Context: an optimization exercise on an open-source flow, tuned for small area and a short achievable clock period. The choices shown serve that exercise and are no tape-out recipe.
At most, simulation tests tie the RTL to the original design; equivalence was not proved.
Some runs may be left out. An edit can pass the tests and still lose a function that they never use.
Only the layout flow was run in runs 2 to 12, 14 and 15; the RTL was not checked for function there.
Treat power and IR drop as tool artefacts here; the default activity estimate runs too high for this design.

Run 1, nets reached from selected ports:
Scale: 2 px per um.
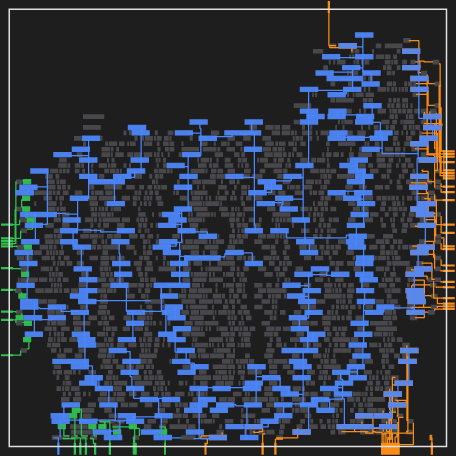
Run 1, met3 routing:
Scale: 2 px per um.
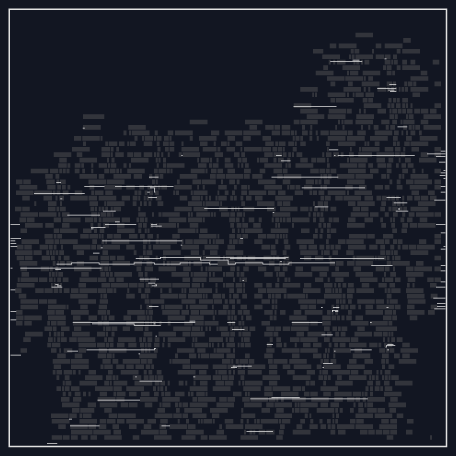
Run 1, layout detail:
Region (148, 39) to (178, 69) um. Cells in grey, sequential cells in the stronger grey; small squares are vias.
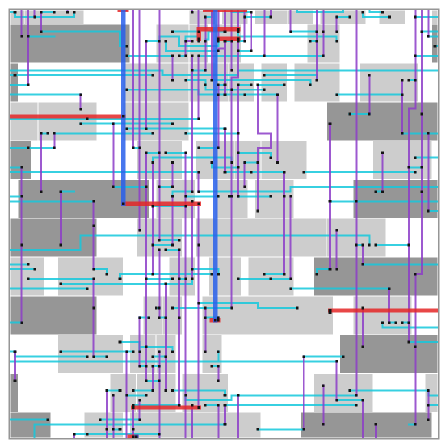
Run 1, clock wires, drivers and flops:
Scale: 2 px per um.
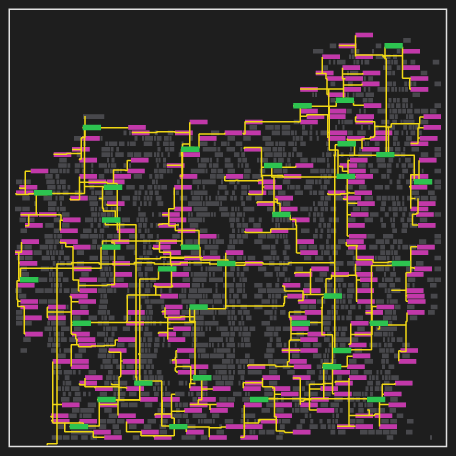
==> flow/design.v <==
module fir_retimed #(
    parameter N_TAPS = 4, 
    parameter DATA_WIDTH = 18,
    parameter COEFF_WIDTH = 18
) (
    input clk,
    input reset_n,
    input ena,
    input signed [DATA_WIDTH-1:0] data_in,
    output signed [(DATA_WIDTH + COEFF_WIDTH + 2)-1:0] data_out  
);
    localparam OUTPUT_WIDTH = DATA_WIDTH + COEFF_WIDTH + 2;  
    localparam PRODUCT_WIDTH = DATA_WIDTH + COEFF_WIDTH;
    localparam INTERMEDIATE_SUM_WIDTH = OUTPUT_WIDTH; 
    localparam signed [COEFF_WIDTH-1:0] b0 = 18'd10;
    localparam signed [COEFF_WIDTH-1:0] b1 = 18'd20;
    localparam signed [COEFF_WIDTH-1:0] b2 = 18'd30;
    localparam signed [COEFF_WIDTH-1:0] b3 = 18'd40;
    reg signed [DATA_WIDTH-1:0] delay_line_s1 [0:3]; 
    wire signed [PRODUCT_WIDTH-1:0] product_s1_comb [0:3]; 
    reg signed [PRODUCT_WIDTH-1:0] product_reg_s2 [0:3];
    wire signed [INTERMEDIATE_SUM_WIDTH-1:0] sum1_s2_comb;
    wire signed [INTERMEDIATE_SUM_WIDTH-1:0] sum2_s2_comb;
    reg signed [INTERMEDIATE_SUM_WIDTH-1:0] sum1_reg_s3;
    reg signed [INTERMEDIATE_SUM_WIDTH-1:0] sum2_reg_s3;
    wire signed [OUTPUT_WIDTH-1:0] final_sum_s3_comb;
    reg signed [OUTPUT_WIDTH-1:0] data_out_reg_s4;
    assign data_out = data_out_reg_s4; 
    always @(posedge clk or negedge reset_n) begin
        if (!reset_n) begin
            delay_line_s1[0] <= {DATA_WIDTH{1'b0}};
            delay_line_s1[1] <= {DATA_WIDTH{1'b0}};
            delay_line_s1[2] <= {DATA_WIDTH{1'b0}};
            delay_line_s1[3] <= {DATA_WIDTH{1'b0}};
        end else if (ena) begin
            delay_line_s1[0] <= data_in;
            delay_line_s1[1] <= delay_line_s1[0];
            delay_line_s1[2] <= delay_line_s1[1];
            delay_line_s1[3] <= delay_line_s1[2];
        end
    end
    assign product_s1_comb[0] = delay_line_s1[0] * b0;
    assign product_s1_comb[1] = delay_line_s1[1] * b1;
    assign product_s1_comb[2] = delay_line_s1[2] * b2;
    assign product_s1_comb[3] = delay_line_s1[3] * b3;
    always @(posedge clk or negedge reset_n) begin
        if (!reset_n) begin
            product_reg_s2[0] <= {PRODUCT_WIDTH{1'b0}};
            product_reg_s2[1] <= {PRODUCT_WIDTH{1'b0}};
            product_reg_s2[2] <= {PRODUCT_WIDTH{1'b0}};
            product_reg_s2[3] <= {PRODUCT_WIDTH{1'b0}};
        end else if (ena) begin
            product_reg_s2[0] <= product_s1_comb[0];
            product_reg_s2[1] <= product_s1_comb[1];
            product_reg_s2[2] <= product_s1_comb[2];
            product_reg_s2[3] <= product_s1_comb[3];
        end
    end
    assign sum1_s2_comb = product_reg_s2[0] + product_reg_s2[1];
    assign sum2_s2_comb = product_reg_s2[2] + product_reg_s2[3];
    always @(posedge clk or negedge reset_n) begin
        if (!reset_n) begin
            sum1_reg_s3 <= {INTERMEDIATE_SUM_WIDTH{1'b0}};
            sum2_reg_s3 <= {INTERMEDIATE_SUM_WIDTH{1'b0}};
        end else if (ena) begin
            sum1_reg_s3 <= sum1_s2_comb;
            sum2_reg_s3 <= sum2_s2_comb;
        end
    end
    assign final_sum_s3_comb = sum1_reg_s3 + sum2_reg_s3;
    always @(posedge clk or negedge reset_n) begin
        if (!reset_n) begin
            data_out_reg_s4 <= {OUTPUT_WIDTH{1'b0}};
        end else if (ena) begin
            data_out_reg_s4 <= final_sum_s3_comb;
        end
    end
endmodule 
==> flow/run.sh <==
#!/bin/bash
# synth_recipe.tcl (not shown) runs the flow's synth.tcl, then flattens the netlist and writes it again
# the make line also repeats each setting of config.mk as NAME=value (left out here)
make -C /OpenROAD-flow-scripts/flow DESIGN_CONFIG=/design/flow/config.mk WORK_HOME=/design/flow/orfs CLKGATE_MAP_FILE= SYNTH_SCRIPT=/design/flow/synth_recipe.tcl finish
==> flow/config.mk <==
export PLATFORM = sky130hd
export DESIGN_NAME = fir_retimed
export DESIGN_NICKNAME = fir_retimed
export VERILOG_FILES = /design/flow/design.v
export SDC_FILE = /design/flow/constraint.sdc
export NUM_CORES = 4
export LEC_CHECK = 0
export CAP_MARGIN = 20
export CORE_MARGIN = 2
export CORE_UTILIZATION = 40
export SLEW_MARGIN = 20
==> flow/constraint.sdc <==
create_clock -name core_clock -period 4.5 [get_ports {clk}]
set_input_delay 0.9000 -clock core_clock [delete_from_list [all_inputs] [get_ports {clk}]]
set_output_delay 0.9000 -clock core_clock [all_outputs]
set_load 0.01 [all_outputs]
==> run notes, run 1 <==
worst setup margin 0.320 ns; Hold Violations, Final 0; buffer and inverter count on the worst path 3; RSZ-0062 raised after global routing no; DR pass1 iterations 5; GRT met3 Usage 0.0226; met1 usage in global routing 0.240; reg2reg path depth 16; post-detail-place hpwl 29.3 mm; initial core utilization 0.404; top cells by area, synth dfrtp_1 36%, ha_1 15%, mux2_2 11%; multi-input combinational area share 0.536; root buffer cell clkbuf_16; register bit total from synthesis 263; antenna cell count 0; most flop-heavy register product_reg_s2; fin crit period approximately 4.2 ns; vias in the first global route 13.2k; chip width 218 um; outcome finished clean; critical path depth in cells 16; clk_skew between 0.015 and 0.02 ns; Max Clk Rate 0.239 GHz; WL/cell 15.9 um; warning count from the yosys run 3; GRT overflow 0
About 'nets reached from selected ports':
- blue: `reset_n` (direction input; end cells 263; wire 2050 um)
- orange: `data_out` (direction output; end cells 38; wire 1150 um)
- green: `data_in` (direction input; end cells 18; wire 269 um)
I/O Buffers: 57
Top Ports: 59

About 'met3 routing':
- nets with wire on the layer: 87
- wire length on this layer: 1260 um
- main direction: horizontal
- longest straight run: 61.0 um

About 'layout detail':
- red: M3
- cyan: M1
- purple: M2
- blue: M4
- cells with their middle in the window: 51
- sequential cells in the window: 9
- netlist names of flops here include: `product_reg_s2` (4), `sum2_reg_s3` (3), `sum1_reg_s3` (2)
- most frequent: dfrtp_1 (9), mux2_2 (7), ha_1 (4)

About 'clock wires, drivers and flops':
- magenta: flip-flops (count 263)
- green: clock-net drivers (count 34)
- yellow: clock wires (length 3980 um)
- routed clock nets: 35
- flops lie: all over the die

Run 1, CTS result over the die:
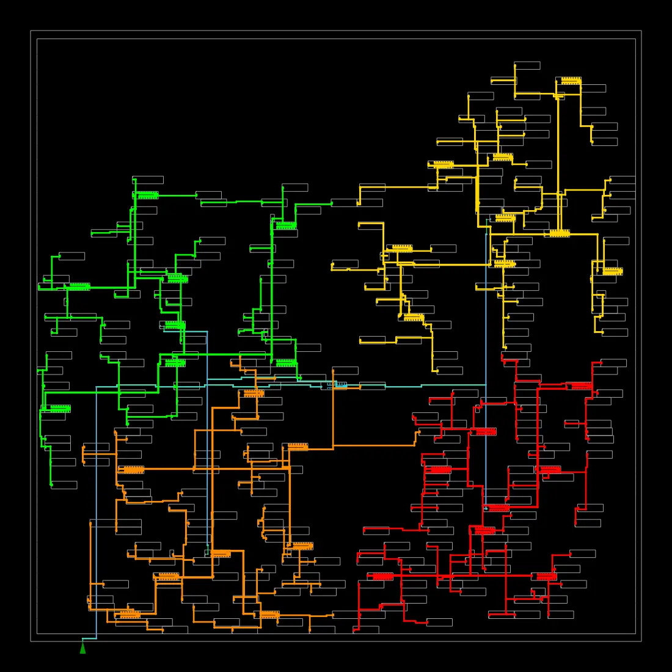

==> run 2, diff against run 1 <==
==> flow/design.v (replaced) <==
module fir_retimed #(
    parameter N_TAPS = 4,
    parameter DATA_WIDTH = 18,
    parameter COEFF_WIDTH = 18
) (
    input clk,
    input reset_n,
    input ena,
    input signed [DATA_WIDTH-1:0] data_in,
    output signed [(DATA_WIDTH + COEFF_WIDTH + 2)-1:0] data_out
);
    reg signed [17:0] x0, x1, x2, x3, x4, x5;
    reg signed [23:0] z;
    wire signed [23:0] a = x2;
    wire signed [23:0] b = x3;
    wire signed [23:0] c = x4;
    wire signed [23:0] d = x5;
    wire signed [23:0] z_next = (a <<< 2) + a + (b <<< 3) + (b <<< 1)
                              + (c <<< 4) - c + (d <<< 4) + (d <<< 2);
    always @(posedge clk or negedge reset_n) begin
        if (!reset_n) begin
            x0 <= 18'd0;
            x1 <= 18'd0;
            x2 <= 18'd0;
            x3 <= 18'd0;
            x4 <= 18'd0;
            x5 <= 18'd0;
            z  <= 24'd0;
        end else if (ena) begin
            x0 <= data_in;
            x1 <= x0;
            x2 <= x1;
            x3 <= x2;
            x4 <= x3;
            x5 <= x4;
            z  <= z_next;
        end
    end
    assign data_out = {{13{z[23]}}, z, 1'b0};
endmodule
Run 2, CTS result over the die:
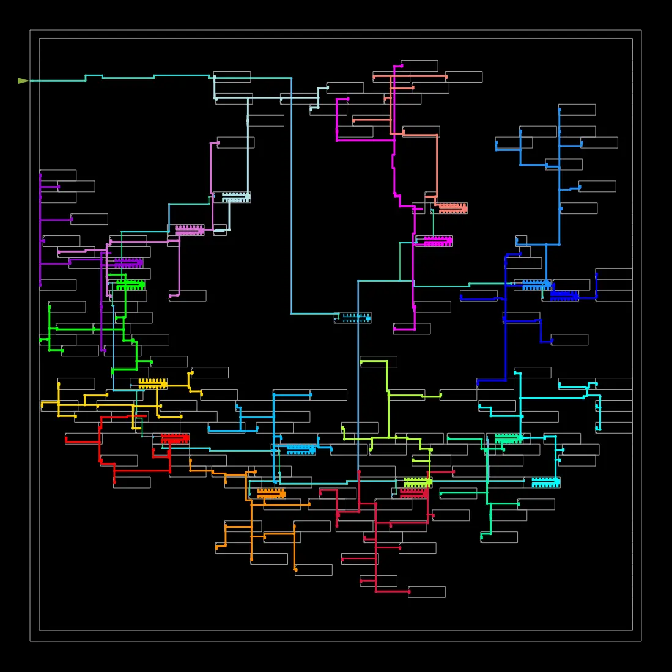
root buffer cell: clkbuf_16
TritonCTS Buffers: 17
clk sink count: 132
Seq Cell Count: 132
CTS H-tree lvls: 4

Run 2, met3 routing:
Scale: 3 px per um.
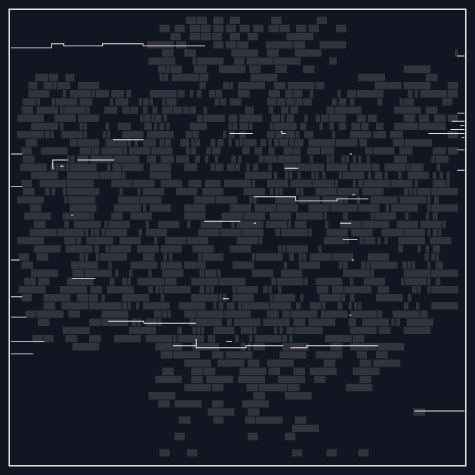
- share of all routed wire: 2.2%
- main direction: horizontal
- longest straight run: 23.7 um
- wire length on this layer: 365 um

==> run notes, run 2 <==
outcome finished clean (unchanged); most flop-heavy register z (was product_reg_s2); post-route insts no fill 1098 (was 2457); fin crit period 4.36 ns (was 4.18 ns); initial core utilization 0.404 (about the same); die area 0.0230 mm2 (was 0.0475 mm2); GRT met3 Usage 0.0353 (was 0.0226); slowest CP cell fa_1 (unchanged); multi-input combinational area share 0.470 (was 0.536); clk_skew 0.00743 ns (was 0.0161 ns); worst-path fanout max 3 (was 6); DP Worst Slack 0.0128 ns (was 0.282 ns); worst hold margin 0.420 ns (was 0.321 ns); critical path depth in cells 15 (was 16); reg2reg path depth 15 (was 16); initial antenna violation count 0 (unchanged); top-count cell post-synth inv_1 (was dfrtp_1); r2r startpoint x3[3] (was delay_line_s1[2][3]); Hold Violations, Final 0 (unchanged); I/O Buffers 57 (unchanged); buffer and inverter count on the worst path 4 (was 3); Max Clk Rate 0.229 GHz (was 0.239 GHz); post-detail-place hpwl 12.5 mm (was 29.3 mm); worst setup margin 0.141 ns (was 0.320 ns); met1 usage in global routing 0.192 (was 0.240); Multi-input gate area 0.00485 mm2 (was 0.0111 mm2); warning count from the yosys run 1 (was 3); DR pass1 iterations 6 (was 5); Met3 Routed Length 364 um (was 1.26 mm); Synth top area share 0.379 (was 0.360); antenna cell count 0 (unchanged); WL/cell 15.1 um (was 15.9 um); storage element area 0.00331 mm2 (was 0.00658 mm2); Slew @ Worst Pin 0.721 ns (was 0.921 ns); register bit total from synthesis 132 (was 263); vias in the first global route 5770 (was 13.2k); post-DR vias/cell 4.85 (was 5.28); Post-synth EDFFs 0 (unchanged); most common cell after layout, fill and taps aside inv_1 (was dfrtp_1); top cells by area, synth dfrtp_1 38%, fa_1 25%, mux2_2 10% (was dfrtp_1 36%, ha_1 15%, mux2_2 11%); Worst path most repeated cell fa_1; chip width 152 um (was 218 um); GRT overflow 0 (unchanged); Top Ports 59 (unchanged)
Run 2, nets reached from selected ports:
Scale: 4 px per um.
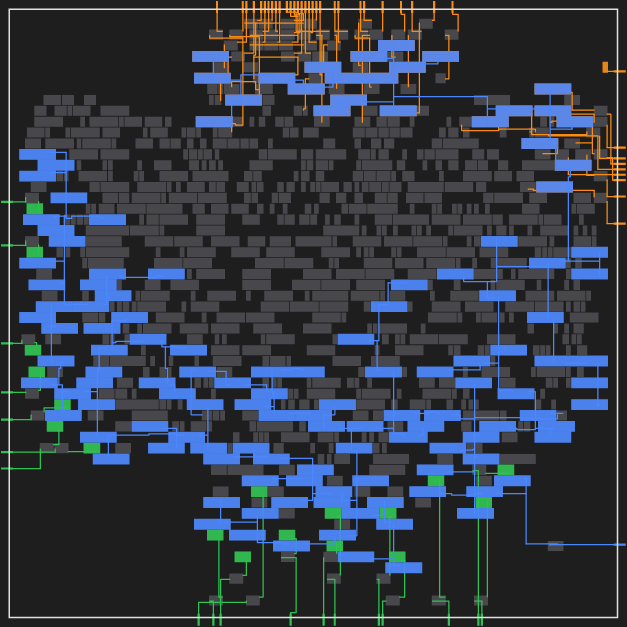
- green: `data_in` (direction input; end cells 18; wire 375 um)
- blue: `reset_n` (direction input; end cells 132; wire 1030 um)
- orange: `data_out` (direction output; end cells 25; wire 797 um)

Run 2, clock wires, drivers and flops:
Scale: 3 px per um.
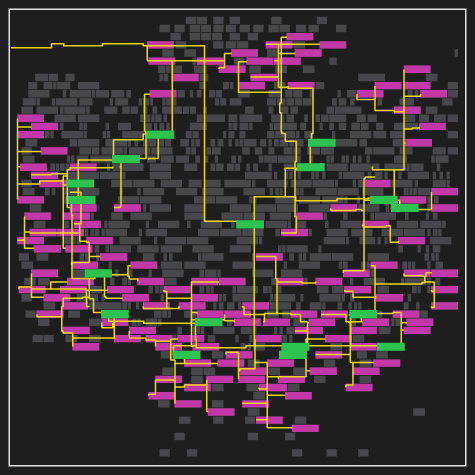

==> run 3, diff against run 2 <==
==> flow/design.v (replaced) <==
module fir_retimed #(
    parameter N_TAPS = 4,
    parameter DATA_WIDTH = 18,
    parameter COEFF_WIDTH = 18
) (
    input clk,
    input reset_n,
    input ena,
    input signed [DATA_WIDTH-1:0] data_in,
    output signed [(DATA_WIDTH + COEFF_WIDTH + 2)-1:0] data_out
);
    reg signed [17:0] x0, x1, x2, x3;
    reg signed [23:0] q;
    reg signed [23:0] p;
    reg signed [23:0] z;
    wire signed [23:0] b = x2;
    wire signed [23:0] d = x3;
    wire signed [23:0] q_next = (b <<< 4) - b + (d <<< 4) + (d <<< 2);
    wire signed [23:0] p_next = q + (b <<< 3) + (b <<< 1);
    wire signed [23:0] z_next = p + (b <<< 2) + b;
    always @(posedge clk or negedge reset_n) begin
        if (!reset_n) begin
            x0 <= 18'd0;
            x1 <= 18'd0;
            x2 <= 18'd0;
            x3 <= 18'd0;
            q  <= 24'd0;
            p  <= 24'd0;
            z  <= 24'd0;
        end else if (ena) begin
            x0 <= data_in;
            x1 <= x0;
            x2 <= x1;
            x3 <= x2;
            q  <= q_next;
            p  <= p_next;
            z  <= z_next;
        end
    end
    assign data_out = {{13{z[23]}}, z, 1'b0};
endmodule
--- a/flow/config.mk
+++ b/flow/config.mk
@@ -5,7 +5,9 @@
 export SDC_FILE = /design/flow/constraint.sdc
 export NUM_CORES = 4
 export LEC_CHECK = 0
+export ABC_CLOCK_PERIOD_IN_PS = 2000
 export CAP_MARGIN = 20
 export CORE_MARGIN = 2
 export CORE_UTILIZATION = 40
+export SETUP_SLACK_MARGIN = 2.5
 export SLEW_MARGIN = 20
Run 3, clock wires, drivers and flops:
Scale: 3 px per um.
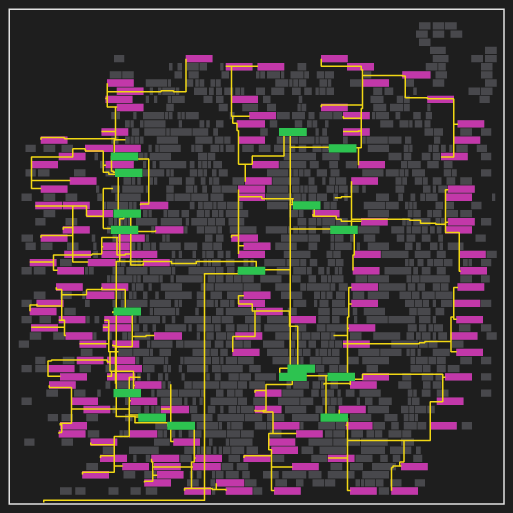
- magenta: flip-flops (count 143)
- green: clock-net drivers (count 17)
- yellow: clock wires (length 2100 um)
- flops lie: all over the die
- routed clock nets: 18
clk_skew: 0.00984 ns
Clock Latency Late Sink: 0.42 ns

Run 3, layout detail:
Region (108, 26) to (138, 56) um. Cells in grey, sequential cells in the stronger grey; small squares are vias.
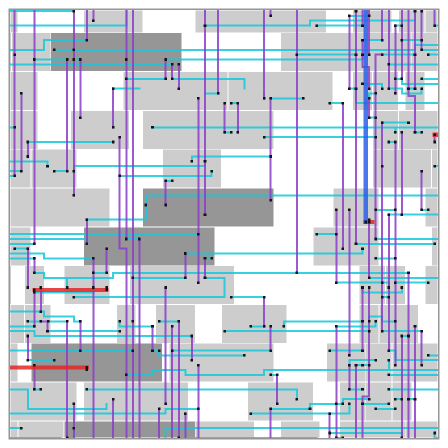
- blue: M4
- red: M3
- purple: M2
- cyan: M1
- sequential cells in the window: 4
- netlist names of flops here include: `p` (4)
- cells with their middle in the window: 49
- most frequent: fa_1 (5), buf_4 (5)

==> run notes, run 3 <==
buffer and inverter count on the worst path 5 (was 4); RSZ-0062 raised after global routing yes; Mapped Nets 1166 (was 912); worst hold margin 0.479 ns (was 0.420 ns); GRT overflow 0 (unchanged); Multi-input gate area 0.00705 mm2 (was 0.00485 mm2); Max Clk Rate 0.301 GHz (was 0.229 GHz); xor/xnor share of the synthesized area 0.0400 (was 0.0151); worst setup margin 1.18 ns (was 0.141 ns); DR pass1 iterations 5 (was 6); multi-input combinational area share 0.516 (was 0.470); top cells by area, synth dfrtp_1 35%, fa_1 14%, ha_1 9.1% (was dfrtp_1 38%, fa_1 25%, mux2_2 10%); reg2reg path depth 14 (was 15); Seq Cell Count 143 (was 132); Top Ports 59 (unchanged); GRT met3 Usage 0.0221 (was 0.0353); die area 0.0270 mm2 (was 0.0230 mm2); DP Worst Slack 0.903 ns (was 0.0128 ns); utilization after layout 0.542 (was 0.478); TritonCTS Buffers 17 (unchanged); most common cell after layout, fill and taps aside dfrtp_1 (was inv_1); slowest CP cell fa_1 (unchanged); met1 usage in global routing 0.241 (was 0.192); chip width 164 um (was 152 um); Synth top area share 0.348 (was 0.379); Post-synth EDFFs 0 (unchanged); initial core utilization 0.408 (was 0.404); CTS H-tree lvls 4 (unchanged); initial antenna violation count 0 (unchanged); critical path depth in cells 14 (was 15); clk sink count 143 (was 132); WL/cell 15.6 um (was 15.1 um); Slew @ Worst Pin 0.855 ns (was 0.721 ns); register bit total from synthesis 143 (was 132); I/O Buffers 57 (unchanged); fin crit period 3.32 ns (was 4.36 ns); root buffer cell clkbuf_16 (unchanged); post-DR vias/cell 5.11 (was 4.85); outcome finished clean (unchanged); Hold Violations, Final 0 (unchanged); post-route insts no fill 1481 (was 1098); post-detail-place hpwl 14.8 mm (was 12.5 mm); antenna cell count 0 (unchanged); top-count cell post-synth dfrtp_1 (was inv_1); worst-path fanout max 4 (was 3); Worst path most repeated cell inv_2 (was fa_1); crit path to q[20] (was z[17]); storage element area 0.00360 mm2 (was 0.00331 mm2); warning count from the yosys run 1 (unchanged); Met3 Routed Length 453 um (was 364 um)
Run 3, nets reached from selected ports:
Scale: 3 px per um.
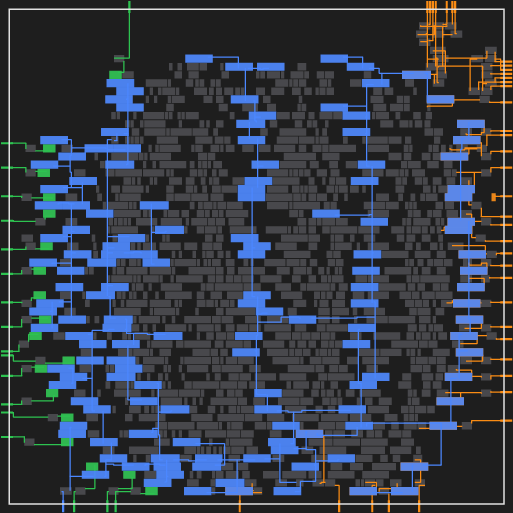
- orange: `data_out` (direction output; end cells 25; wire 632 um)
- blue: `reset_n` (direction input; end cells 143; wire 1230 um)
- green: `data_in` (direction input; end cells 18; wire 240 um)

Run 3, met3 routing:
Scale: 3 px per um.
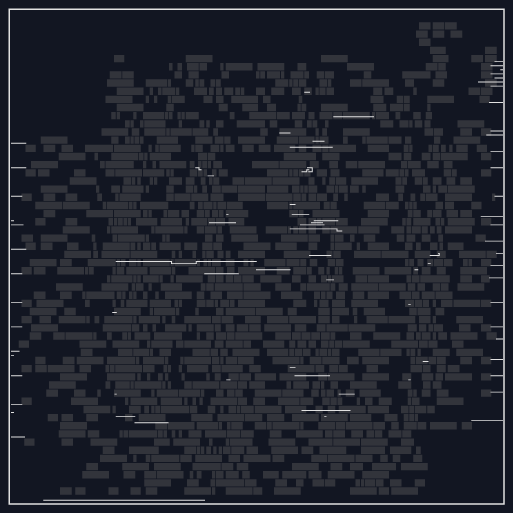

==> run 4, diff against run 3 <==
--- a/flow/config.mk
+++ b/flow/config.mk
@@ -5,9 +5,7 @@
 export SDC_FILE = /design/flow/constraint.sdc
 export NUM_CORES = 4
 export LEC_CHECK = 0
-export ABC_CLOCK_PERIOD_IN_PS = 2000
 export CAP_MARGIN = 20
 export CORE_MARGIN = 2
 export CORE_UTILIZATION = 40
-export SETUP_SLACK_MARGIN = 2.5
 export SLEW_MARGIN = 20
Run 4, met3 routing:
Scale: 3 px per um.
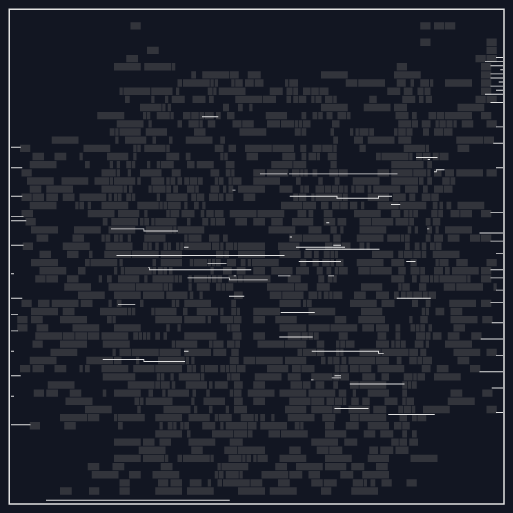
- main direction: horizontal
- wire length on this layer: 662 um
via count: 7054
GRT met3 Usage: 0.0251
DRT Wirelength: 20.4 mm

Run 4, nets reached from selected ports:
Scale: 3 px per um.
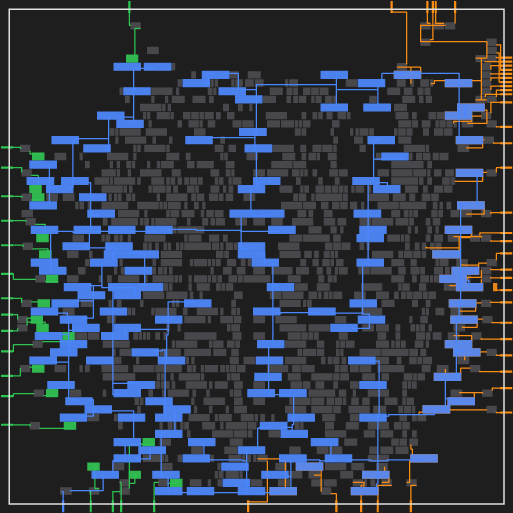
- orange: `data_out` (direction output; end cells 25; wire 605 um)
- green: `data_in` (direction input; end cells 18; wire 238 um)
- blue: `reset_n` (direction input; end cells 143; wire 1270 um)

==> run notes, run 4 <==
I/O Buffers 57 (unchanged); Top Ports 59 (unchanged); crit path to q[21] (was q[20]); CTS H-tree lvls 4 (unchanged); clk_skew 0.0130 ns (was 0.00984 ns); worst hold margin 0.480 ns (was 0.479 ns); DR pass1 iterations 4 (was 5); fin crit period 3.87 ns (was 3.32 ns); DP Worst Slack 0.588 ns (was 0.903 ns); utilization after layout 0.464 (was 0.542); top-count cell post-synth dfrtp_1 (unchanged); TritonCTS Buffers 17 (unchanged); die area 0.0270 mm2 (unchanged); Post-synth EDFFs 0 (unchanged); Met3 Routed Length 662 um (was 453 um); Clock Latency Late Sink 0.42 ns (about the same); r2r startpoint x2[6] (unchanged); multi-input combinational area share 0.515 (was 0.516); xor/xnor share of the synthesized area 0.0400 (unchanged); post-DR vias/cell 5.13 (was 5.11); initial antenna violation count 0 (unchanged); buffer and inverter count on the worst path 3 (was 5); Worst path most repeated cell inv_1 (was inv_2); outcome finished clean (unchanged); post-detail-place hpwl 14.9 mm (was 14.8 mm); top cells by area, synth dfrtp_1 35%, fa_1 14%, ha_1 9.1% (unchanged)
Run 4, clock wires, drivers and flops:
Scale: 3 px per um.
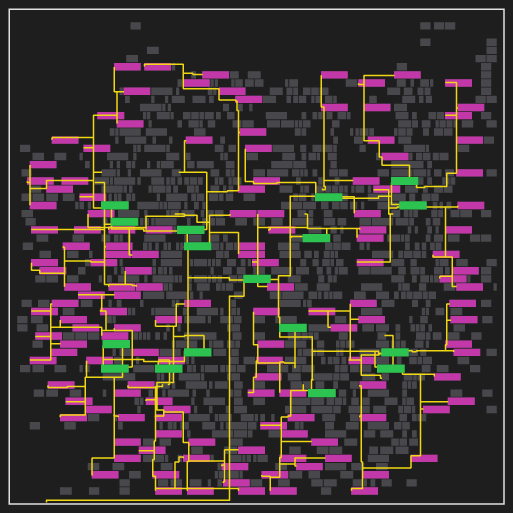
- yellow: clock wires (length 2250 um)
- green: clock-net drivers (count 17)
- magenta: flip-flops (count 143)
- routed clock nets: 18
- flops lie: all over the die

Run 4, layout detail:
Region (108, 26) to (138, 56) um. Cells in grey, sequential cells in the stronger grey; small squares are vias.
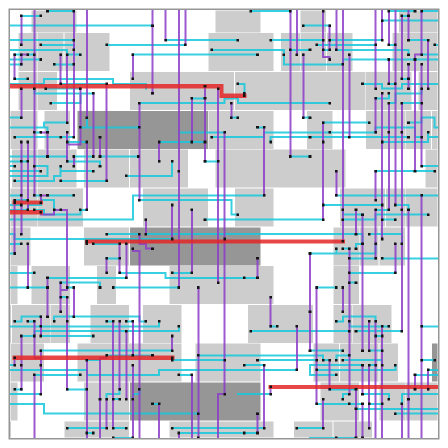

==> run 5, diff against run 4 <==
==> flow/design.v (replaced) <==
module fir_retimed #(
    parameter N_TAPS = 4,
    parameter DATA_WIDTH = 18,
    parameter COEFF_WIDTH = 18
) (
    input clk,
    input reset_n,
    input ena,
    input signed [DATA_WIDTH-1:0] data_in,
    output signed [(DATA_WIDTH + COEFF_WIDTH + 2)-1:0] data_out
);
    reg signed [17:0] x0, x1, x2;
    reg signed [19:0] t;
    reg signed [20:0] s2;
    reg signed [21:0] s1;
    reg signed [21:0] s;
    reg signed [23:0] z;
    wire signed [19:0] t_next  = {{2{x0[17]}}, x0} + {x0[17], x0, 1'b0};
    wire signed [20:0] s2_next = {t[19], t} + {{1{x2[17]}}, x2, 2'b00};
    wire signed [21:0] s1_next = {s2[20], s2} + {{3{x1[17]}}, x1, 1'b0};
    wire signed [21:0] s_next  = s1 + {{4{x1[17]}}, x1};
    wire signed [23:0] z_next  = {{2{s[21]}}, s} + {s, 2'b00};
    always @(posedge clk or negedge reset_n) begin
        if (!reset_n) begin
            x0 <= 18'd0;
            x1 <= 18'd0;
            x2 <= 18'd0;
            t  <= 20'd0;
            s2 <= 21'd0;
            s1 <= 22'd0;
            s  <= 22'd0;
            z  <= 24'd0;
        end else if (ena) begin
            x0 <= data_in;
            x1 <= x0;
            x2 <= x1;
            t  <= t_next;
            s2 <= s2_next;
            s1 <= s1_next;
            s  <= s_next;
            z  <= z_next;
        end
    end
    assign data_out = {{13{z[23]}}, z, 1'b0};
endmodule
Run 5, layout detail:
Region (112, 27) to (142, 57) um. Cells in grey, sequential cells in the stronger grey; small squares are vias.
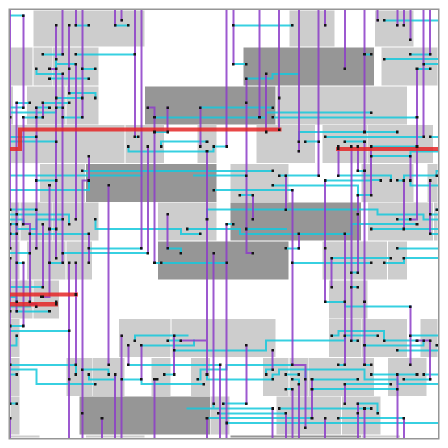
- cyan: M1
- purple: M2
- red: M3
- cells with their middle in the window: 52
- netlist names of flops here include: `s` (6)
- sequential cells in the window: 6
- most frequent: ha_1 (6), dfrtp_1 (6), o21ai_0 (4)

Run 5, clock wires, drivers and flops:
Scale: 3 px per um.
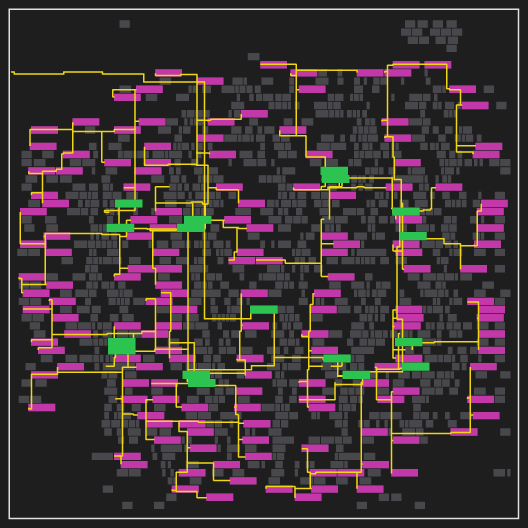
- magenta: flip-flops (count 160)
- yellow: clock wires (length 2280 um)
- green: clock-net drivers (count 17)
- flops lie: all over the die

==> run notes, run 5 <==
Mapped Nets 1226 (was 1166); initial core utilization 0.406 (was 0.408); most common cell after layout, fill and taps aside dfrtp_1 (unchanged); post-DR vias/cell 5.54 (was 5.13); GRT overflow 0 (unchanged); clk sink count 160 (was 143); crit path launch x2[0] (was x2[6]); CTS H-tree lvls 4 (unchanged); met1 usage in global routing 0.225 (was 0.240); Slew @ Worst Pin 0.985 ns (was 0.832 ns); multi-input combinational area share 0.531 (was 0.515); fin crit period 2.85 ns (was 3.87 ns); utilization after layout 0.458 (was 0.464); warning count from the yosys run 1 (unchanged); storage element area 0.00400 mm2 (was 0.00358 mm2); outcome finished clean (unchanged); WL/cell 15.6 um (was 14.8 um); Hold Violations, Final 0 (unchanged); Met3 Routed Length 658 um (was 662 um); Post-synth EDFFs 0 (unchanged); Multi-input gate area 0.00654 mm2 (was 0.00604 mm2); DP Worst Slack 1.51 ns (was 0.588 ns); clk_skew 0.0153 ns (was 0.0130 ns); r2r startpoint x2[0] (was x2[6]); post-detail-place hpwl 16.5 mm (was 14.9 mm); Synth top area share 0.367 (was 0.348); GRT met3 Usage 0.0247 (was 0.0251); worst hold margin 0.480 ns (about the same); Seq Cell Count 160 (was 143); buffer and inverter count on the worst path 1 (was 3); slowest CP cell a2111oi_0 (was dfrtp_1); post-route insts no fill 1487 (was 1375); worst-path fanout max 3 (was 7); register bit total from synthesis 160 (was 143); Top Ports 59 (unchanged); top-count cell post-synth dfrtp_1 (unchanged); vias in the first global route 8184 (was 6996); RSZ-0062 raised after global routing no (unchanged); reg2reg path depth 9 (was 13); DR pass1 iterations 5 (was 4); critical path depth in cells 9 (was 13); most flop-heavy register z; top cells by area, synth dfrtp_1 37%, ha_1 11%, mux2_2 10% (was dfrtp_1 35%, fa_1 14%, ha_1 9.1%); crit path to s2[16] (was q[21]); Clock Latency Late Sink 0.43 ns (was 0.42 ns); worst setup margin 1.65 ns (was 0.626 ns)
Run 5, IR drop map:
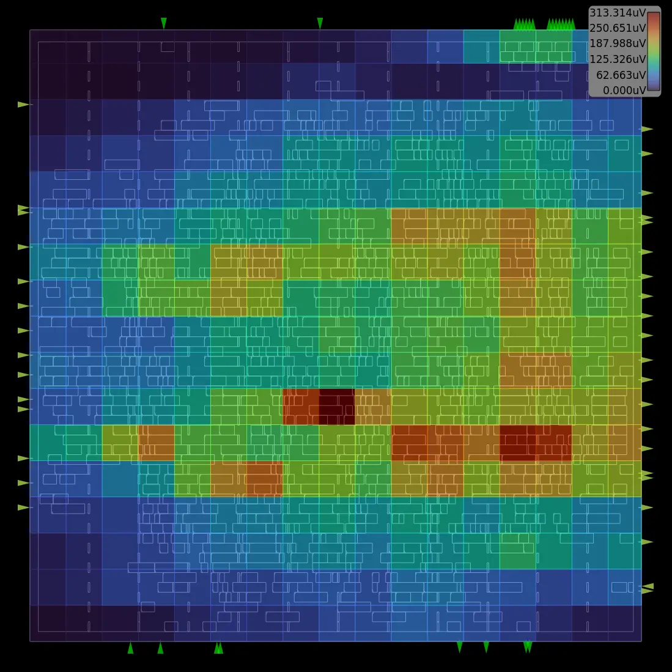

Run 5, CTS result over the die:
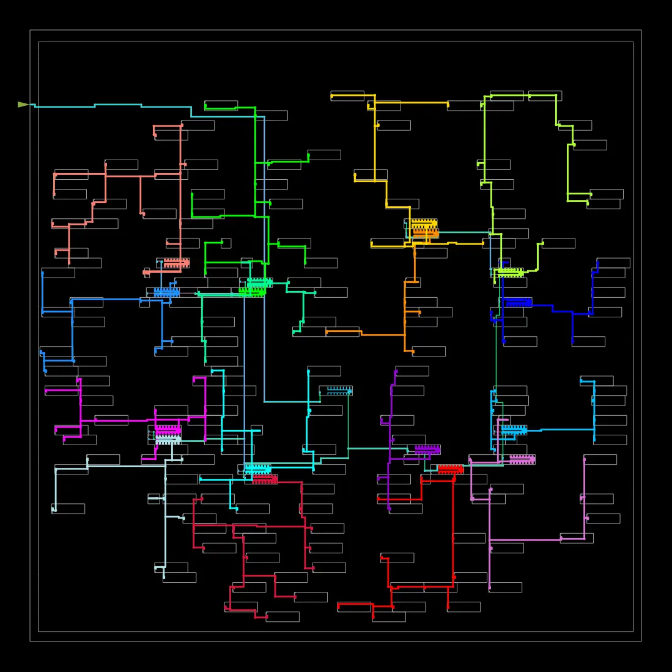

==> run 6, diff against run 5 <==
--- a/flow/config.mk
+++ b/flow/config.mk
@@ -5,7 +5,9 @@
 export SDC_FILE = /design/flow/constraint.sdc
 export NUM_CORES = 4
 export LEC_CHECK = 0
+export ABC_CLOCK_PERIOD_IN_PS = 1500
 export CAP_MARGIN = 20
 export CORE_MARGIN = 2
 export CORE_UTILIZATION = 40
+export SETUP_SLACK_MARGIN = 2.5
 export SLEW_MARGIN = 20
Run 6, CTS result over the die:
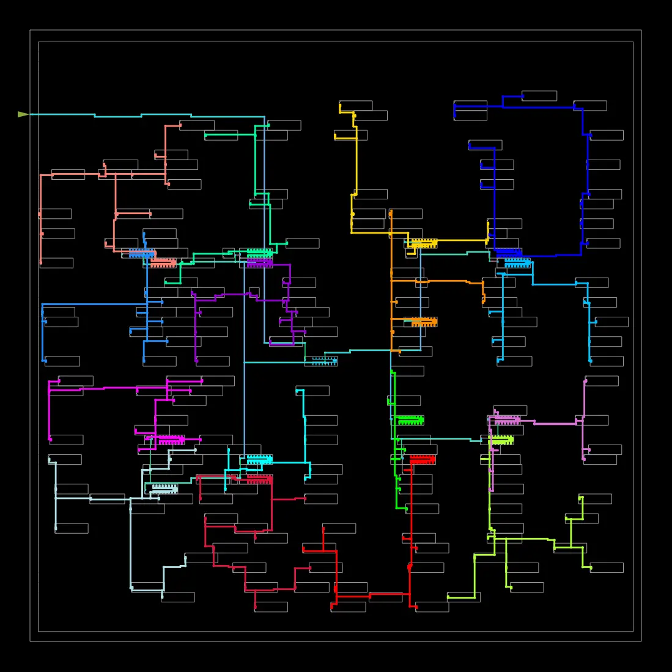
clk sink count: 160
Seq Cell Count: 160

Run 6, nets reached from selected ports:
Scale: 3 px per um.
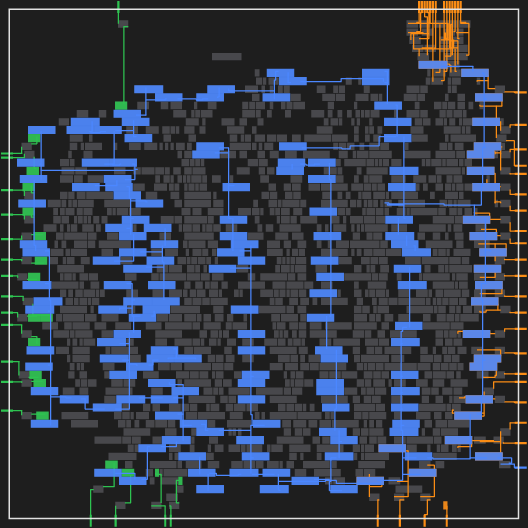
- blue: `reset_n` (direction input; end cells 160; wire 1320 um)
- green: `data_in` (direction input; end cells 18; wire 219 um)
- orange: `data_out` (direction output; end cells 25; wire 711 um)

Run 6, met3 routing:
Scale: 3 px per um.
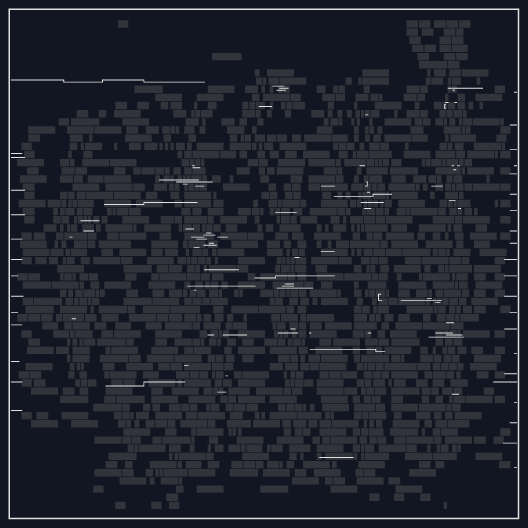
- wire length on this layer: 563 um
- main direction: horizontal
- share of all routed wire: 2.1%
- longest straight run: 22.3 um
- nets with wire on the layer: 85
DRT Wirelength: 26.8 mm
GRT met3 Usage: 0.0252
via count: 9040

==> run notes, run 6 <==
utilization after layout 0.554 (was 0.458); TritonCTS Buffers 17 (unchanged); worst hold margin 0.485 ns (was 0.480 ns); multi-input combinational area share 0.534 (was 0.531); Max Clk Rate 0.416 GHz (was 0.351 GHz); buffer and inverter count on the worst path 0 (was 1); CTS H-tree lvls 4 (unchanged); outcome finished clean (unchanged); initial antenna violation count 0 (unchanged); fin crit period 2.40 ns (was 2.85 ns); RSZ-0062 raised after global routing yes (was no); top cells by area, synth dfrtp_1 37%, ha_1 11%, mux2_2 10% (unchanged); chip width 169 um (unchanged); Top Ports 59 (unchanged); Post-synth EDFFs 0 (unchanged); warning count from the yosys run 1 (unchanged); worst setup margin 2.10 ns (was 1.65 ns); xor/xnor share of the synthesized area 0.0393 (unchanged); Clock Latency Late Sink 0.43 ns (about the same); Multi-input gate area 0.00795 mm2 (was 0.00654 mm2); DP Worst Slack 1.48 ns (was 1.51 ns); most common cell after layout, fill and taps aside dfrtp_1 (unchanged); vias in the first global route 8959 (was 8184); Mapped Nets 1226 (unchanged); post-detail-place hpwl 16.5 mm (about the same); Slew @ Worst Pin 0.925 ns (was 0.985 ns); top-count cell post-synth dfrtp_1 (unchanged); slowest CP cell dfrtp_2 (was a2111oi_0); most flop-heavy register z (unchanged); post-route insts no fill 1612 (was 1487); initial core utilization 0.406 (unchanged); worst-path fanout max 3 (unchanged); I/O Buffers 57 (unchanged); GRT overflow 0 (unchanged); crit path launch t[0] (was x2[0]); antenna cell count 0 (unchanged); Hold Violations, Final 0 (unchanged); r2r startpoint t[0] (was x2[0])
Run 6, layout detail:
Region (112, 27) to (142, 57) um. Cells in grey, sequential cells in the stronger grey; small squares are vias.
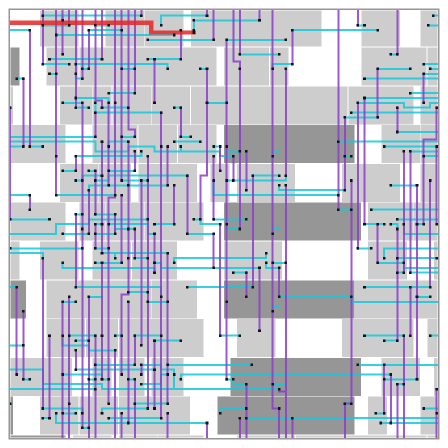

==> run 7, diff against run 6 <==
==> flow/design.v (replaced) <==
module fir_retimed #(
    parameter N_TAPS = 4,
    parameter DATA_WIDTH = 18,
    parameter COEFF_WIDTH = 18
) (
    input clk,
    input reset_n,
    input ena,
    input signed [DATA_WIDTH-1:0] data_in,
    output signed [(DATA_WIDTH + COEFF_WIDTH + 2)-1:0] data_out
);
    reg signed [17:0] x0, x1;
    reg signed [18:0] u;
    reg signed [20:0] s2;
    reg signed [21:0] s1;
    reg signed [21:0] s;
    reg signed [23:0] z;
    wire signed [18:0] u_next  = {x0[17], x0} + {x1[17], x1};
    wire signed [20:0] s2_next = {u, 2'b00} - {{3{x1[17]}}, x1};
    wire signed [21:0] s1_next = {s2[20], s2} + {{3{x1[17]}}, x1, 1'b0};
    wire signed [21:0] s_next  = s1 + {{4{x1[17]}}, x1};
    wire signed [23:0] z_next  = {{2{s[21]}}, s} + {s, 2'b00};
    always @(posedge clk or negedge reset_n) begin
        if (!reset_n) begin
            x0 <= 18'd0;
            x1 <= 18'd0;
            u  <= 19'd0;
            s2 <= 21'd0;
            s1 <= 22'd0;
            s  <= 22'd0;
            z  <= 24'd0;
        end else if (ena) begin
            x0 <= data_in;
            x1 <= x0;
            u  <= u_next;
            s2 <= s2_next;
            s1 <= s1_next;
            s  <= s_next;
            z  <= z_next;
        end
    end
    assign data_out = {{13{z[23]}}, z, 1'b0};
endmodule
--- a/flow/config.mk
+++ b/flow/config.mk
@@ -5,9 +5,8 @@
 export SDC_FILE = /design/flow/constraint.sdc
 export NUM_CORES = 4
 export LEC_CHECK = 0
-export ABC_CLOCK_PERIOD_IN_PS = 1500
 export CAP_MARGIN = 20
 export CORE_MARGIN = 2
 export CORE_UTILIZATION = 40
-export SETUP_SLACK_MARGIN = 2.5
+export SETUP_SLACK_MARGIN = 1.8
 export SLEW_MARGIN = 20
Run 7, layout detail:
Region (109, 26) to (139, 56) um. Cells in grey, sequential cells in the stronger grey; small squares are vias.
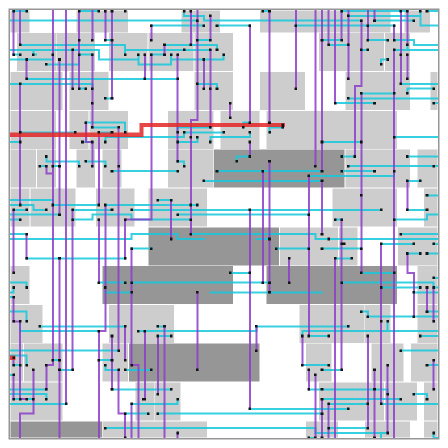
- cyan: M1
- red: M3
- purple: M2
- netlist names of flops here include: `s` (5)
- cells with their middle in the window: 60
- sequential cells in the window: 5
- most frequent: ha_1 (7), nor2_1 (6), dfrtp_1 (5)

Run 7, IR drop map:
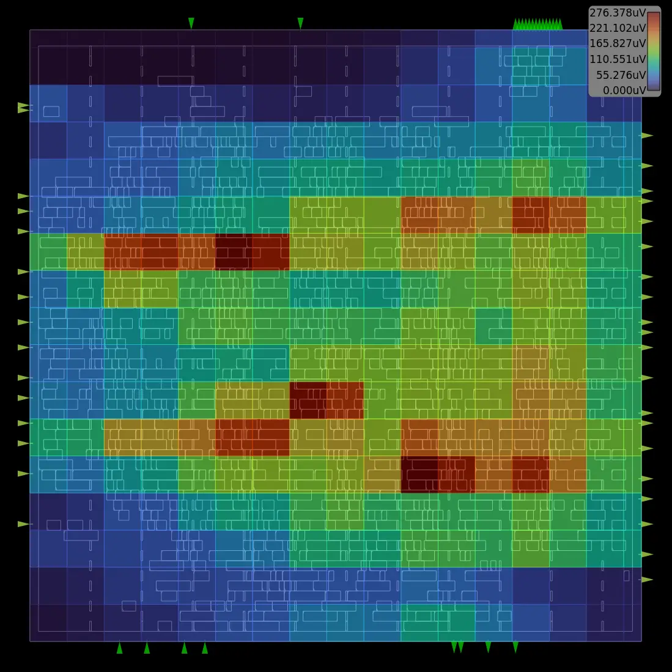

==> run notes, run 7 <==
multi-input combinational area share 0.537 (was 0.534); most flop-heavy register z (unchanged); RSZ-0062 raised after global routing yes (unchanged); top-count cell post-synth dfrtp_1 (unchanged); xor/xnor share of the synthesized area 0.0466 (was 0.0393); most common cell after layout, fill and taps aside dfrtp_1 (unchanged); Post-synth EDFFs 0 (unchanged); GRT overflow 0 (unchanged); clk sink count 144 (was 160); top cells by area, synth dfrtp_1 35%, ha_1 12%, mux2_2 7.6% (was dfrtp_1 37%, ha_1 11%, mux2_2 10%); initial core utilization 0.409 (was 0.406); crit path launch x1[5] (was t[0]); critical path depth in cells 8 (unchanged); DP Worst Slack 1.70 ns (was 1.48 ns); register bit total from synthesis 144 (was 160); worst hold margin 0.479 ns (was 0.485 ns); initial antenna violation count 0 (unchanged); WL/cell 15.4 um (was 16.6 um); die area 0.0272 mm2 (was 0.0286 mm2); slowest CP cell a211oi_1 (was dfrtp_2); worst setup margin 1.87 ns (was 2.10 ns); fin crit period 2.63 ns (was 2.40 ns); warning count from the yosys run 1 (unchanged); Slew @ Worst Pin 0.903 ns (was 0.925 ns); Clock Latency Late Sink 0.43 ns (about the same); root buffer cell clkbuf_16 (unchanged); storage element area 0.00361 mm2 (was 0.00404 mm2); antenna cell count 0 (unchanged); worst-path fanout max 4 (was 3); post-detail-place hpwl 16.3 mm (was 16.5 mm); DRT Wirelength 22.9 mm (was 26.8 mm); buffer and inverter count on the worst path 0 (unchanged); DR pass1 iterations 5 (unchanged); utilization after layout 0.474 (was 0.554); r2r startpoint x1[5] (was t[0]); Max Clk Rate 0.381 GHz (was 0.416 GHz); vias in the first global route 7952 (was 8959); Mapped Nets 1226 (unchanged); I/O Buffers 57 (unchanged); Hold Path Origin z[6] (was z[15]); Multi-input gate area 0.00643 mm2 (was 0.00795 mm2); met1 usage in global routing 0.238 (was 0.234); post-route insts no fill 1488 (was 1612); Met3 Routed Length 560 um (was 563 um); TritonCTS Buffers 17 (unchanged); clk_skew 0.0156 ns (was 0.0150 ns); reg2reg path depth 8 (unchanged); outcome finished clean (unchanged); GRT met3 Usage 0.0326 (was 0.0252)
Run 7, nets reached from selected ports:
Scale: 3 px per um.
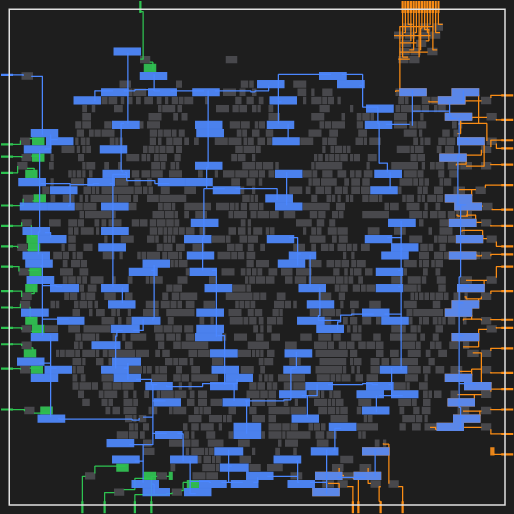
- green: `data_in` (direction input; end cells 18; wire 200 um)
- orange: `data_out` (direction output; end cells 25; wire 596 um)
- blue: `reset_n` (direction input; end cells 144; wire 1270 um)

Run 7, met3 routing:
Scale: 3 px per um.
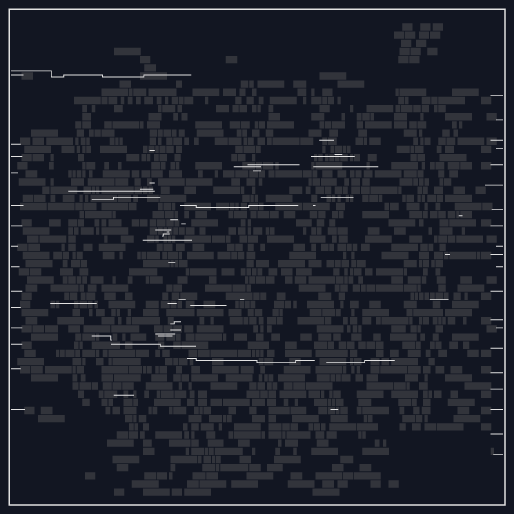

==> run 8, diff against run 7 <==
--- a/flow/config.mk
+++ b/flow/config.mk
@@ -8,5 +8,4 @@
 export CAP_MARGIN = 20
 export CORE_MARGIN = 2
 export CORE_UTILIZATION = 40
-export SETUP_SLACK_MARGIN = 1.8
 export SLEW_MARGIN = 20
Run 8, met3 routing:
Scale: 3 px per um.
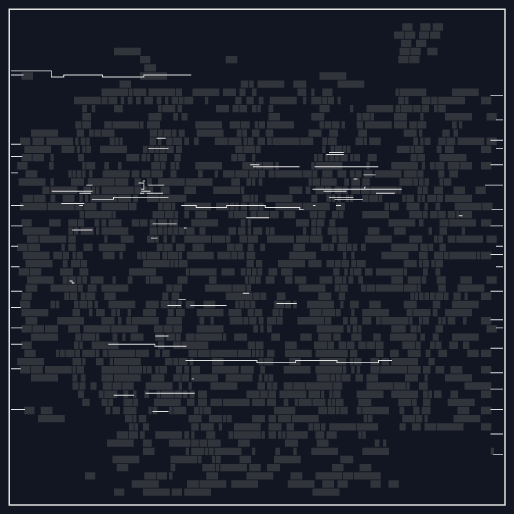
- wire length on this layer: 601 um
- share of all routed wire: 2.7%
- main direction: horizontal
- longest straight run: 29.4 um
- nets with wire on the layer: 68

Run 8, clock wires, drivers and flops:
Scale: 3 px per um.
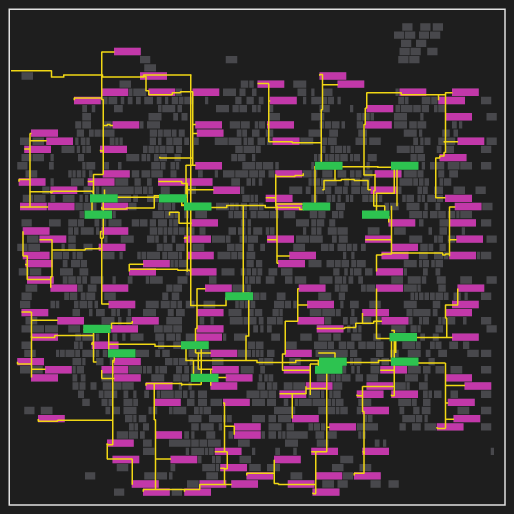
- yellow: clock wires (length 2160 um)
- green: clock-net drivers (count 17)
- magenta: flip-flops (count 144)
- routed clock nets: 18

==> run notes, run 8 <==
chip width 165 um (unchanged); crit path to s2[18] (was u[17]); post-detail-place hpwl 16.3 mm (unchanged); die area 0.0272 mm2 (unchanged); outcome finished clean (unchanged); top cells by area, synth dfrtp_1 35%, ha_1 12%, mux2_2 7.6% (unchanged); worst setup margin 1.68 ns (was 1.87 ns); slowest CP cell dfrtp_1 (was a211oi_1); fin crit period 2.82 ns (was 2.63 ns); Post-synth EDFFs 0 (unchanged); critical path depth in cells 9 (was 8); RSZ-0062 raised after global routing no (was yes); register bit total from synthesis 144 (unchanged); warning count from the yosys run 1 (unchanged); root buffer cell clkbuf_16 (unchanged); post-route insts no fill 1479 (was 1488); Clock Latency Late Sink 0.43 ns (about the same); antenna cell count 0 (unchanged); Hold Path Origin z[6] (unchanged); Mapped Nets 1226 (unchanged); DR pass1 iterations 5 (unchanged); post-DR vias/cell 5.50 (was 5.47); multi-input combinational area share 0.534 (was 0.537); met1 usage in global routing 0.238 (about the same); buffer and inverter count on the worst path 1 (was 0); Hold Violations, Final 0 (unchanged); top-count cell post-synth dfrtp_1 (unchanged); utilization after layout 0.465 (was 0.474); GRT overflow 0 (unchanged); Met3 Routed Length 601 um (was 560 um); GRT met3 Usage 0.0326 (unchanged); Multi-input gate area 0.00627 mm2 (was 0.00643 mm2); r2r startpoint x1[1] (was x1[5]); clk sink count 144 (unchanged); DRT Wirelength 22.4 mm (was 22.9 mm); crit path launch x1[1] (was x1[5]); reg2reg path depth 9 (was 8); most flop-heavy register z (unchanged); Slew @ Worst Pin 0.906 ns (was 0.903 ns)
Run 8, IR drop map:
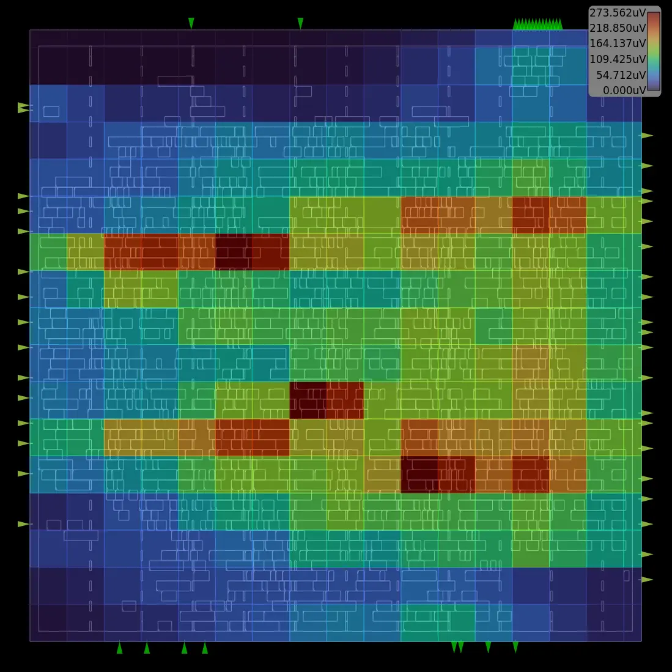

Run 8, layout detail:
Region (109, 26) to (139, 56) um. Cells in grey, sequential cells in the stronger grey; small squares are vias.
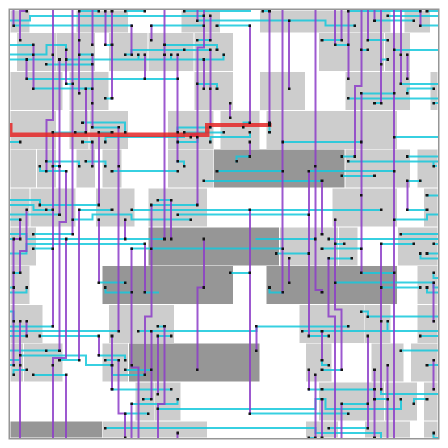

==> run 9, diff against run 8 <==
==> flow/flow/run.sh (new file) <==
#!/bin/bash
# The standard layout, with plain buffers (not delay cells) on the ports.
set -euo pipefail
bash standard.sh BUFFER_PORTS_ARGS="-buffer_cell sky130_fd_sc_hd__buf_2" finish > make_finish.log 2>&1
==> flow/standard.sh (new file) <==
#!/bin/bash
# synth_recipe.tcl (not shown) runs the flow's synth.tcl, then flattens the netlist and writes it again
# the make line also repeats each setting of config.mk as NAME=value (left out here)
make -C /OpenROAD-flow-scripts/flow DESIGN_CONFIG=/design/flow/config.mk WORK_HOME=/design/flow/orfs CLKGATE_MAP_FILE= SYNTH_SCRIPT=/design/flow/synth_recipe.tcl "${@:-finish}"
--- a/flow/config.mk
+++ b/flow/config.mk
@@ -8,4 +8,5 @@
 export CAP_MARGIN = 20
 export CORE_MARGIN = 2
 export CORE_UTILIZATION = 40
+export SETUP_SLACK_MARGIN = 1.8
 export SLEW_MARGIN = 20
removed: flow/run.sh
Run 9, layout detail:
Region (109, 26) to (139, 56) um. Cells in grey, sequential cells in the stronger grey; small squares are vias.
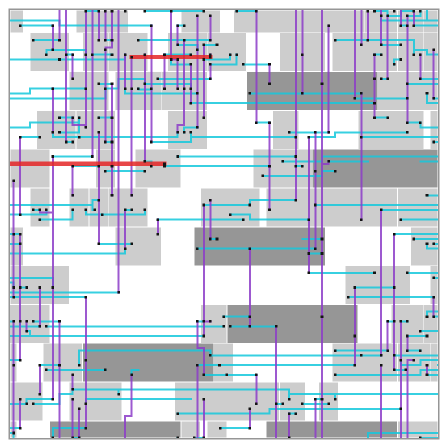
- cyan: M1
- red: M3
- purple: M2
- netlist names of flops here include: `s` (5)
- most frequent: ha_1 (6), dfrtp_1 (5)
- cells with their middle in the window: 55
- sequential cells in the window: 5

Run 9, IR drop map:
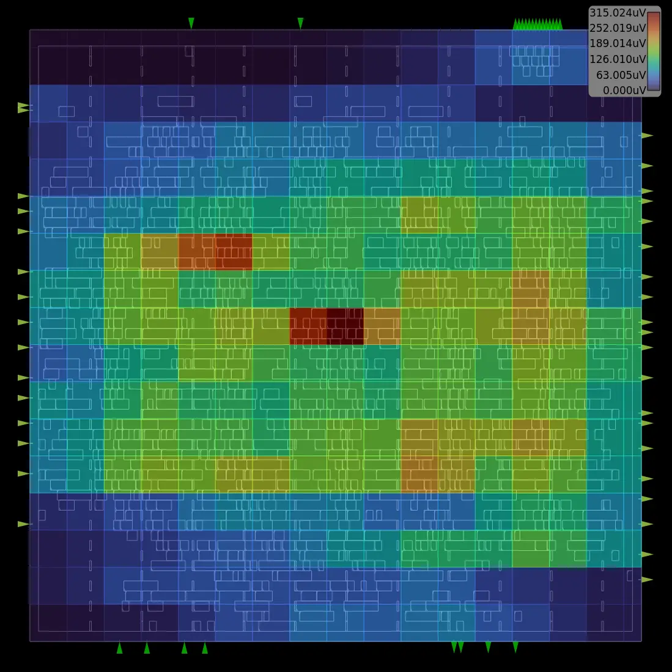

Run 9, met3 routing:
Scale: 3 px per um.
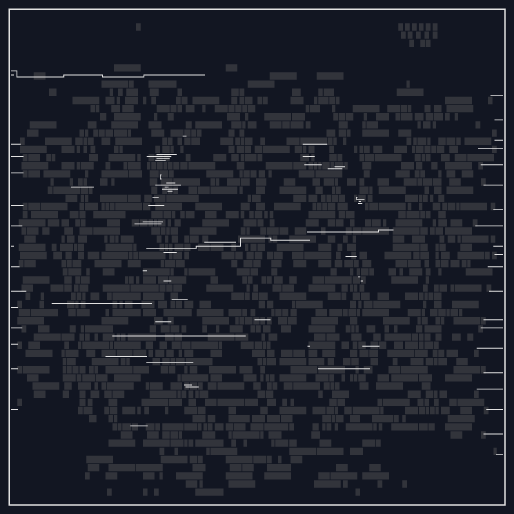
- main direction: horizontal
- nets with wire on the layer: 67
- share of all routed wire: 2.6%
- wire length on this layer: 581 um
- longest straight run: 44.2 um
GRT met3 Usage: 0.0276
DRT Wirelength: 22.2 mm
via count: 8130

==> run notes, run 9 <==
RSZ-0062 raised after global routing yes (was no); worst setup margin 1.84 ns (was 1.68 ns); register bit total from synthesis 144 (unchanged); top-count cell post-synth dfrtp_1 (unchanged); chip width 165 um (unchanged); utilization after layout 0.462 (was 0.465); WL/cell 14.9 um (was 15.1 um); met1 usage in global routing 0.233 (was 0.238); most flop-heavy register z (unchanged); I/O Buffers 57 (unchanged); reg2reg path depth 9 (unchanged); antenna cell count 0 (unchanged); Slew @ Worst Pin 0.926 ns (was 0.906 ns); Multi-input gate area 0.00638 mm2 (was 0.00627 mm2); Seq Cell Count 144 (unchanged); r2r startpoint x1[2] (was x1[1]); post-route insts no fill 1487 (was 1479); storage element area 0.00361 mm2 (was 0.00360 mm2); outcome finished clean (unchanged); xor/xnor share of the synthesized area 0.0466 (unchanged); clk_skew 0.0107 ns (was 0.0152 ns); fin crit period 2.66 ns (was 2.82 ns); critical path depth in cells 9 (unchanged); Max Clk Rate 0.376 GHz (was 0.354 GHz); worst hold margin 0.477 ns (was 0.480 ns)
Run 9, CTS result over the die:
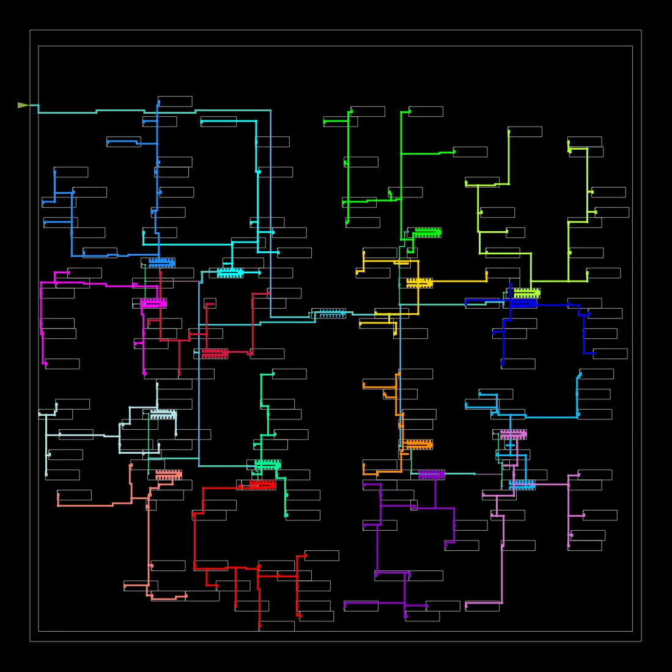

==> run 10, diff against run 9 <==
--- a/flow/config.mk
+++ b/flow/config.mk
@@ -5,6 +5,7 @@
 export SDC_FILE = /design/flow/constraint.sdc
 export NUM_CORES = 4
 export LEC_CHECK = 0
+export ABC_AREA = 1
 export CAP_MARGIN = 20
 export CORE_MARGIN = 2
 export CORE_UTILIZATION = 40
Run 10, CTS result over the die:
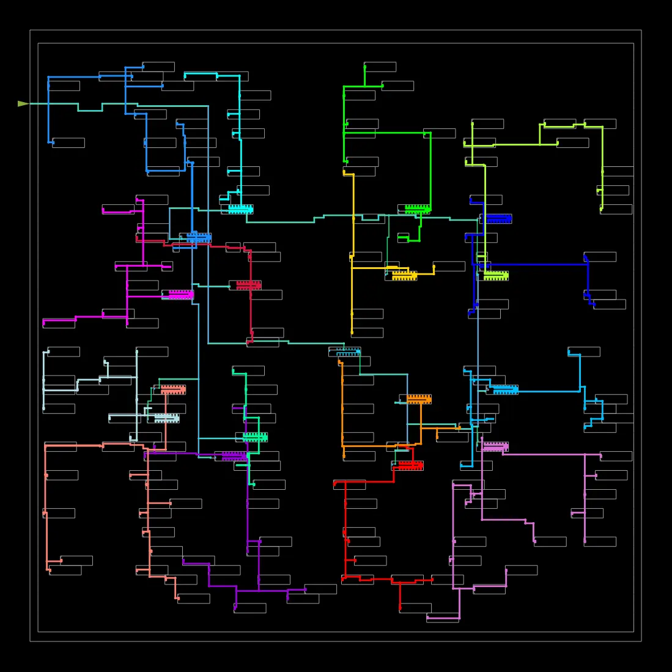
Seq Cell Count: 144
clk sink count: 144

Run 10, layout detail:
Region (116, 29) to (146, 59) um. Cells in grey, sequential cells in the stronger grey; small squares are vias.
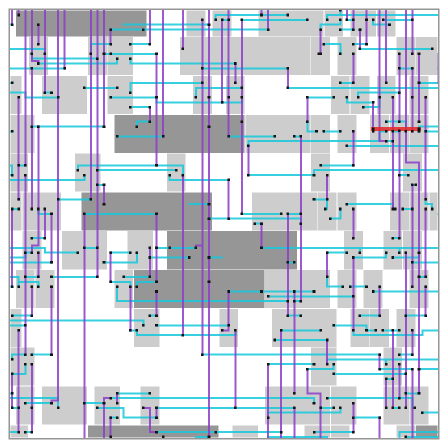
- red: M3
- purple: M2
- cyan: M1
- sequential cells in the window: 5
- netlist names of flops here include: `s` (5)
- most frequent: nand2_1 (35), inv_1 (10)
- cells with their middle in the window: 77

==> run notes, run 10 <==
utilization after layout 0.449 (was 0.462); vias in the first global route 10.7k (was 7681); RSZ-0062 raised after global routing no (was yes); WL/cell 14.0 um (was 14.9 um); CTS H-tree lvls 4 (unchanged); warning count from the yosys run 1 (unchanged); Mapped Nets 1887 (was 1226); top-count cell post-synth nand2_1 (was dfrtp_1); multi-input combinational area share 0.553 (was 0.547); GRT met3 Usage 0.0257 (was 0.0276); worst hold margin 0.473 ns (was 0.477 ns); root buffer cell clkbuf_16 (unchanged); Hold Violations, Final 0 (unchanged); worst-path fanout max 5 (unchanged); TritonCTS Buffers 17 (unchanged); most flop-heavy register z (unchanged); chip width 175 um (was 165 um); most common cell after layout, fill and taps aside nand2_1 (was dfrtp_1); GRT overflow 0 (unchanged); met1 usage in global routing 0.233 (about the same); worst setup margin 2.16 ns (was 1.84 ns); crit path to s[16] (unchanged); post-DR vias/cell 4.90 (was 5.47); Synth top area share 0.308 (was 0.348); storage element area 0.00360 mm2 (was 0.00361 mm2); antenna cell count 0 (unchanged); outcome finished clean (unchanged); I/O Buffers 57 (unchanged); slowest CP cell dfrtp_1 (unchanged); register bit total from synthesis 144 (unchanged); clk_skew 0.0210 ns (was 0.0107 ns); via count 10.8k (was 8130)
Run 10, met3 routing:
Scale: 3 px per um.
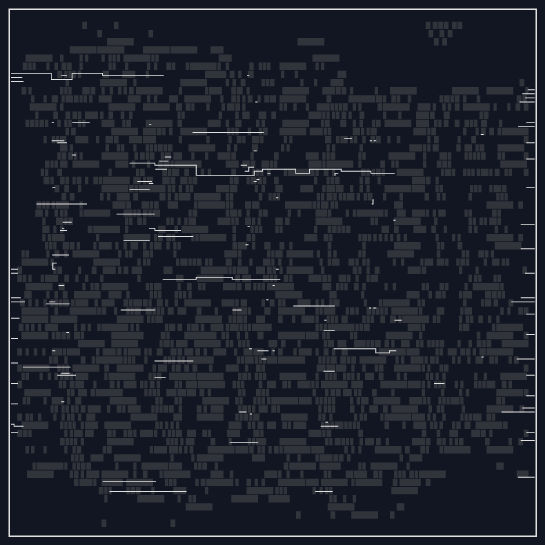
- nets with wire on the layer: 83
- main direction: horizontal
- share of all routed wire: 2.2%
- wire length on this layer: 666 um

Run 10, nets reached from selected ports:
Scale: 3 px per um.
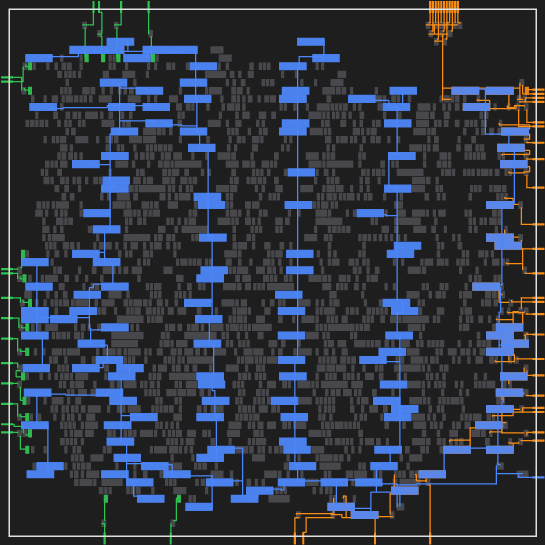

==> run 11, diff against run 10 <==
--- a/flow/config.mk
+++ b/flow/config.mk
@@ -5,9 +5,8 @@
 export SDC_FILE = /design/flow/constraint.sdc
 export NUM_CORES = 4
 export LEC_CHECK = 0
-export ABC_AREA = 1
 export CAP_MARGIN = 20
 export CORE_MARGIN = 2
 export CORE_UTILIZATION = 40
-export SETUP_SLACK_MARGIN = 1.8
+export SETUP_SLACK_MARGIN = 2.4
 export SLEW_MARGIN = 20
Run 11, nets reached from selected ports:
Scale: 3 px per um.
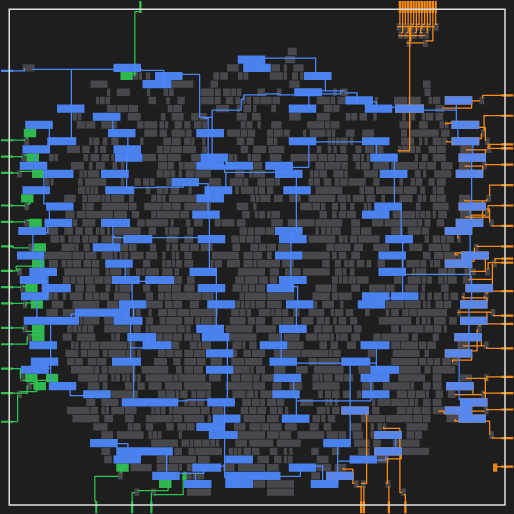
- green: `data_in` (direction input; end cells 18; wire 231 um)
- blue: `reset_n` (direction input; end cells 144; wire 1310 um)
- orange: `data_out` (direction output; end cells 25; wire 651 um)

Run 11, layout detail:
Region (109, 26) to (139, 56) um. Cells in grey, sequential cells in the stronger grey; small squares are vias.
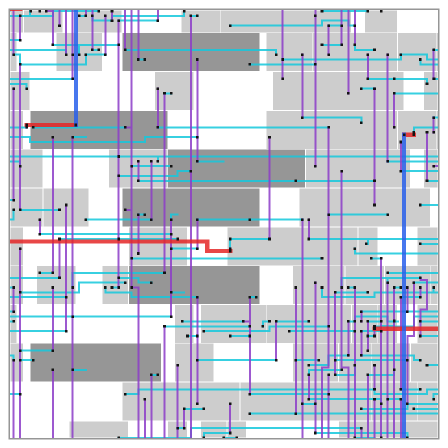
- purple: M2
- blue: M4
- red: M3
- cyan: M1
- netlist names of flops here include: `s` (5), `z` (1)
- sequential cells in the window: 6
- most frequent: buf_4 (8)
- cells with their middle in the window: 51

Run 11, met3 routing:
Scale: 3 px per um.
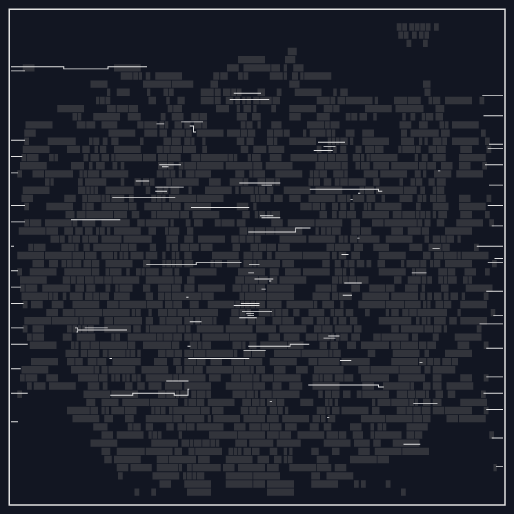
- wire length on this layer: 668 um
- share of all routed wire: 2.6%
via count: 8772
DRT Wirelength: 26.0 mm
GRT met3 Usage: 0.0314

==> run notes, run 11 <==
outcome finished clean (unchanged); die area 0.0272 mm2 (was 0.0307 mm2); crit path launch x1[0] (was x1[1]); r2r startpoint x1[0] (was x1[1]); top-count cell post-synth dfrtp_1 (was nand2_1); Hold Violations, Final 0 (unchanged); post-route insts no fill 1584 (was 2197); reg2reg path depth 11 (was 12); antenna cell count 0 (unchanged); warning count from the yosys run 1 (unchanged); Met3 Routed Length 667 um (was 665 um); Multi-input gate area 0.00767 mm2 (was 0.00714 mm2); vias in the first global route 8569 (was 10.7k); clk sink count 144 (unchanged); WL/cell 16.4 um (was 14.0 um); post-detail-place hpwl 16.5 mm (was 23.8 mm); CLK BUF 17 (was 18); Mapped Nets 1226 (was 1887); Max Clk Rate 0.399 GHz (was 0.428 GHz); TritonCTS Buffers 17 (unchanged); initial core utilization 0.409 (was 0.407); worst hold margin 0.466 ns (was 0.473 ns); most common cell after layout, fill and taps aside dfrtp_1 (was nand2_1); clk_skew 0.0120 ns (was 0.0210 ns); Seq Cell Count 144 (unchanged); final net count 1365 (was 1924); critical path depth in cells 11 (was 12); most flop-heavy register z (unchanged); Top Ports 59 (unchanged); slowest CP cell dfrtp_2 (was dfrtp_1); storage element area 0.00363 mm2 (was 0.00360 mm2); initial antenna violation count 0 (unchanged); RSZ-0062 raised after global routing yes (was no); root buffer cell clkbuf_16 (unchanged); Synth top area share 0.348 (was 0.308); GRT overflow 0 (unchanged); buffer and inverter count on the worst path 2 (unchanged); register bit total from synthesis 144 (unchanged); I/O Buffers 57 (unchanged); fin crit period 2.51 ns (was 2.34 ns); Post-synth EDFFs 0 (unchanged); multi-input combinational area share 0.555 (was 0.553); utilization after layout 0.547 (was 0.449); crit path to u[10] (was s[16]); worst setup margin 1.99 ns (was 2.16 ns)
Run 11, clock wires, drivers and flops:
Scale: 3 px per um.
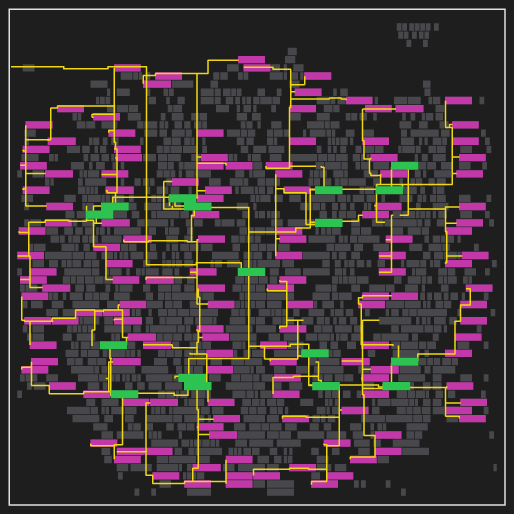

==> run 12, diff against run 11 <==
--- a/flow/config.mk
+++ b/flow/config.mk
@@ -7,6 +7,6 @@
 export LEC_CHECK = 0
 export CAP_MARGIN = 20
 export CORE_MARGIN = 2
-export CORE_UTILIZATION = 40
-export SETUP_SLACK_MARGIN = 2.4
+export CORE_UTILIZATION = 65
+export SETUP_SLACK_MARGIN = 1.8
 export SLEW_MARGIN = 20
Run 12, clock wires, drivers and flops:
Scale: 4 px per um.
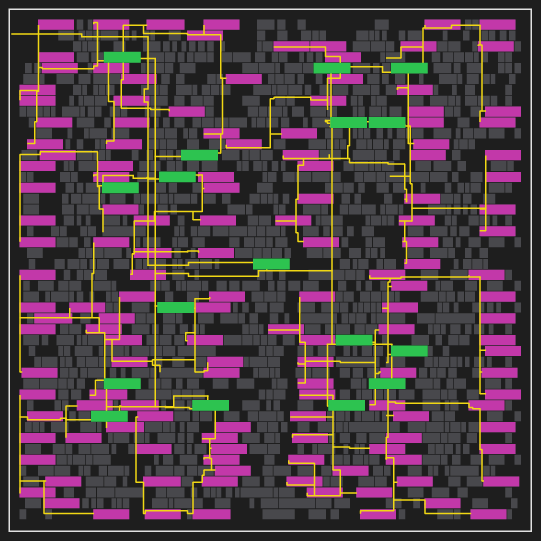
- green: clock-net drivers (count 17)
- magenta: flip-flops (count 144)
- yellow: clock wires (length 1940 um)
- routed clock nets: 18

Run 12, CTS result over the die:
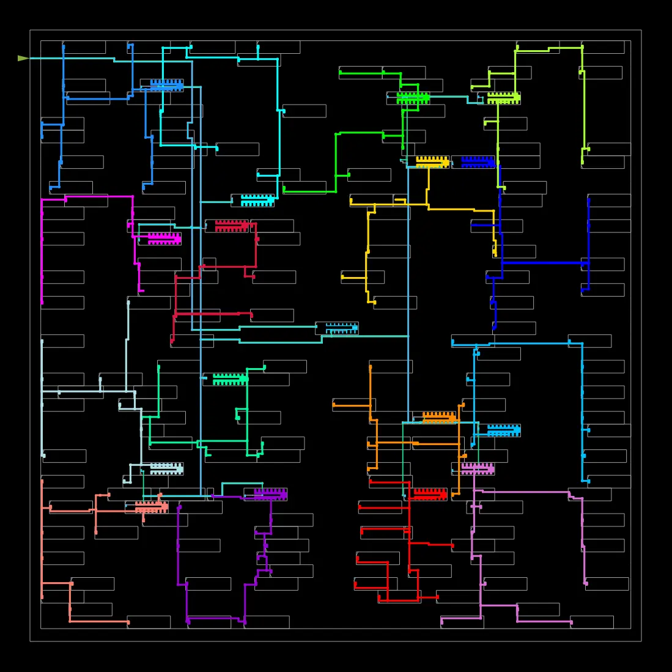

==> run notes, run 12 <==
storage element area 0.00361 mm2 (was 0.00363 mm2); most common cell after layout, fill and taps aside dfrtp_1 (unchanged); Mapped Nets 1226 (unchanged); top-count cell post-synth dfrtp_1 (unchanged); worst hold margin 0.475 ns (was 0.466 ns); initial antenna violation count 0 (unchanged); critical path depth in cells 9 (was 11); Multi-input gate area 0.00642 mm2 (was 0.00767 mm2); crit path launch x1[7] (was x1[0]); utilization after layout 0.736 (was 0.547); most flop-heavy register z (unchanged); register bit total from synthesis 144 (unchanged); RSZ-0062 raised after global routing yes (unchanged); fin crit period 2.65 ns (was 2.51 ns); outcome finished clean (unchanged); Post-synth EDFFs 0 (unchanged); root buffer cell clkbuf_16 (unchanged); Seq Cell Count 144 (unchanged); xor/xnor share of the synthesized area 0.0466 (unchanged); CTS H-tree lvls 4 (unchanged); post-DR vias/cell 5.98 (was 5.54); clk sink count 144 (unchanged); WL/cell 15.8 um (was 16.4 um); Hold Violations, Final 0 (unchanged); I/O Buffers 57 (unchanged); met1 usage in global routing 0.344 (was 0.251); TritonCTS Buffers 17 (unchanged); warning count from the yosys run 1 (unchanged); post-detail-place hpwl 15.3 mm (was 16.5 mm); Slew @ Worst Pin 0.803 ns (was 0.720 ns)
Run 12, nets reached from selected ports:
Scale: 4 px per um.
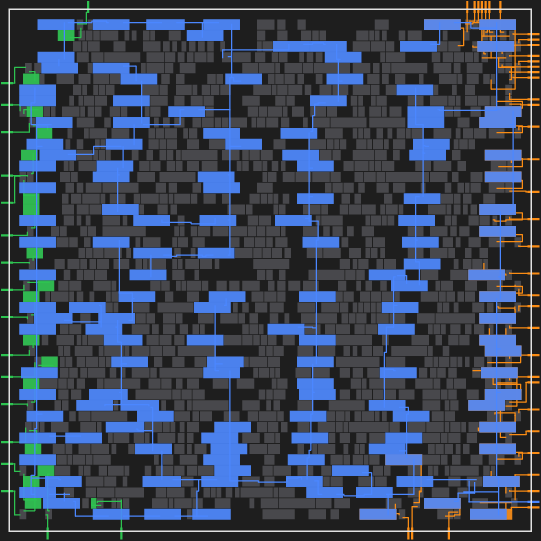
- orange: `data_out` (direction output; end cells 25; wire 498 um)
- green: `data_in` (direction input; end cells 18; wire 208 um)
- blue: `reset_n` (direction input; end cells 144; wire 1110 um)

Run 12, layout detail:
Region (83, 18) to (113, 48) um. Cells in grey, sequential cells in the stronger grey; small squares are vias.
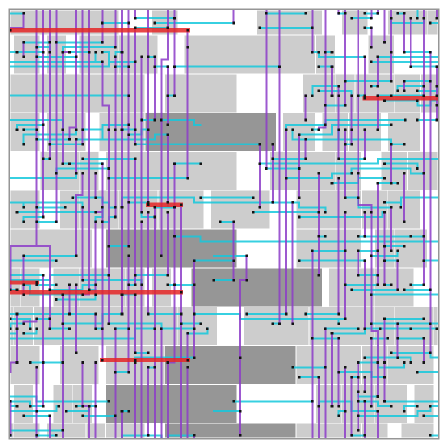

==> run 13, diff against run 12 <==
--- a/flow/design.v
+++ b/flow/design.v
@@ -9,17 +9,30 @@
     input signed [DATA_WIDTH-1:0] data_in,
     output signed [(DATA_WIDTH + COEFF_WIDTH + 2)-1:0] data_out
 );
+    localparam KIND = 0;
     reg signed [17:0] x0, x1;
     reg signed [18:0] u;
     reg signed [20:0] s2;
     reg signed [21:0] s1;
     reg signed [21:0] s;
     reg signed [23:0] z;
-    wire signed [18:0] u_next  = {x0[17], x0} + {x1[17], x1};
-    wire signed [20:0] s2_next = {u, 2'b00} - {{3{x1[17]}}, x1};
-    wire signed [21:0] s1_next = {s2[20], s2} + {{3{x1[17]}}, x1, 1'b0};
-    wire signed [21:0] s_next  = s1 + {{4{x1[17]}}, x1};
-    wire signed [23:0] z_next  = {{2{s[21]}}, s} + {s, 2'b00};
+    wire [18:0] u_next;
+    wire [20:0] s2_next;
+    wire [21:0] s1_next;
+    wire [21:0] s_next;
+    wire [23:0] z_next;
+    pfx_add #(.W(19), .KIND(KIND)) add_u (
+        .a({x0[17], x0}), .b({x1[17], x1}), .ci(1'b0), .s(u_next));
+    pfx_add #(.W(21), .KIND(KIND)) add_s2 (
+        .a({u, 2'b00}), .b(~{{3{x1[17]}}, x1}), .ci(1'b1), .s(s2_next));
+    pfx_add #(.W(21), .KIND(KIND)) add_s1 (
+        .a({s2[20], s2[20:1]}), .b({{3{x1[17]}}, x1}), .ci(1'b0), .s(s1_next[21:1]));
+    assign s1_next[0] = s2[0];
+    pfx_add #(.W(22), .KIND(KIND)) add_s (
+        .a(s1), .b({{4{x1[17]}}, x1}), .ci(1'b0), .s(s_next));
+    pfx_add #(.W(22), .KIND(KIND)) add_z (
+        .a({s[21], s[21], s[21:2]}), .b(s), .ci(1'b0), .s(z_next[23:2]));
+    assign z_next[1:0] = s[1:0];
     always @(posedge clk or negedge reset_n) begin
         if (!reset_n) begin
             x0 <= 18'd0;
@@ -41,3 +54,48 @@
     end
     assign data_out = {{13{z[23]}}, z, 1'b0};
 endmodule
+module pfx_add #(parameter W = 22, parameter KIND = 0) (
+    input  [W-1:0] a,
+    input  [W-1:0] b,
+    input          ci,
+    output [W-1:0] s
+);
+    reg [W-1:0] g, p, p0;
+    integer i, l, j;
+    always @* begin
+        p0 = a ^ b;
+        g  = a & b;
+        p  = p0;
+        g[0] = g[0] | (p[0] & ci);
+        if (KIND == 0) begin
+            for (l = 1; (1 << l) <= 2*W; l = l + 1)
+                for (j = (1 << l) - 1; j < W; j = j + (1 << l)) begin
+                    g[j] = g[j] | (p[j] & g[j - (1 << (l-1))]);
+                    p[j] = p[j] & p[j - (1 << (l-1))];
+                end
+            for (l = 12; l > 0; l = l - 1)
+                for (j = (1 << l) + (1 << (l-1)) - 1; j < W; j = j + (1 << l)) begin
+                    g[j] = g[j] | (p[j] & g[j - (1 << (l-1))]);
+                    p[j] = p[j] & p[j - (1 << (l-1))];
+                end
+        end else if (KIND == 1) begin
+            for (l = 0; (1 << l) < W; l = l + 1)
+                for (i = W - 1; i >= 0; i = i - 1)
+                    if ((i >> l) & 1) begin
+                        j = ((i >> l) << l) - 1;
+                        g[i] = g[i] | (p[i] & g[j]);
+                        p[i] = p[i] & p[j];
+                    end
+        end else if (KIND == 2) begin
+            for (l = 0; (1 << l) < W; l = l + 1)
+                for (i = W - 1; i >= (1 << l); i = i - 1) begin
+                    g[i] = g[i] | (p[i] & g[i - (1 << l)]);
+                    p[i] = p[i] & p[i - (1 << l)];
+                end
+        end else begin
+            for (i = 1; i < W; i = i + 1)
+                g[i] = g[i] | (p[i] & g[i-1]);
+        end
+    end
+    assign s = p0 ^ {g[W-2:0], ci};
+endmodule
==> flow/run.sh (new file) <==
#!/bin/bash
# synth_recipe.tcl (not shown) runs the flow's synth.tcl, then flattens the netlist and writes it again
# the make line also repeats each setting of config.mk as NAME=value (left out here)
make -C /OpenROAD-flow-scripts/flow DESIGN_CONFIG=/design/flow/config.mk WORK_HOME=/design/flow/orfs CLKGATE_MAP_FILE= SYNTH_SCRIPT=/design/flow/synth_recipe.tcl finish
--- a/flow/config.mk
+++ b/flow/config.mk
@@ -7,6 +7,6 @@
 export LEC_CHECK = 0
 export CAP_MARGIN = 20
 export CORE_MARGIN = 2
-export CORE_UTILIZATION = 65
+export CORE_UTILIZATION = 40
 export SETUP_SLACK_MARGIN = 1.8
 export SLEW_MARGIN = 20
removed: flow/flow/run.sh
removed: flow/standard.sh
Run 13, layout detail:
Region (102, 24) to (132, 54) um. Cells in grey, sequential cells in the stronger grey; small squares are vias.
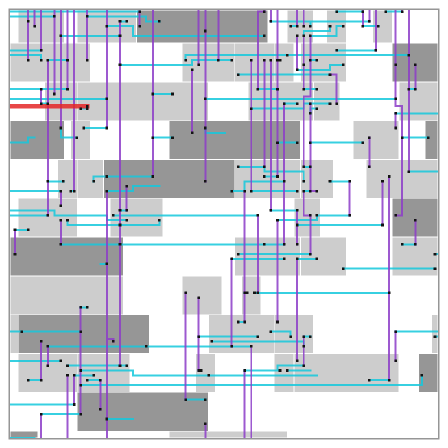
- cyan: M1
- red: M3
- purple: M2
- cells with their middle in the window: 44
- sequential cells in the window: 6
- most frequent: inv_1 (7), dfrtp_1 (6), mux2_2 (5)
- netlist names of flops here include: `s` (6)

Run 13, CTS result over the die:
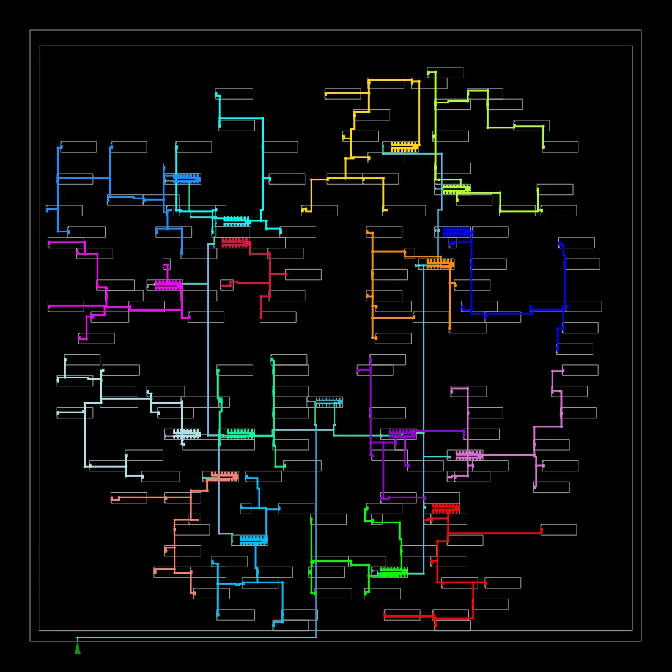

==> run notes, run 13 <==
buffer and inverter count on the worst path 1 (unchanged); post-DR vias/cell 4.99 (was 5.98); worst hold margin 0.505 ns (was 0.475 ns); top-count cell post-synth dfrtp_1 (unchanged); Worst path most repeated cell fa_2; vias in the first global route 6172 (was 7787); chip width 156 um (was 130 um); initial antenna violation count 0 (unchanged); Clock Latency Late Sink 0.43 ns (was 0.42 ns); Top Ports 59 (unchanged); Slew @ Worst Pin 0.938 ns (was 0.803 ns); Hold Violations, Final 0 (unchanged); die area 0.0245 mm2 (was 0.0169 mm2); post-detail-place hpwl 12.2 mm (was 15.3 mm); clk_skew 0.0114 ns (was 0.00664 ns); CLK BUF 18 (was 22); most flop-heavy register z (unchanged); WL/cell 14.2 um (was 15.8 um); utilization after layout 0.504 (was 0.736); top cells by area, synth dfrtp_1 39%, ha_1 13%, fa_1 11% (was dfrtp_1 35%, ha_1 12%, mux2_2 7.6%); met1 usage in global routing 0.219 (was 0.344); antenna cell count 0 (unchanged); I/O Buffers 57 (unchanged); DRT Wirelength 17.4 mm (was 21.6 mm); crit path to s1[17] (was s2[18]); Hold Path Origin z[20] (was z[16]); fin crit period 2.85 ns (was 2.65 ns); Mapped Nets 996 (was 1226); register bit total from synthesis 144 (unchanged); critical path depth in cells 11 (was 9); final net count 1088 (was 1267); CTS H-tree lvls 4 (unchanged); multi-input combinational area share 0.491 (was 0.555); worst-path fanout max 5 (unchanged); Met3 Routed Length 408 um (was 730 um); crit path launch x1[0] (was x1[7]); xor/xnor share of the synthesized area 0.0443 (was 0.0466); Multi-input gate area 0.00562 mm2 (was 0.00642 mm2); outcome finished clean (unchanged); GRT met3 Usage 0.0244 (was 0.0369); TritonCTS Buffers 17 (unchanged); DR pass1 iterations 4 (was 5); post-route insts no fill 1222 (was 1371); Max Clk Rate 0.351 GHz (was 0.377 GHz)
Run 13, IR drop map:
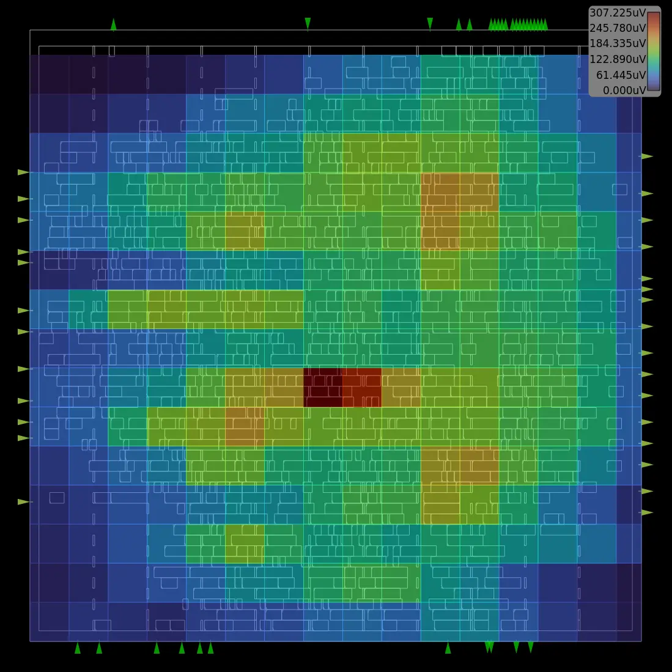

Run 13, nets reached from selected ports:
Scale: 4 px per um.
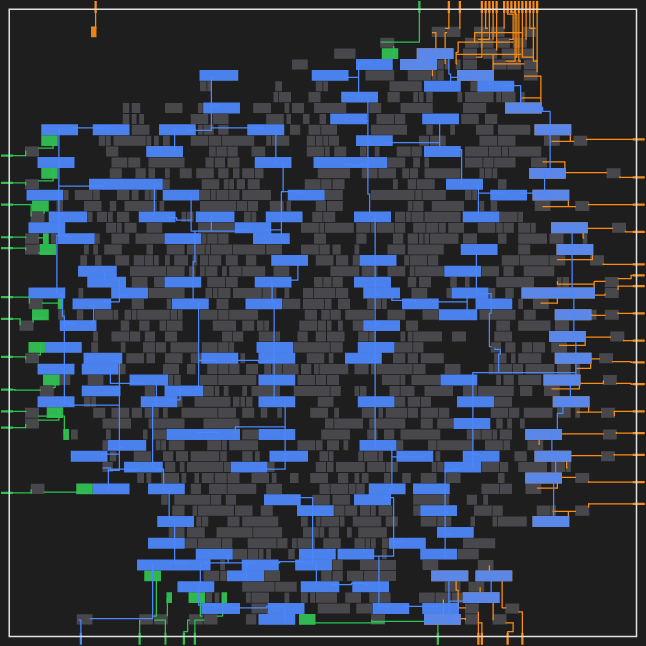

==> run 14, diff against run 13 <==
--- a/flow/design.v
+++ b/flow/design.v
@@ -9,7 +9,7 @@
     input signed [DATA_WIDTH-1:0] data_in,
     output signed [(DATA_WIDTH + COEFF_WIDTH + 2)-1:0] data_out
 );
-    localparam KIND = 0;
+    localparam KIND = 2;
     reg signed [17:0] x0, x1;
     reg signed [18:0] u;
     reg signed [20:0] s2;
Run 14, nets reached from selected ports:
Scale: 4 px per um.
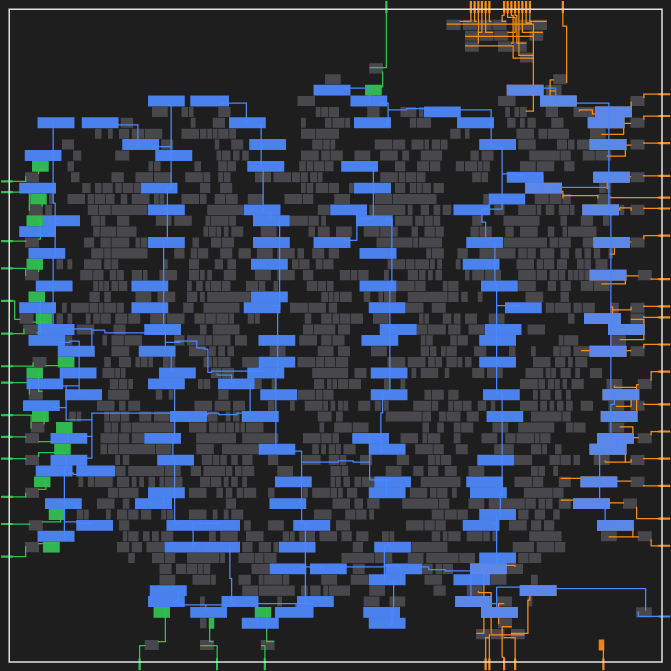
- blue: `reset_n` (direction input; end cells 144; wire 1200 um)
- orange: `data_out` (direction output; end cells 25; wire 620 um)
- green: `data_in` (direction input; end cells 18; wire 215 um)

Run 14, IR drop map:
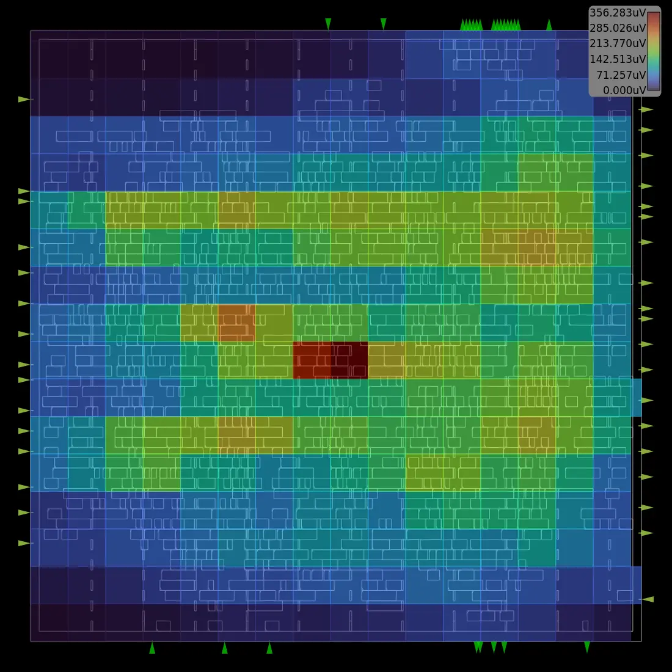

==> run notes, run 14 <==
outcome finished clean (unchanged); utilization after layout 0.474 (was 0.504); RSZ-0062 raised after global routing yes (unchanged); Hold Path Origin s1[14] (was z[20]); root buffer cell clkbuf_16 (unchanged); post-route insts no fill 1424 (was 1222); worst hold margin 0.489 ns (was 0.505 ns); crit path to z[16] (was s1[17]); die area 0.0265 mm2 (was 0.0245 mm2); met1 usage in global routing 0.221 (was 0.219); I/O Buffers 57 (unchanged); warning count from the yosys run 4 (unchanged); CLK BUF 20 (was 18); GRT overflow 0 (unchanged); reg2reg path depth 9 (was 11); WL/cell 15.1 um (was 14.2 um); register bit total from synthesis 144 (unchanged); Mapped Nets 1152 (was 996); initial antenna violation count 0 (unchanged); top-count cell post-synth dfrtp_1 (unchanged); vias in the first global route 7489 (was 6172); Seq Cell Count 144 (unchanged); storage element area 0.00361 mm2 (was 0.00362 mm2); DP Worst Slack 1.52 ns (was 1.44 ns); most flop-heavy register z (unchanged); final net count 1205 (was 1088); most common cell after layout, fill and taps aside dfrtp_1 (unchanged); DR pass1 iterations 4 (unchanged); Multi-input gate area 0.00630 mm2 (was 0.00562 mm2); Slew @ Worst Pin 0.984 ns (was 0.938 ns); antenna cell count 0 (unchanged); crit path launch s[2] (was x1[0]); r2r startpoint s[2] (was x1[0]); buffer and inverter count on the worst path 0 (was 1); GRT met3 Usage 0.0285 (was 0.0244); Synth top area share 0.357 (was 0.388); chip width 163 um (was 156 um); DRT Wirelength 21.5 mm (was 17.4 mm); worst-path fanout max 4 (was 5); multi-input combinational area share 0.532 (was 0.491); slowest CP cell dfrtp_1 (was fa_2); post-DR vias/cell 5.40 (was 4.99); TritonCTS Buffers 17 (unchanged); initial core utilization 0.404 (was 0.409); clk sink count 144 (unchanged); via count 7689 (was 6101); Clock Latency Late Sink 0.43 ns (about the same); Max Clk Rate 0.374 GHz (was 0.351 GHz); top cells by area, synth dfrtp_1 36%, ha_1 12%, mux2_2 8.4% (was dfrtp_1 39%, ha_1 13%, fa_1 11%); clk_skew 0.0122 ns (was 0.0114 ns)
Run 14, CTS result over the die:
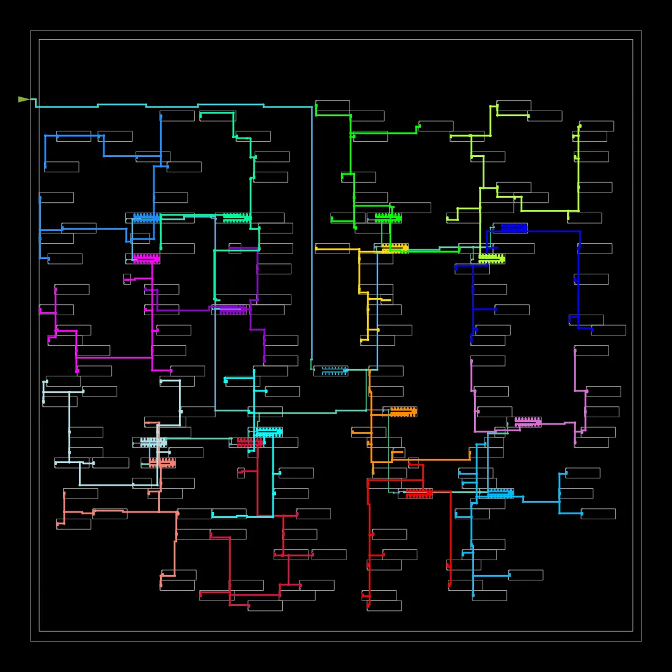

Run 14, clock wires, drivers and flops:
Scale: 3 px per um.
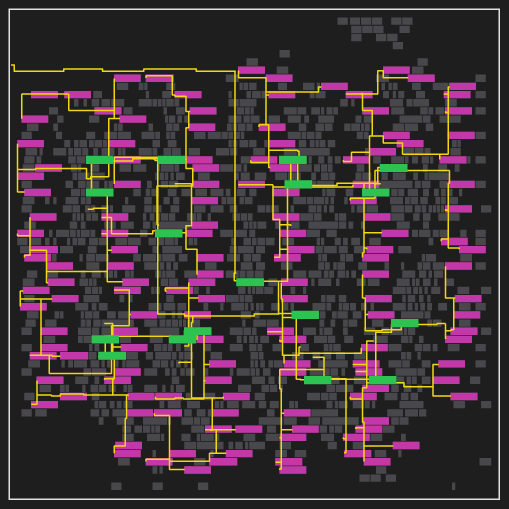

==> run 15, diff against run 14 <==
--- a/flow/design.v
+++ b/flow/design.v
@@ -9,7 +9,7 @@
     input signed [DATA_WIDTH-1:0] data_in,
     output signed [(DATA_WIDTH + COEFF_WIDTH + 2)-1:0] data_out
 );
-    localparam KIND = 2;
+    localparam KIND = 1;
     reg signed [17:0] x0, x1;
     reg signed [18:0] u;
     reg signed [20:0] s2;
==> flow/flow/run.sh (new file) <==
#!/bin/bash
# The standard layout, with plain buffers (not delay cells) on the ports.
set -euo pipefail
bash standard.sh BUFFER_PORTS_ARGS="-buffer_cell sky130_fd_sc_hd__buf_2" finish > make_finish.log 2>&1
==> flow/standard.sh (new file) <==
#!/bin/bash
# synth_recipe.tcl (not shown) runs the flow's synth.tcl, then flattens the netlist and writes it again
# the make line also repeats each setting of config.mk as NAME=value (left out here)
make -C /OpenROAD-flow-scripts/flow DESIGN_CONFIG=/design/flow/config.mk WORK_HOME=/design/flow/orfs CLKGATE_MAP_FILE= SYNTH_SCRIPT=/design/flow/synth_recipe.tcl "${@:-finish}"
--- a/flow/config.mk
+++ b/flow/config.mk
@@ -5,6 +5,7 @@
 export SDC_FILE = /design/flow/constraint.sdc
 export NUM_CORES = 4
 export LEC_CHECK = 0
+export ABC_AREA = 1
 export CAP_MARGIN = 20
 export CORE_MARGIN = 2
 export CORE_UTILIZATION = 40
removed: flow/run.sh
Run 15, clock wires, drivers and flops:
Scale: 3 px per um.
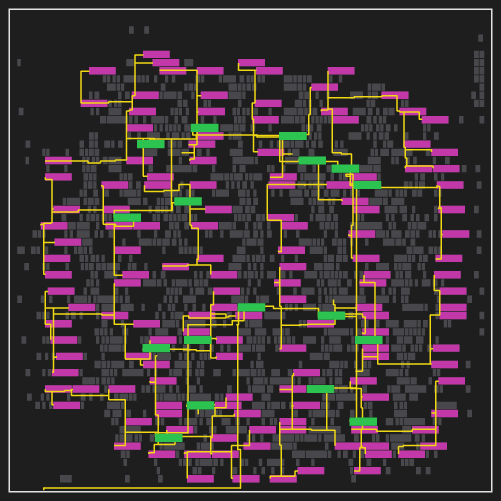
- magenta: flip-flops (count 144)
- green: clock-net drivers (count 17)
- yellow: clock wires (length 2050 um)
- flops lie: all over the die

Run 15, layout detail:
Region (105, 25) to (135, 55) um. Cells in grey, sequential cells in the stronger grey; small squares are vias.
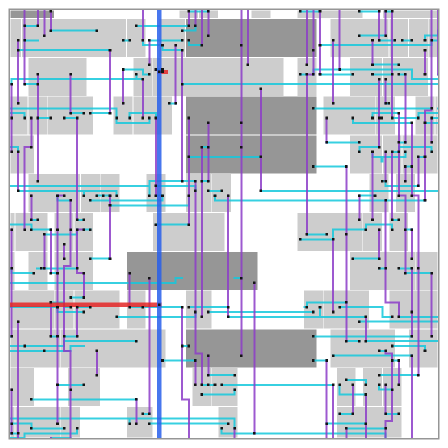
- red: M3
- purple: M2
- cyan: M1
- blue: M4
- most frequent: nand2_1 (23), ha_1 (5), dfrtp_1 (5)
- cells with their middle in the window: 71
- netlist names of flops here include: `s` (5)
- sequential cells in the window: 5

==> run notes, run 15 <==
reg2reg path depth 12 (was 9); post-route insts no fill 1622 (was 1424); Seq Cell Count 144 (unchanged); DP Worst Slack 1.86 ns (was 1.52 ns); Hold Path Origin z[2] (was s1[14]); via count 7480 (was 7689); crit path launch x1[2] (was s[2]); WL/cell 11.3 um (was 15.1 um); met1 usage in global routing 0.211 (was 0.221); Post-synth EDFFs 0 (unchanged); Mapped Nets 1391 (was 1152); final net count 1426 (was 1205); Clock Latency Late Sink 0.43 ns (about the same); utilization after layout 0.451 (was 0.474); initial core utilization 0.404 (about the same); multi-input combinational area share 0.499 (was 0.532); top cells by area, synth dfrtp_1 37%, nand2_1 18%, ha_1 12% (was dfrtp_1 36%, ha_1 12%, mux2_2 8.4%); GRT met3 Usage 0.0276 (was 0.0285); crit path to s2[17] (was z[16]); Slew @ Worst Pin 0.923 ns (was 0.984 ns); clk_skew 0.0133 ns (was 0.0122 ns); die area 0.0257 mm2 (was 0.0265 mm2); root buffer cell clkbuf_16 (unchanged); Hold Violations, Final 0 (unchanged); chip width 160 um (was 163 um); post-detail-place hpwl 13.0 mm (was 15.4 mm); warning count from the yosys run 4 (unchanged); buffer and inverter count on the worst path 2 (was 0); outcome finished clean (unchanged); worst setup margin 2.04 ns (was 1.83 ns)
Run 15, CTS result over the die:
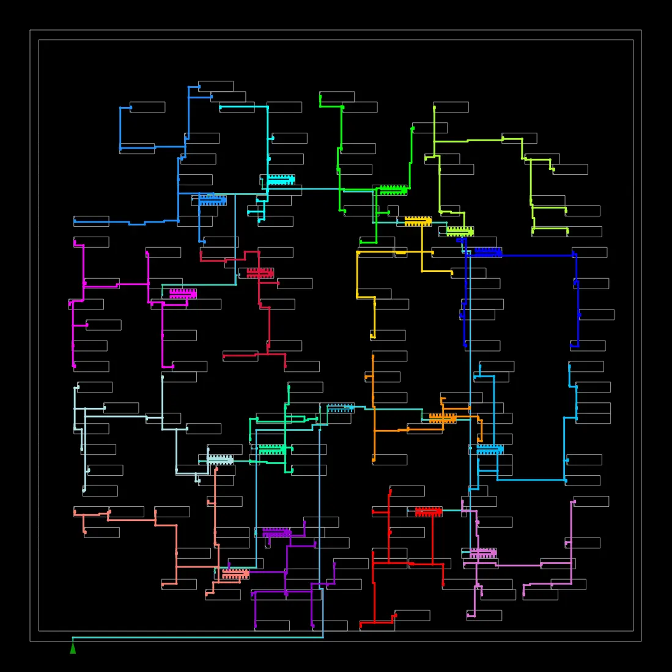

Run 15, IR drop map:
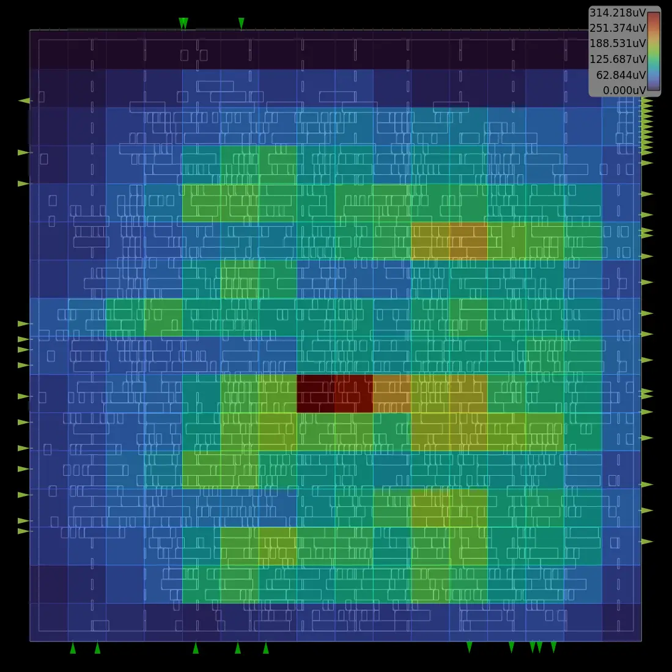

==> run 16, diff against run 15 <==
--- a/flow/design.v
+++ b/flow/design.v
@@ -9,7 +9,7 @@
     input signed [DATA_WIDTH-1:0] data_in,
     output signed [(DATA_WIDTH + COEFF_WIDTH + 2)-1:0] data_out
 );
-    localparam KIND = 1;
+    localparam KIND = 0;
     reg signed [17:0] x0, x1;
     reg signed [18:0] u;
     reg signed [20:0] s2;
--- a/flow/config.mk
+++ b/flow/config.mk
@@ -9,5 +9,5 @@
 export CAP_MARGIN = 20
 export CORE_MARGIN = 2
 export CORE_UTILIZATION = 40
-export SETUP_SLACK_MARGIN = 1.8
+export SETUP_SLACK_MARGIN = 2.2
 export SLEW_MARGIN = 20
Run 16, IR drop map:
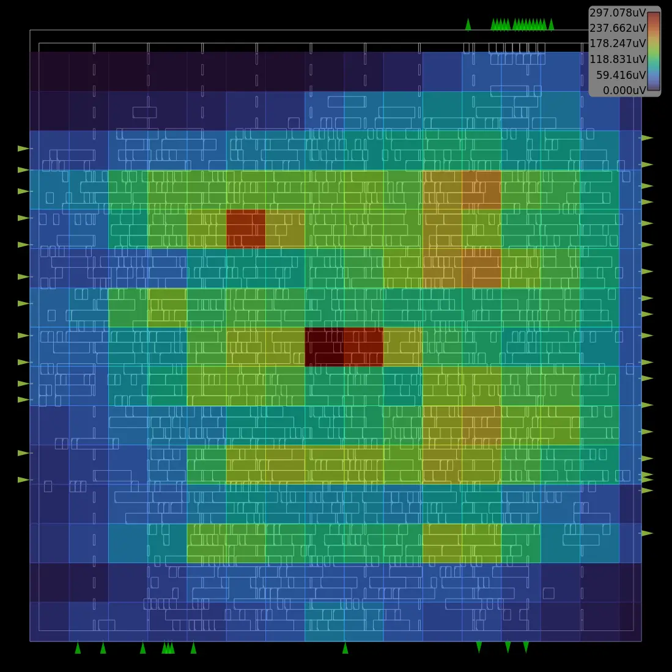

Run 16, CTS result over the die:
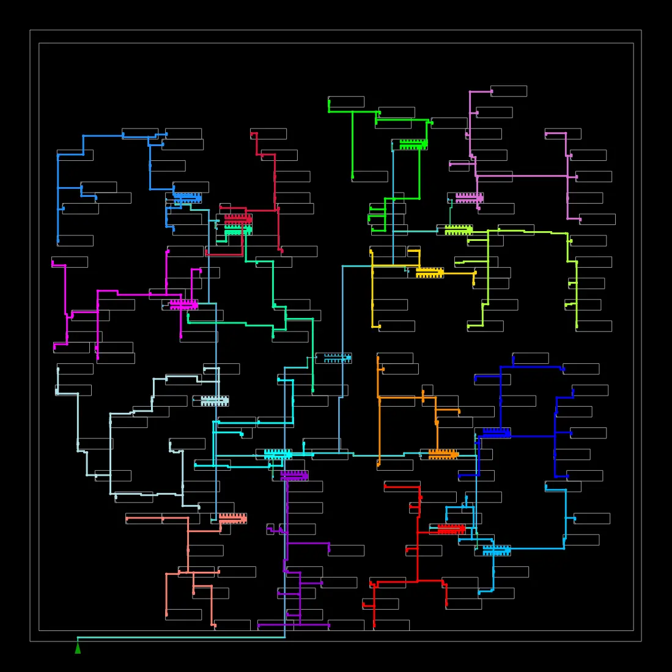

Run 16, clock wires, drivers and flops:
Scale: 3 px per um.
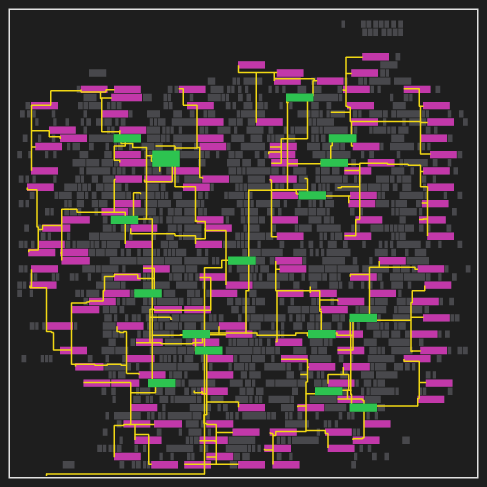
- magenta: flip-flops (count 144)
- green: clock-net drivers (count 17)
- yellow: clock wires (length 2030 um)
- routed clock nets: 18
- flops lie: all over the die
Clock Latency Late Sink: 0.43 ns

==> run notes, run 16 <==
outcome finished clean (unchanged); warning count from the yosys run 4 (unchanged); Synth top area share 0.392 (was 0.369); I/O Buffers 57 (unchanged); post-detail-place hpwl 11.7 mm (was 13.0 mm); WL/cell 13.0 um (was 11.3 um); Max Clk Rate 0.399 GHz (was 0.406 GHz); crit path to s2[15] (was s2[17]); GRT overflow 0 (unchanged); Mapped Nets 1182 (was 1391); initial antenna violation count 0 (unchanged); DRT Wirelength 18.2 mm (was 18.3 mm); critical path depth in cells 14 (was 12); DR pass1 iterations 4 (unchanged); slowest CP cell dfrtp_2 (was dfrtp_1); storage element area 0.00363 mm2 (was 0.00360 mm2); xor/xnor share of the synthesized area 0.0447 (was 0.0269); via count 6596 (was 7480); r2r startpoint x1[7] (was x1[2]); RSZ-0062 raised after global routing yes (was no); dpl cells 1319 (was 1591); clk_skew 0.0134 ns (was 0.0133 ns); worst setup margin 2.00 ns (was 2.04 ns); Post-Layout Inst Area 0.0114 mm2 (was 0.0109 mm2); GRT met3 Usage 0.0250 (was 0.0276); CP endpoint kind flip-flop (unchanged); crit path launch x1[7] (was x1[2]); worst hold margin 0.465 ns (about the same); chip width 156 um (was 160 um); Multi-input gate area 0.00571 mm2 (was 0.00544 mm2); CLK BUF 20 (was 23); antenna cell count 0 (unchanged); Post-synth EDFFs 0 (unchanged); Hold Violations, Final 0 (unchanged); Worst path most repeated cell buf_6; GP Congestion 0.727 (was 0.783); wire length on met2 8.20 mm (was 8.01 mm); met1 usage in global routing 0.233 (was 0.211); Top Ports 59 (unchanged); Met3 Routed Length 346 um (was 468 um); CTS H-tree lvls 4 (unchanged); root buffer cell clkbuf_16 (unchanged); post-CTS repair timing setup buffer count 27 (was 0); register bit total from synthesis 144 (unchanged); Seq Cell Count 144 (unchanged); final net count 1270 (was 1426); most common cell after layout, fill and taps aside nand2_1 (unchanged); top-count cell post-synth nand2_1 (unchanged); DP Worst Slack 1.80 ns (was 1.86 ns); post-route insts no fill 1404 (was 1622); clk sink count 144 (unchanged); reg2reg path depth 14 (was 12); fin crit period 2.50 ns (was 2.46 ns); Total Routing Usage GR 0.160 (was 0.153); Slew @ Worst Pin 0.977 ns (was 0.923 ns); multi-input combinational area share 0.499 (about the same)
Run 16, nets reached from selected ports:
Scale: 4 px per um.
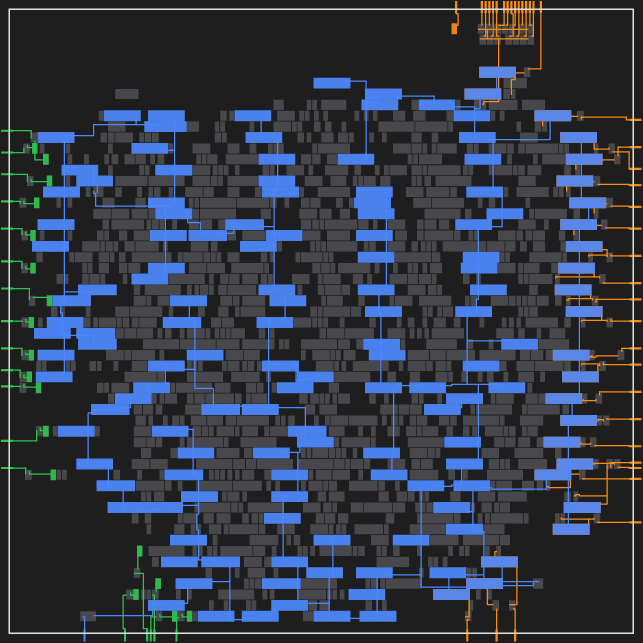

==> run 17, diff against run 16 <==
--- a/flow/config.mk
+++ b/flow/config.mk
@@ -9,5 +9,5 @@
 export CAP_MARGIN = 20
 export CORE_MARGIN = 2
 export CORE_UTILIZATION = 40
-export SETUP_SLACK_MARGIN = 2.2
+export SETUP_SLACK_MARGIN = 1.4
 export SLEW_MARGIN = 20
Run 17, nets reached from selected ports:
Scale: 4 px per um.
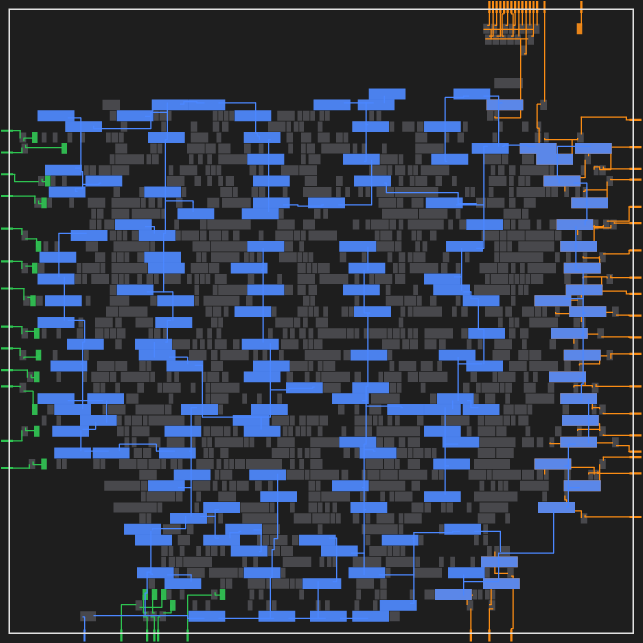
- orange: `data_out` (direction output; end cells 25; wire 569 um)
- green: `data_in` (direction input; end cells 18; wire 175 um)
- blue: `reset_n` (direction input; end cells 144; wire 1180 um)

Run 17, IR drop map:
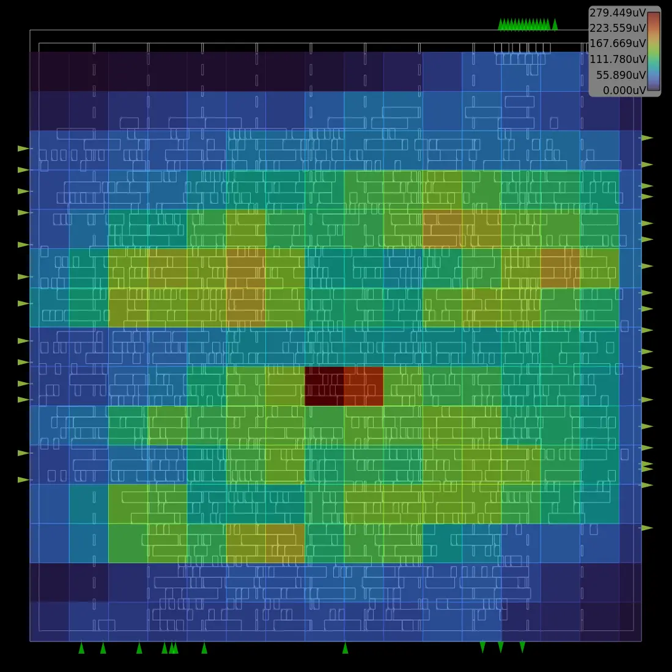

Run 17, layout detail:
Region (102, 24) to (132, 54) um. Cells in grey, sequential cells in the stronger grey; small squares are vias.
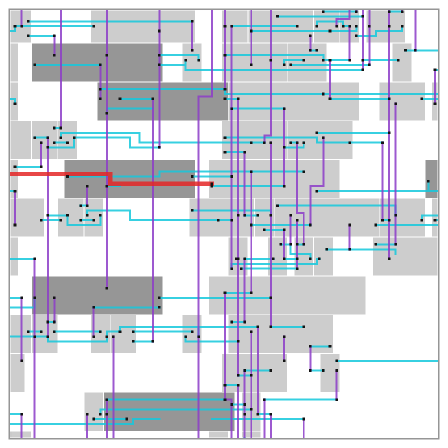
- purple: M2
- red: M3
- cyan: M1
- cells with their middle in the window: 45
- most frequent: nand2_1 (10)
- netlist names of flops here include: `s` (5)
- sequential cells in the window: 5

==> run notes, run 17 <==
CTS H-tree lvls 4 (unchanged); DRT Wirelength 16.9 mm (was 18.2 mm); root buffer cell clkbuf_16 (unchanged); buffer and inverter count on the worst path 0 (was 4); WL/cell 12.5 um (was 13.0 um); multi-input combinational area share 0.482 (was 0.499); CP endpoint kind flip-flop (unchanged); crit path to u[15] (was s2[15]); die area 0.0242 mm2 (unchanged); GRT overflow 0 (unchanged); worst-path fanout max 5 (was 4); I/O Buffers 57 (unchanged); post-detail-place hpwl 12.0 mm (was 11.7 mm); vias in the first global route 6249 (was 6516); fin crit period 2.83 ns (was 2.50 ns); Hold Violations, Final 0 (unchanged); Slew @ Worst Pin 0.933 ns (was 0.977 ns); Hold Path Origin z[14] (was z[3]); storage element area 0.00360 mm2 (was 0.00363 mm2); CLK BUF 19 (was 20); initial core utilization 0.406 (unchanged); Max Clk Rate 0.354 GHz (was 0.399 GHz); warning count from the yosys run 4 (unchanged); r2r startpoint x1[0] (was x1[7]); clk_skew 0.00959 ns (was 0.0134 ns); DP Worst Slack 1.61 ns (was 1.80 ns); outcome finished clean (unchanged); antenna cell count 0 (unchanged); post-DR vias/cell 4.69 (was 4.70); DR pass1 iterations 5 (was 4)
Run 17, clock wires, drivers and flops:
Scale: 3 px per um.
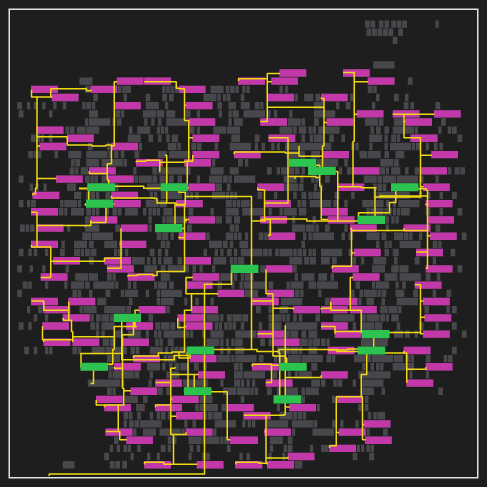

==> run 18, diff against run 17 <==
--- a/flow/config.mk
+++ b/flow/config.mk
@@ -9,5 +9,4 @@
 export CAP_MARGIN = 20
 export CORE_MARGIN = 2
 export CORE_UTILIZATION = 40
-export SETUP_SLACK_MARGIN = 1.4
 export SLEW_MARGIN = 20
Run 18, clock wires, drivers and flops:
Scale: 3 px per um.
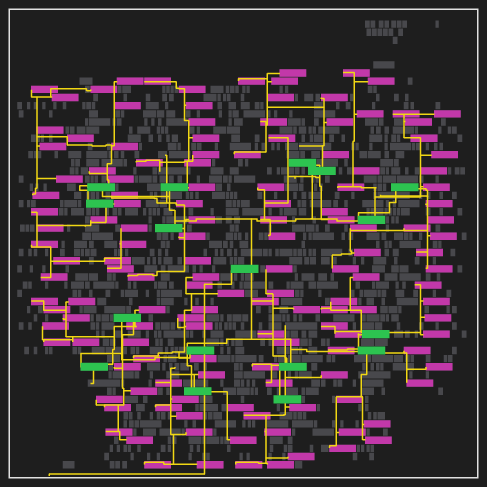
- yellow: clock wires (length 2120 um)
- magenta: flip-flops (count 144)
- green: clock-net drivers (count 17)
- routed clock nets: 18
clk_skew: 0.00943 ns

Run 18, CTS result over the die:
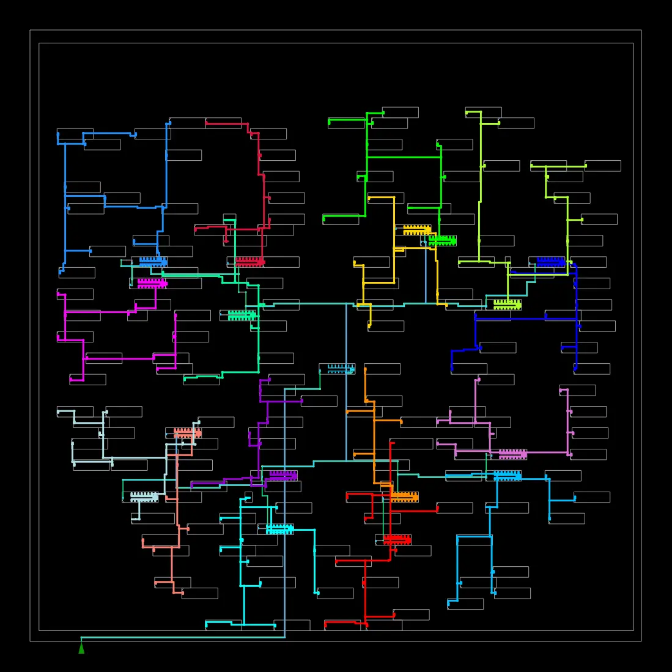

==> run notes, run 18 <==
outcome finished clean (unchanged); register bit total from synthesis 144 (unchanged); r2r startpoint x1[0] (unchanged); met1 usage in global routing 0.220 (unchanged); Post-Layout Inst Area 0.0103 mm2 (about the same); DRT Wirelength 16.9 mm (about the same); multi-input combinational area share 0.482 (about the same); root buffer cell clkbuf_16 (unchanged); worst setup margin 1.65 ns (was 1.67 ns); buffer and inverter count on the worst path 1 (was 0); CLK BUF 19 (unchanged); top-count cell post-synth nand2_1 (unchanged); dpl cells 1320 (unchanged); vias in the first global route 6249 (unchanged); post-detail-place hpwl 12.0 mm (unchanged); Mapped Nets 1182 (unchanged); Hold Violations, Final 0 (unchanged); via count 6309 (was 6343); Total Routing Usage GR 0.152 (unchanged); GRT met3 Usage 0.0344 (unchanged); Met3 Routed Length 485 um (was 526 um); Hold Path Origin z[14] (unchanged); top cells by area, synth dfrtp_1 39%, nand2_1 13%, ha_1 13% (unchanged); initial antenna violation count 0 (unchanged); critical path depth in cells 13 (was 11); CP endpoint kind flip-flop (unchanged); DR pass1 iterations 4 (was 5); Max Clk Rate 0.351 GHz (was 0.354 GHz); RSZ-0062 raised after global routing no (unchanged); Top Ports 59 (unchanged); antenna cell count 0 (unchanged); warning count from the yosys run 4 (unchanged); TritonCTS Buffers 17 (unchanged); Slew @ Worst Pin 0.935 ns (was 0.933 ns); die area 0.0242 mm2 (unchanged); initial core utilization 0.406 (unchanged); Worst path most repeated cell nand2_1; Seq Cell Count 144 (unchanged); WL/cell 12.5 um (about the same); GP Congestion 0.799 (unchanged); chip width 156 um (unchanged); crit path launch x1[0] (unchanged); crit path to s[21] (was u[15]); CTS H-tree lvls 4 (unchanged); I/O Buffers 57 (unchanged); clk sink count 144 (unchanged); most flop-heavy register z (unchanged); storage element area 0.00360 mm2 (about the same); Post-synth EDFFs 0 (unchanged); wire length on met2 7.34 mm (about the same)
Run 18, IR drop map:
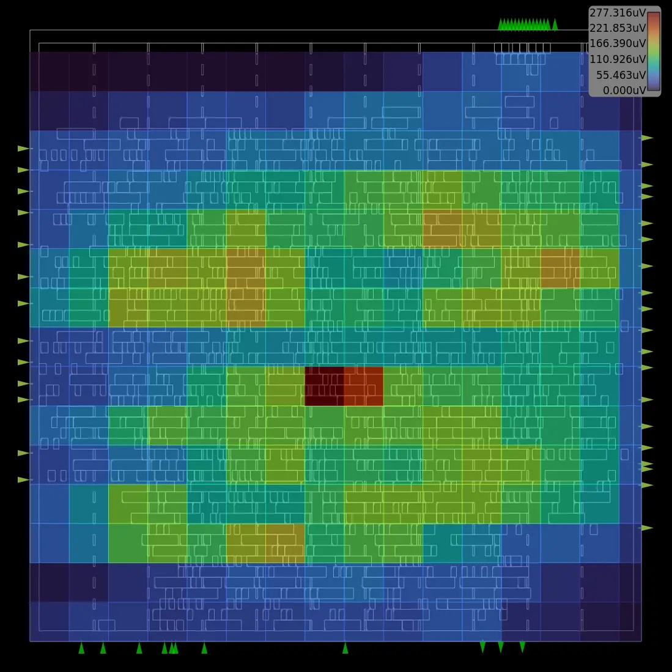

==> port drivers added, routing unchanged <==
Ports are ideal in the flow. The routed layouts listed here were re-timed in OpenROAD.
Step 1 sets driving cells, clkbuf_16 on the clock port and buf_2 on the other inputs (assumed; they add their load-dependent delay and slew).
Step 2 times the ports against the registers' clock, not the clock port: input delays grow and output delays shrink by t, the midpoint of the rising clock arrivals with the driver on.
a / b / c = no drivers / after step 1 / after step 2; a / b = the first two.
run | shift t [ns] | setup WS [ns] | latest minus earliest clock arrival (ns) | worst slew at a driven data input, ns
run 1 | 0.585 | 0.320 / 0.320 / 0.320 | 0.017 / 0.017 | 0.06
run 2 | 0.460 | 0.141 / 0.141 / 0.141 | 0.009 / 0.008 | 0.05
run 3 | 0.463 | 1.179 / 1.179 / 1.179 | 0.012 / 0.012 | 0.04
run 4 | 0.460 | 0.626 / 0.626 / 0.626 | 0.013 / 0.013 | 0.04
run 5 | 0.471 | 1.651 / 1.651 / 1.485 | 0.017 / 0.016 | 0.04
run 6 | 0.471 | 2.096 / 2.096 / 1.794 | 0.015 / 0.015 | 0.09
run 7 | 0.468 | 1.873 / 1.873 / 1.799 | 0.015 / 0.016 | 0.04
run 8 | 0.470 | 1.676 / 1.676 / 1.676 | 0.015 / 0.016 | 0.04
run 9 | 0.461 | 1.842 / 1.842 / 1.625 | 0.011 / 0.011 | 0.04
run 10 | 0.491 | 2.164 / 2.164 / 1.905 | 0.021 / 0.021 | 0.04
run 11 | 0.473 | 1.995 / 1.995 / 1.986 | 0.013 / 0.013 | 0.04
run 12 | 0.466 | 1.850 / 1.850 / 1.531 | 0.007 / 0.007 | 0.05
run 13 | 0.460 | 1.654 / 1.654 / 1.654 | 0.012 / 0.011 | 0.04
run 14 | 0.471 | 1.829 / 1.829 / 1.829 | 0.012 / 0.012 | 0.04
run 15 | 0.460 | 2.038 / 2.038 / 1.873 | 0.014 / 0.014 | 0.04
run 16 | 0.466 | 1.995 / 1.995 / 1.995 | 0.014 / 0.014 | 0.04
run 17 | 0.467 | 1.673 / 1.673 / 1.673 | 0.010 / 0.010 | 0.04
run 18 | 0.465 | 1.652 / 1.652 / 1.652 | 0.010 / 0.010 | 0.04
After both steps setup and hold are still met in every run listed. For run 12, which loses most, drivers alone change the setup slack by 0.000 ns; drivers and shift together by -0.319 ns.
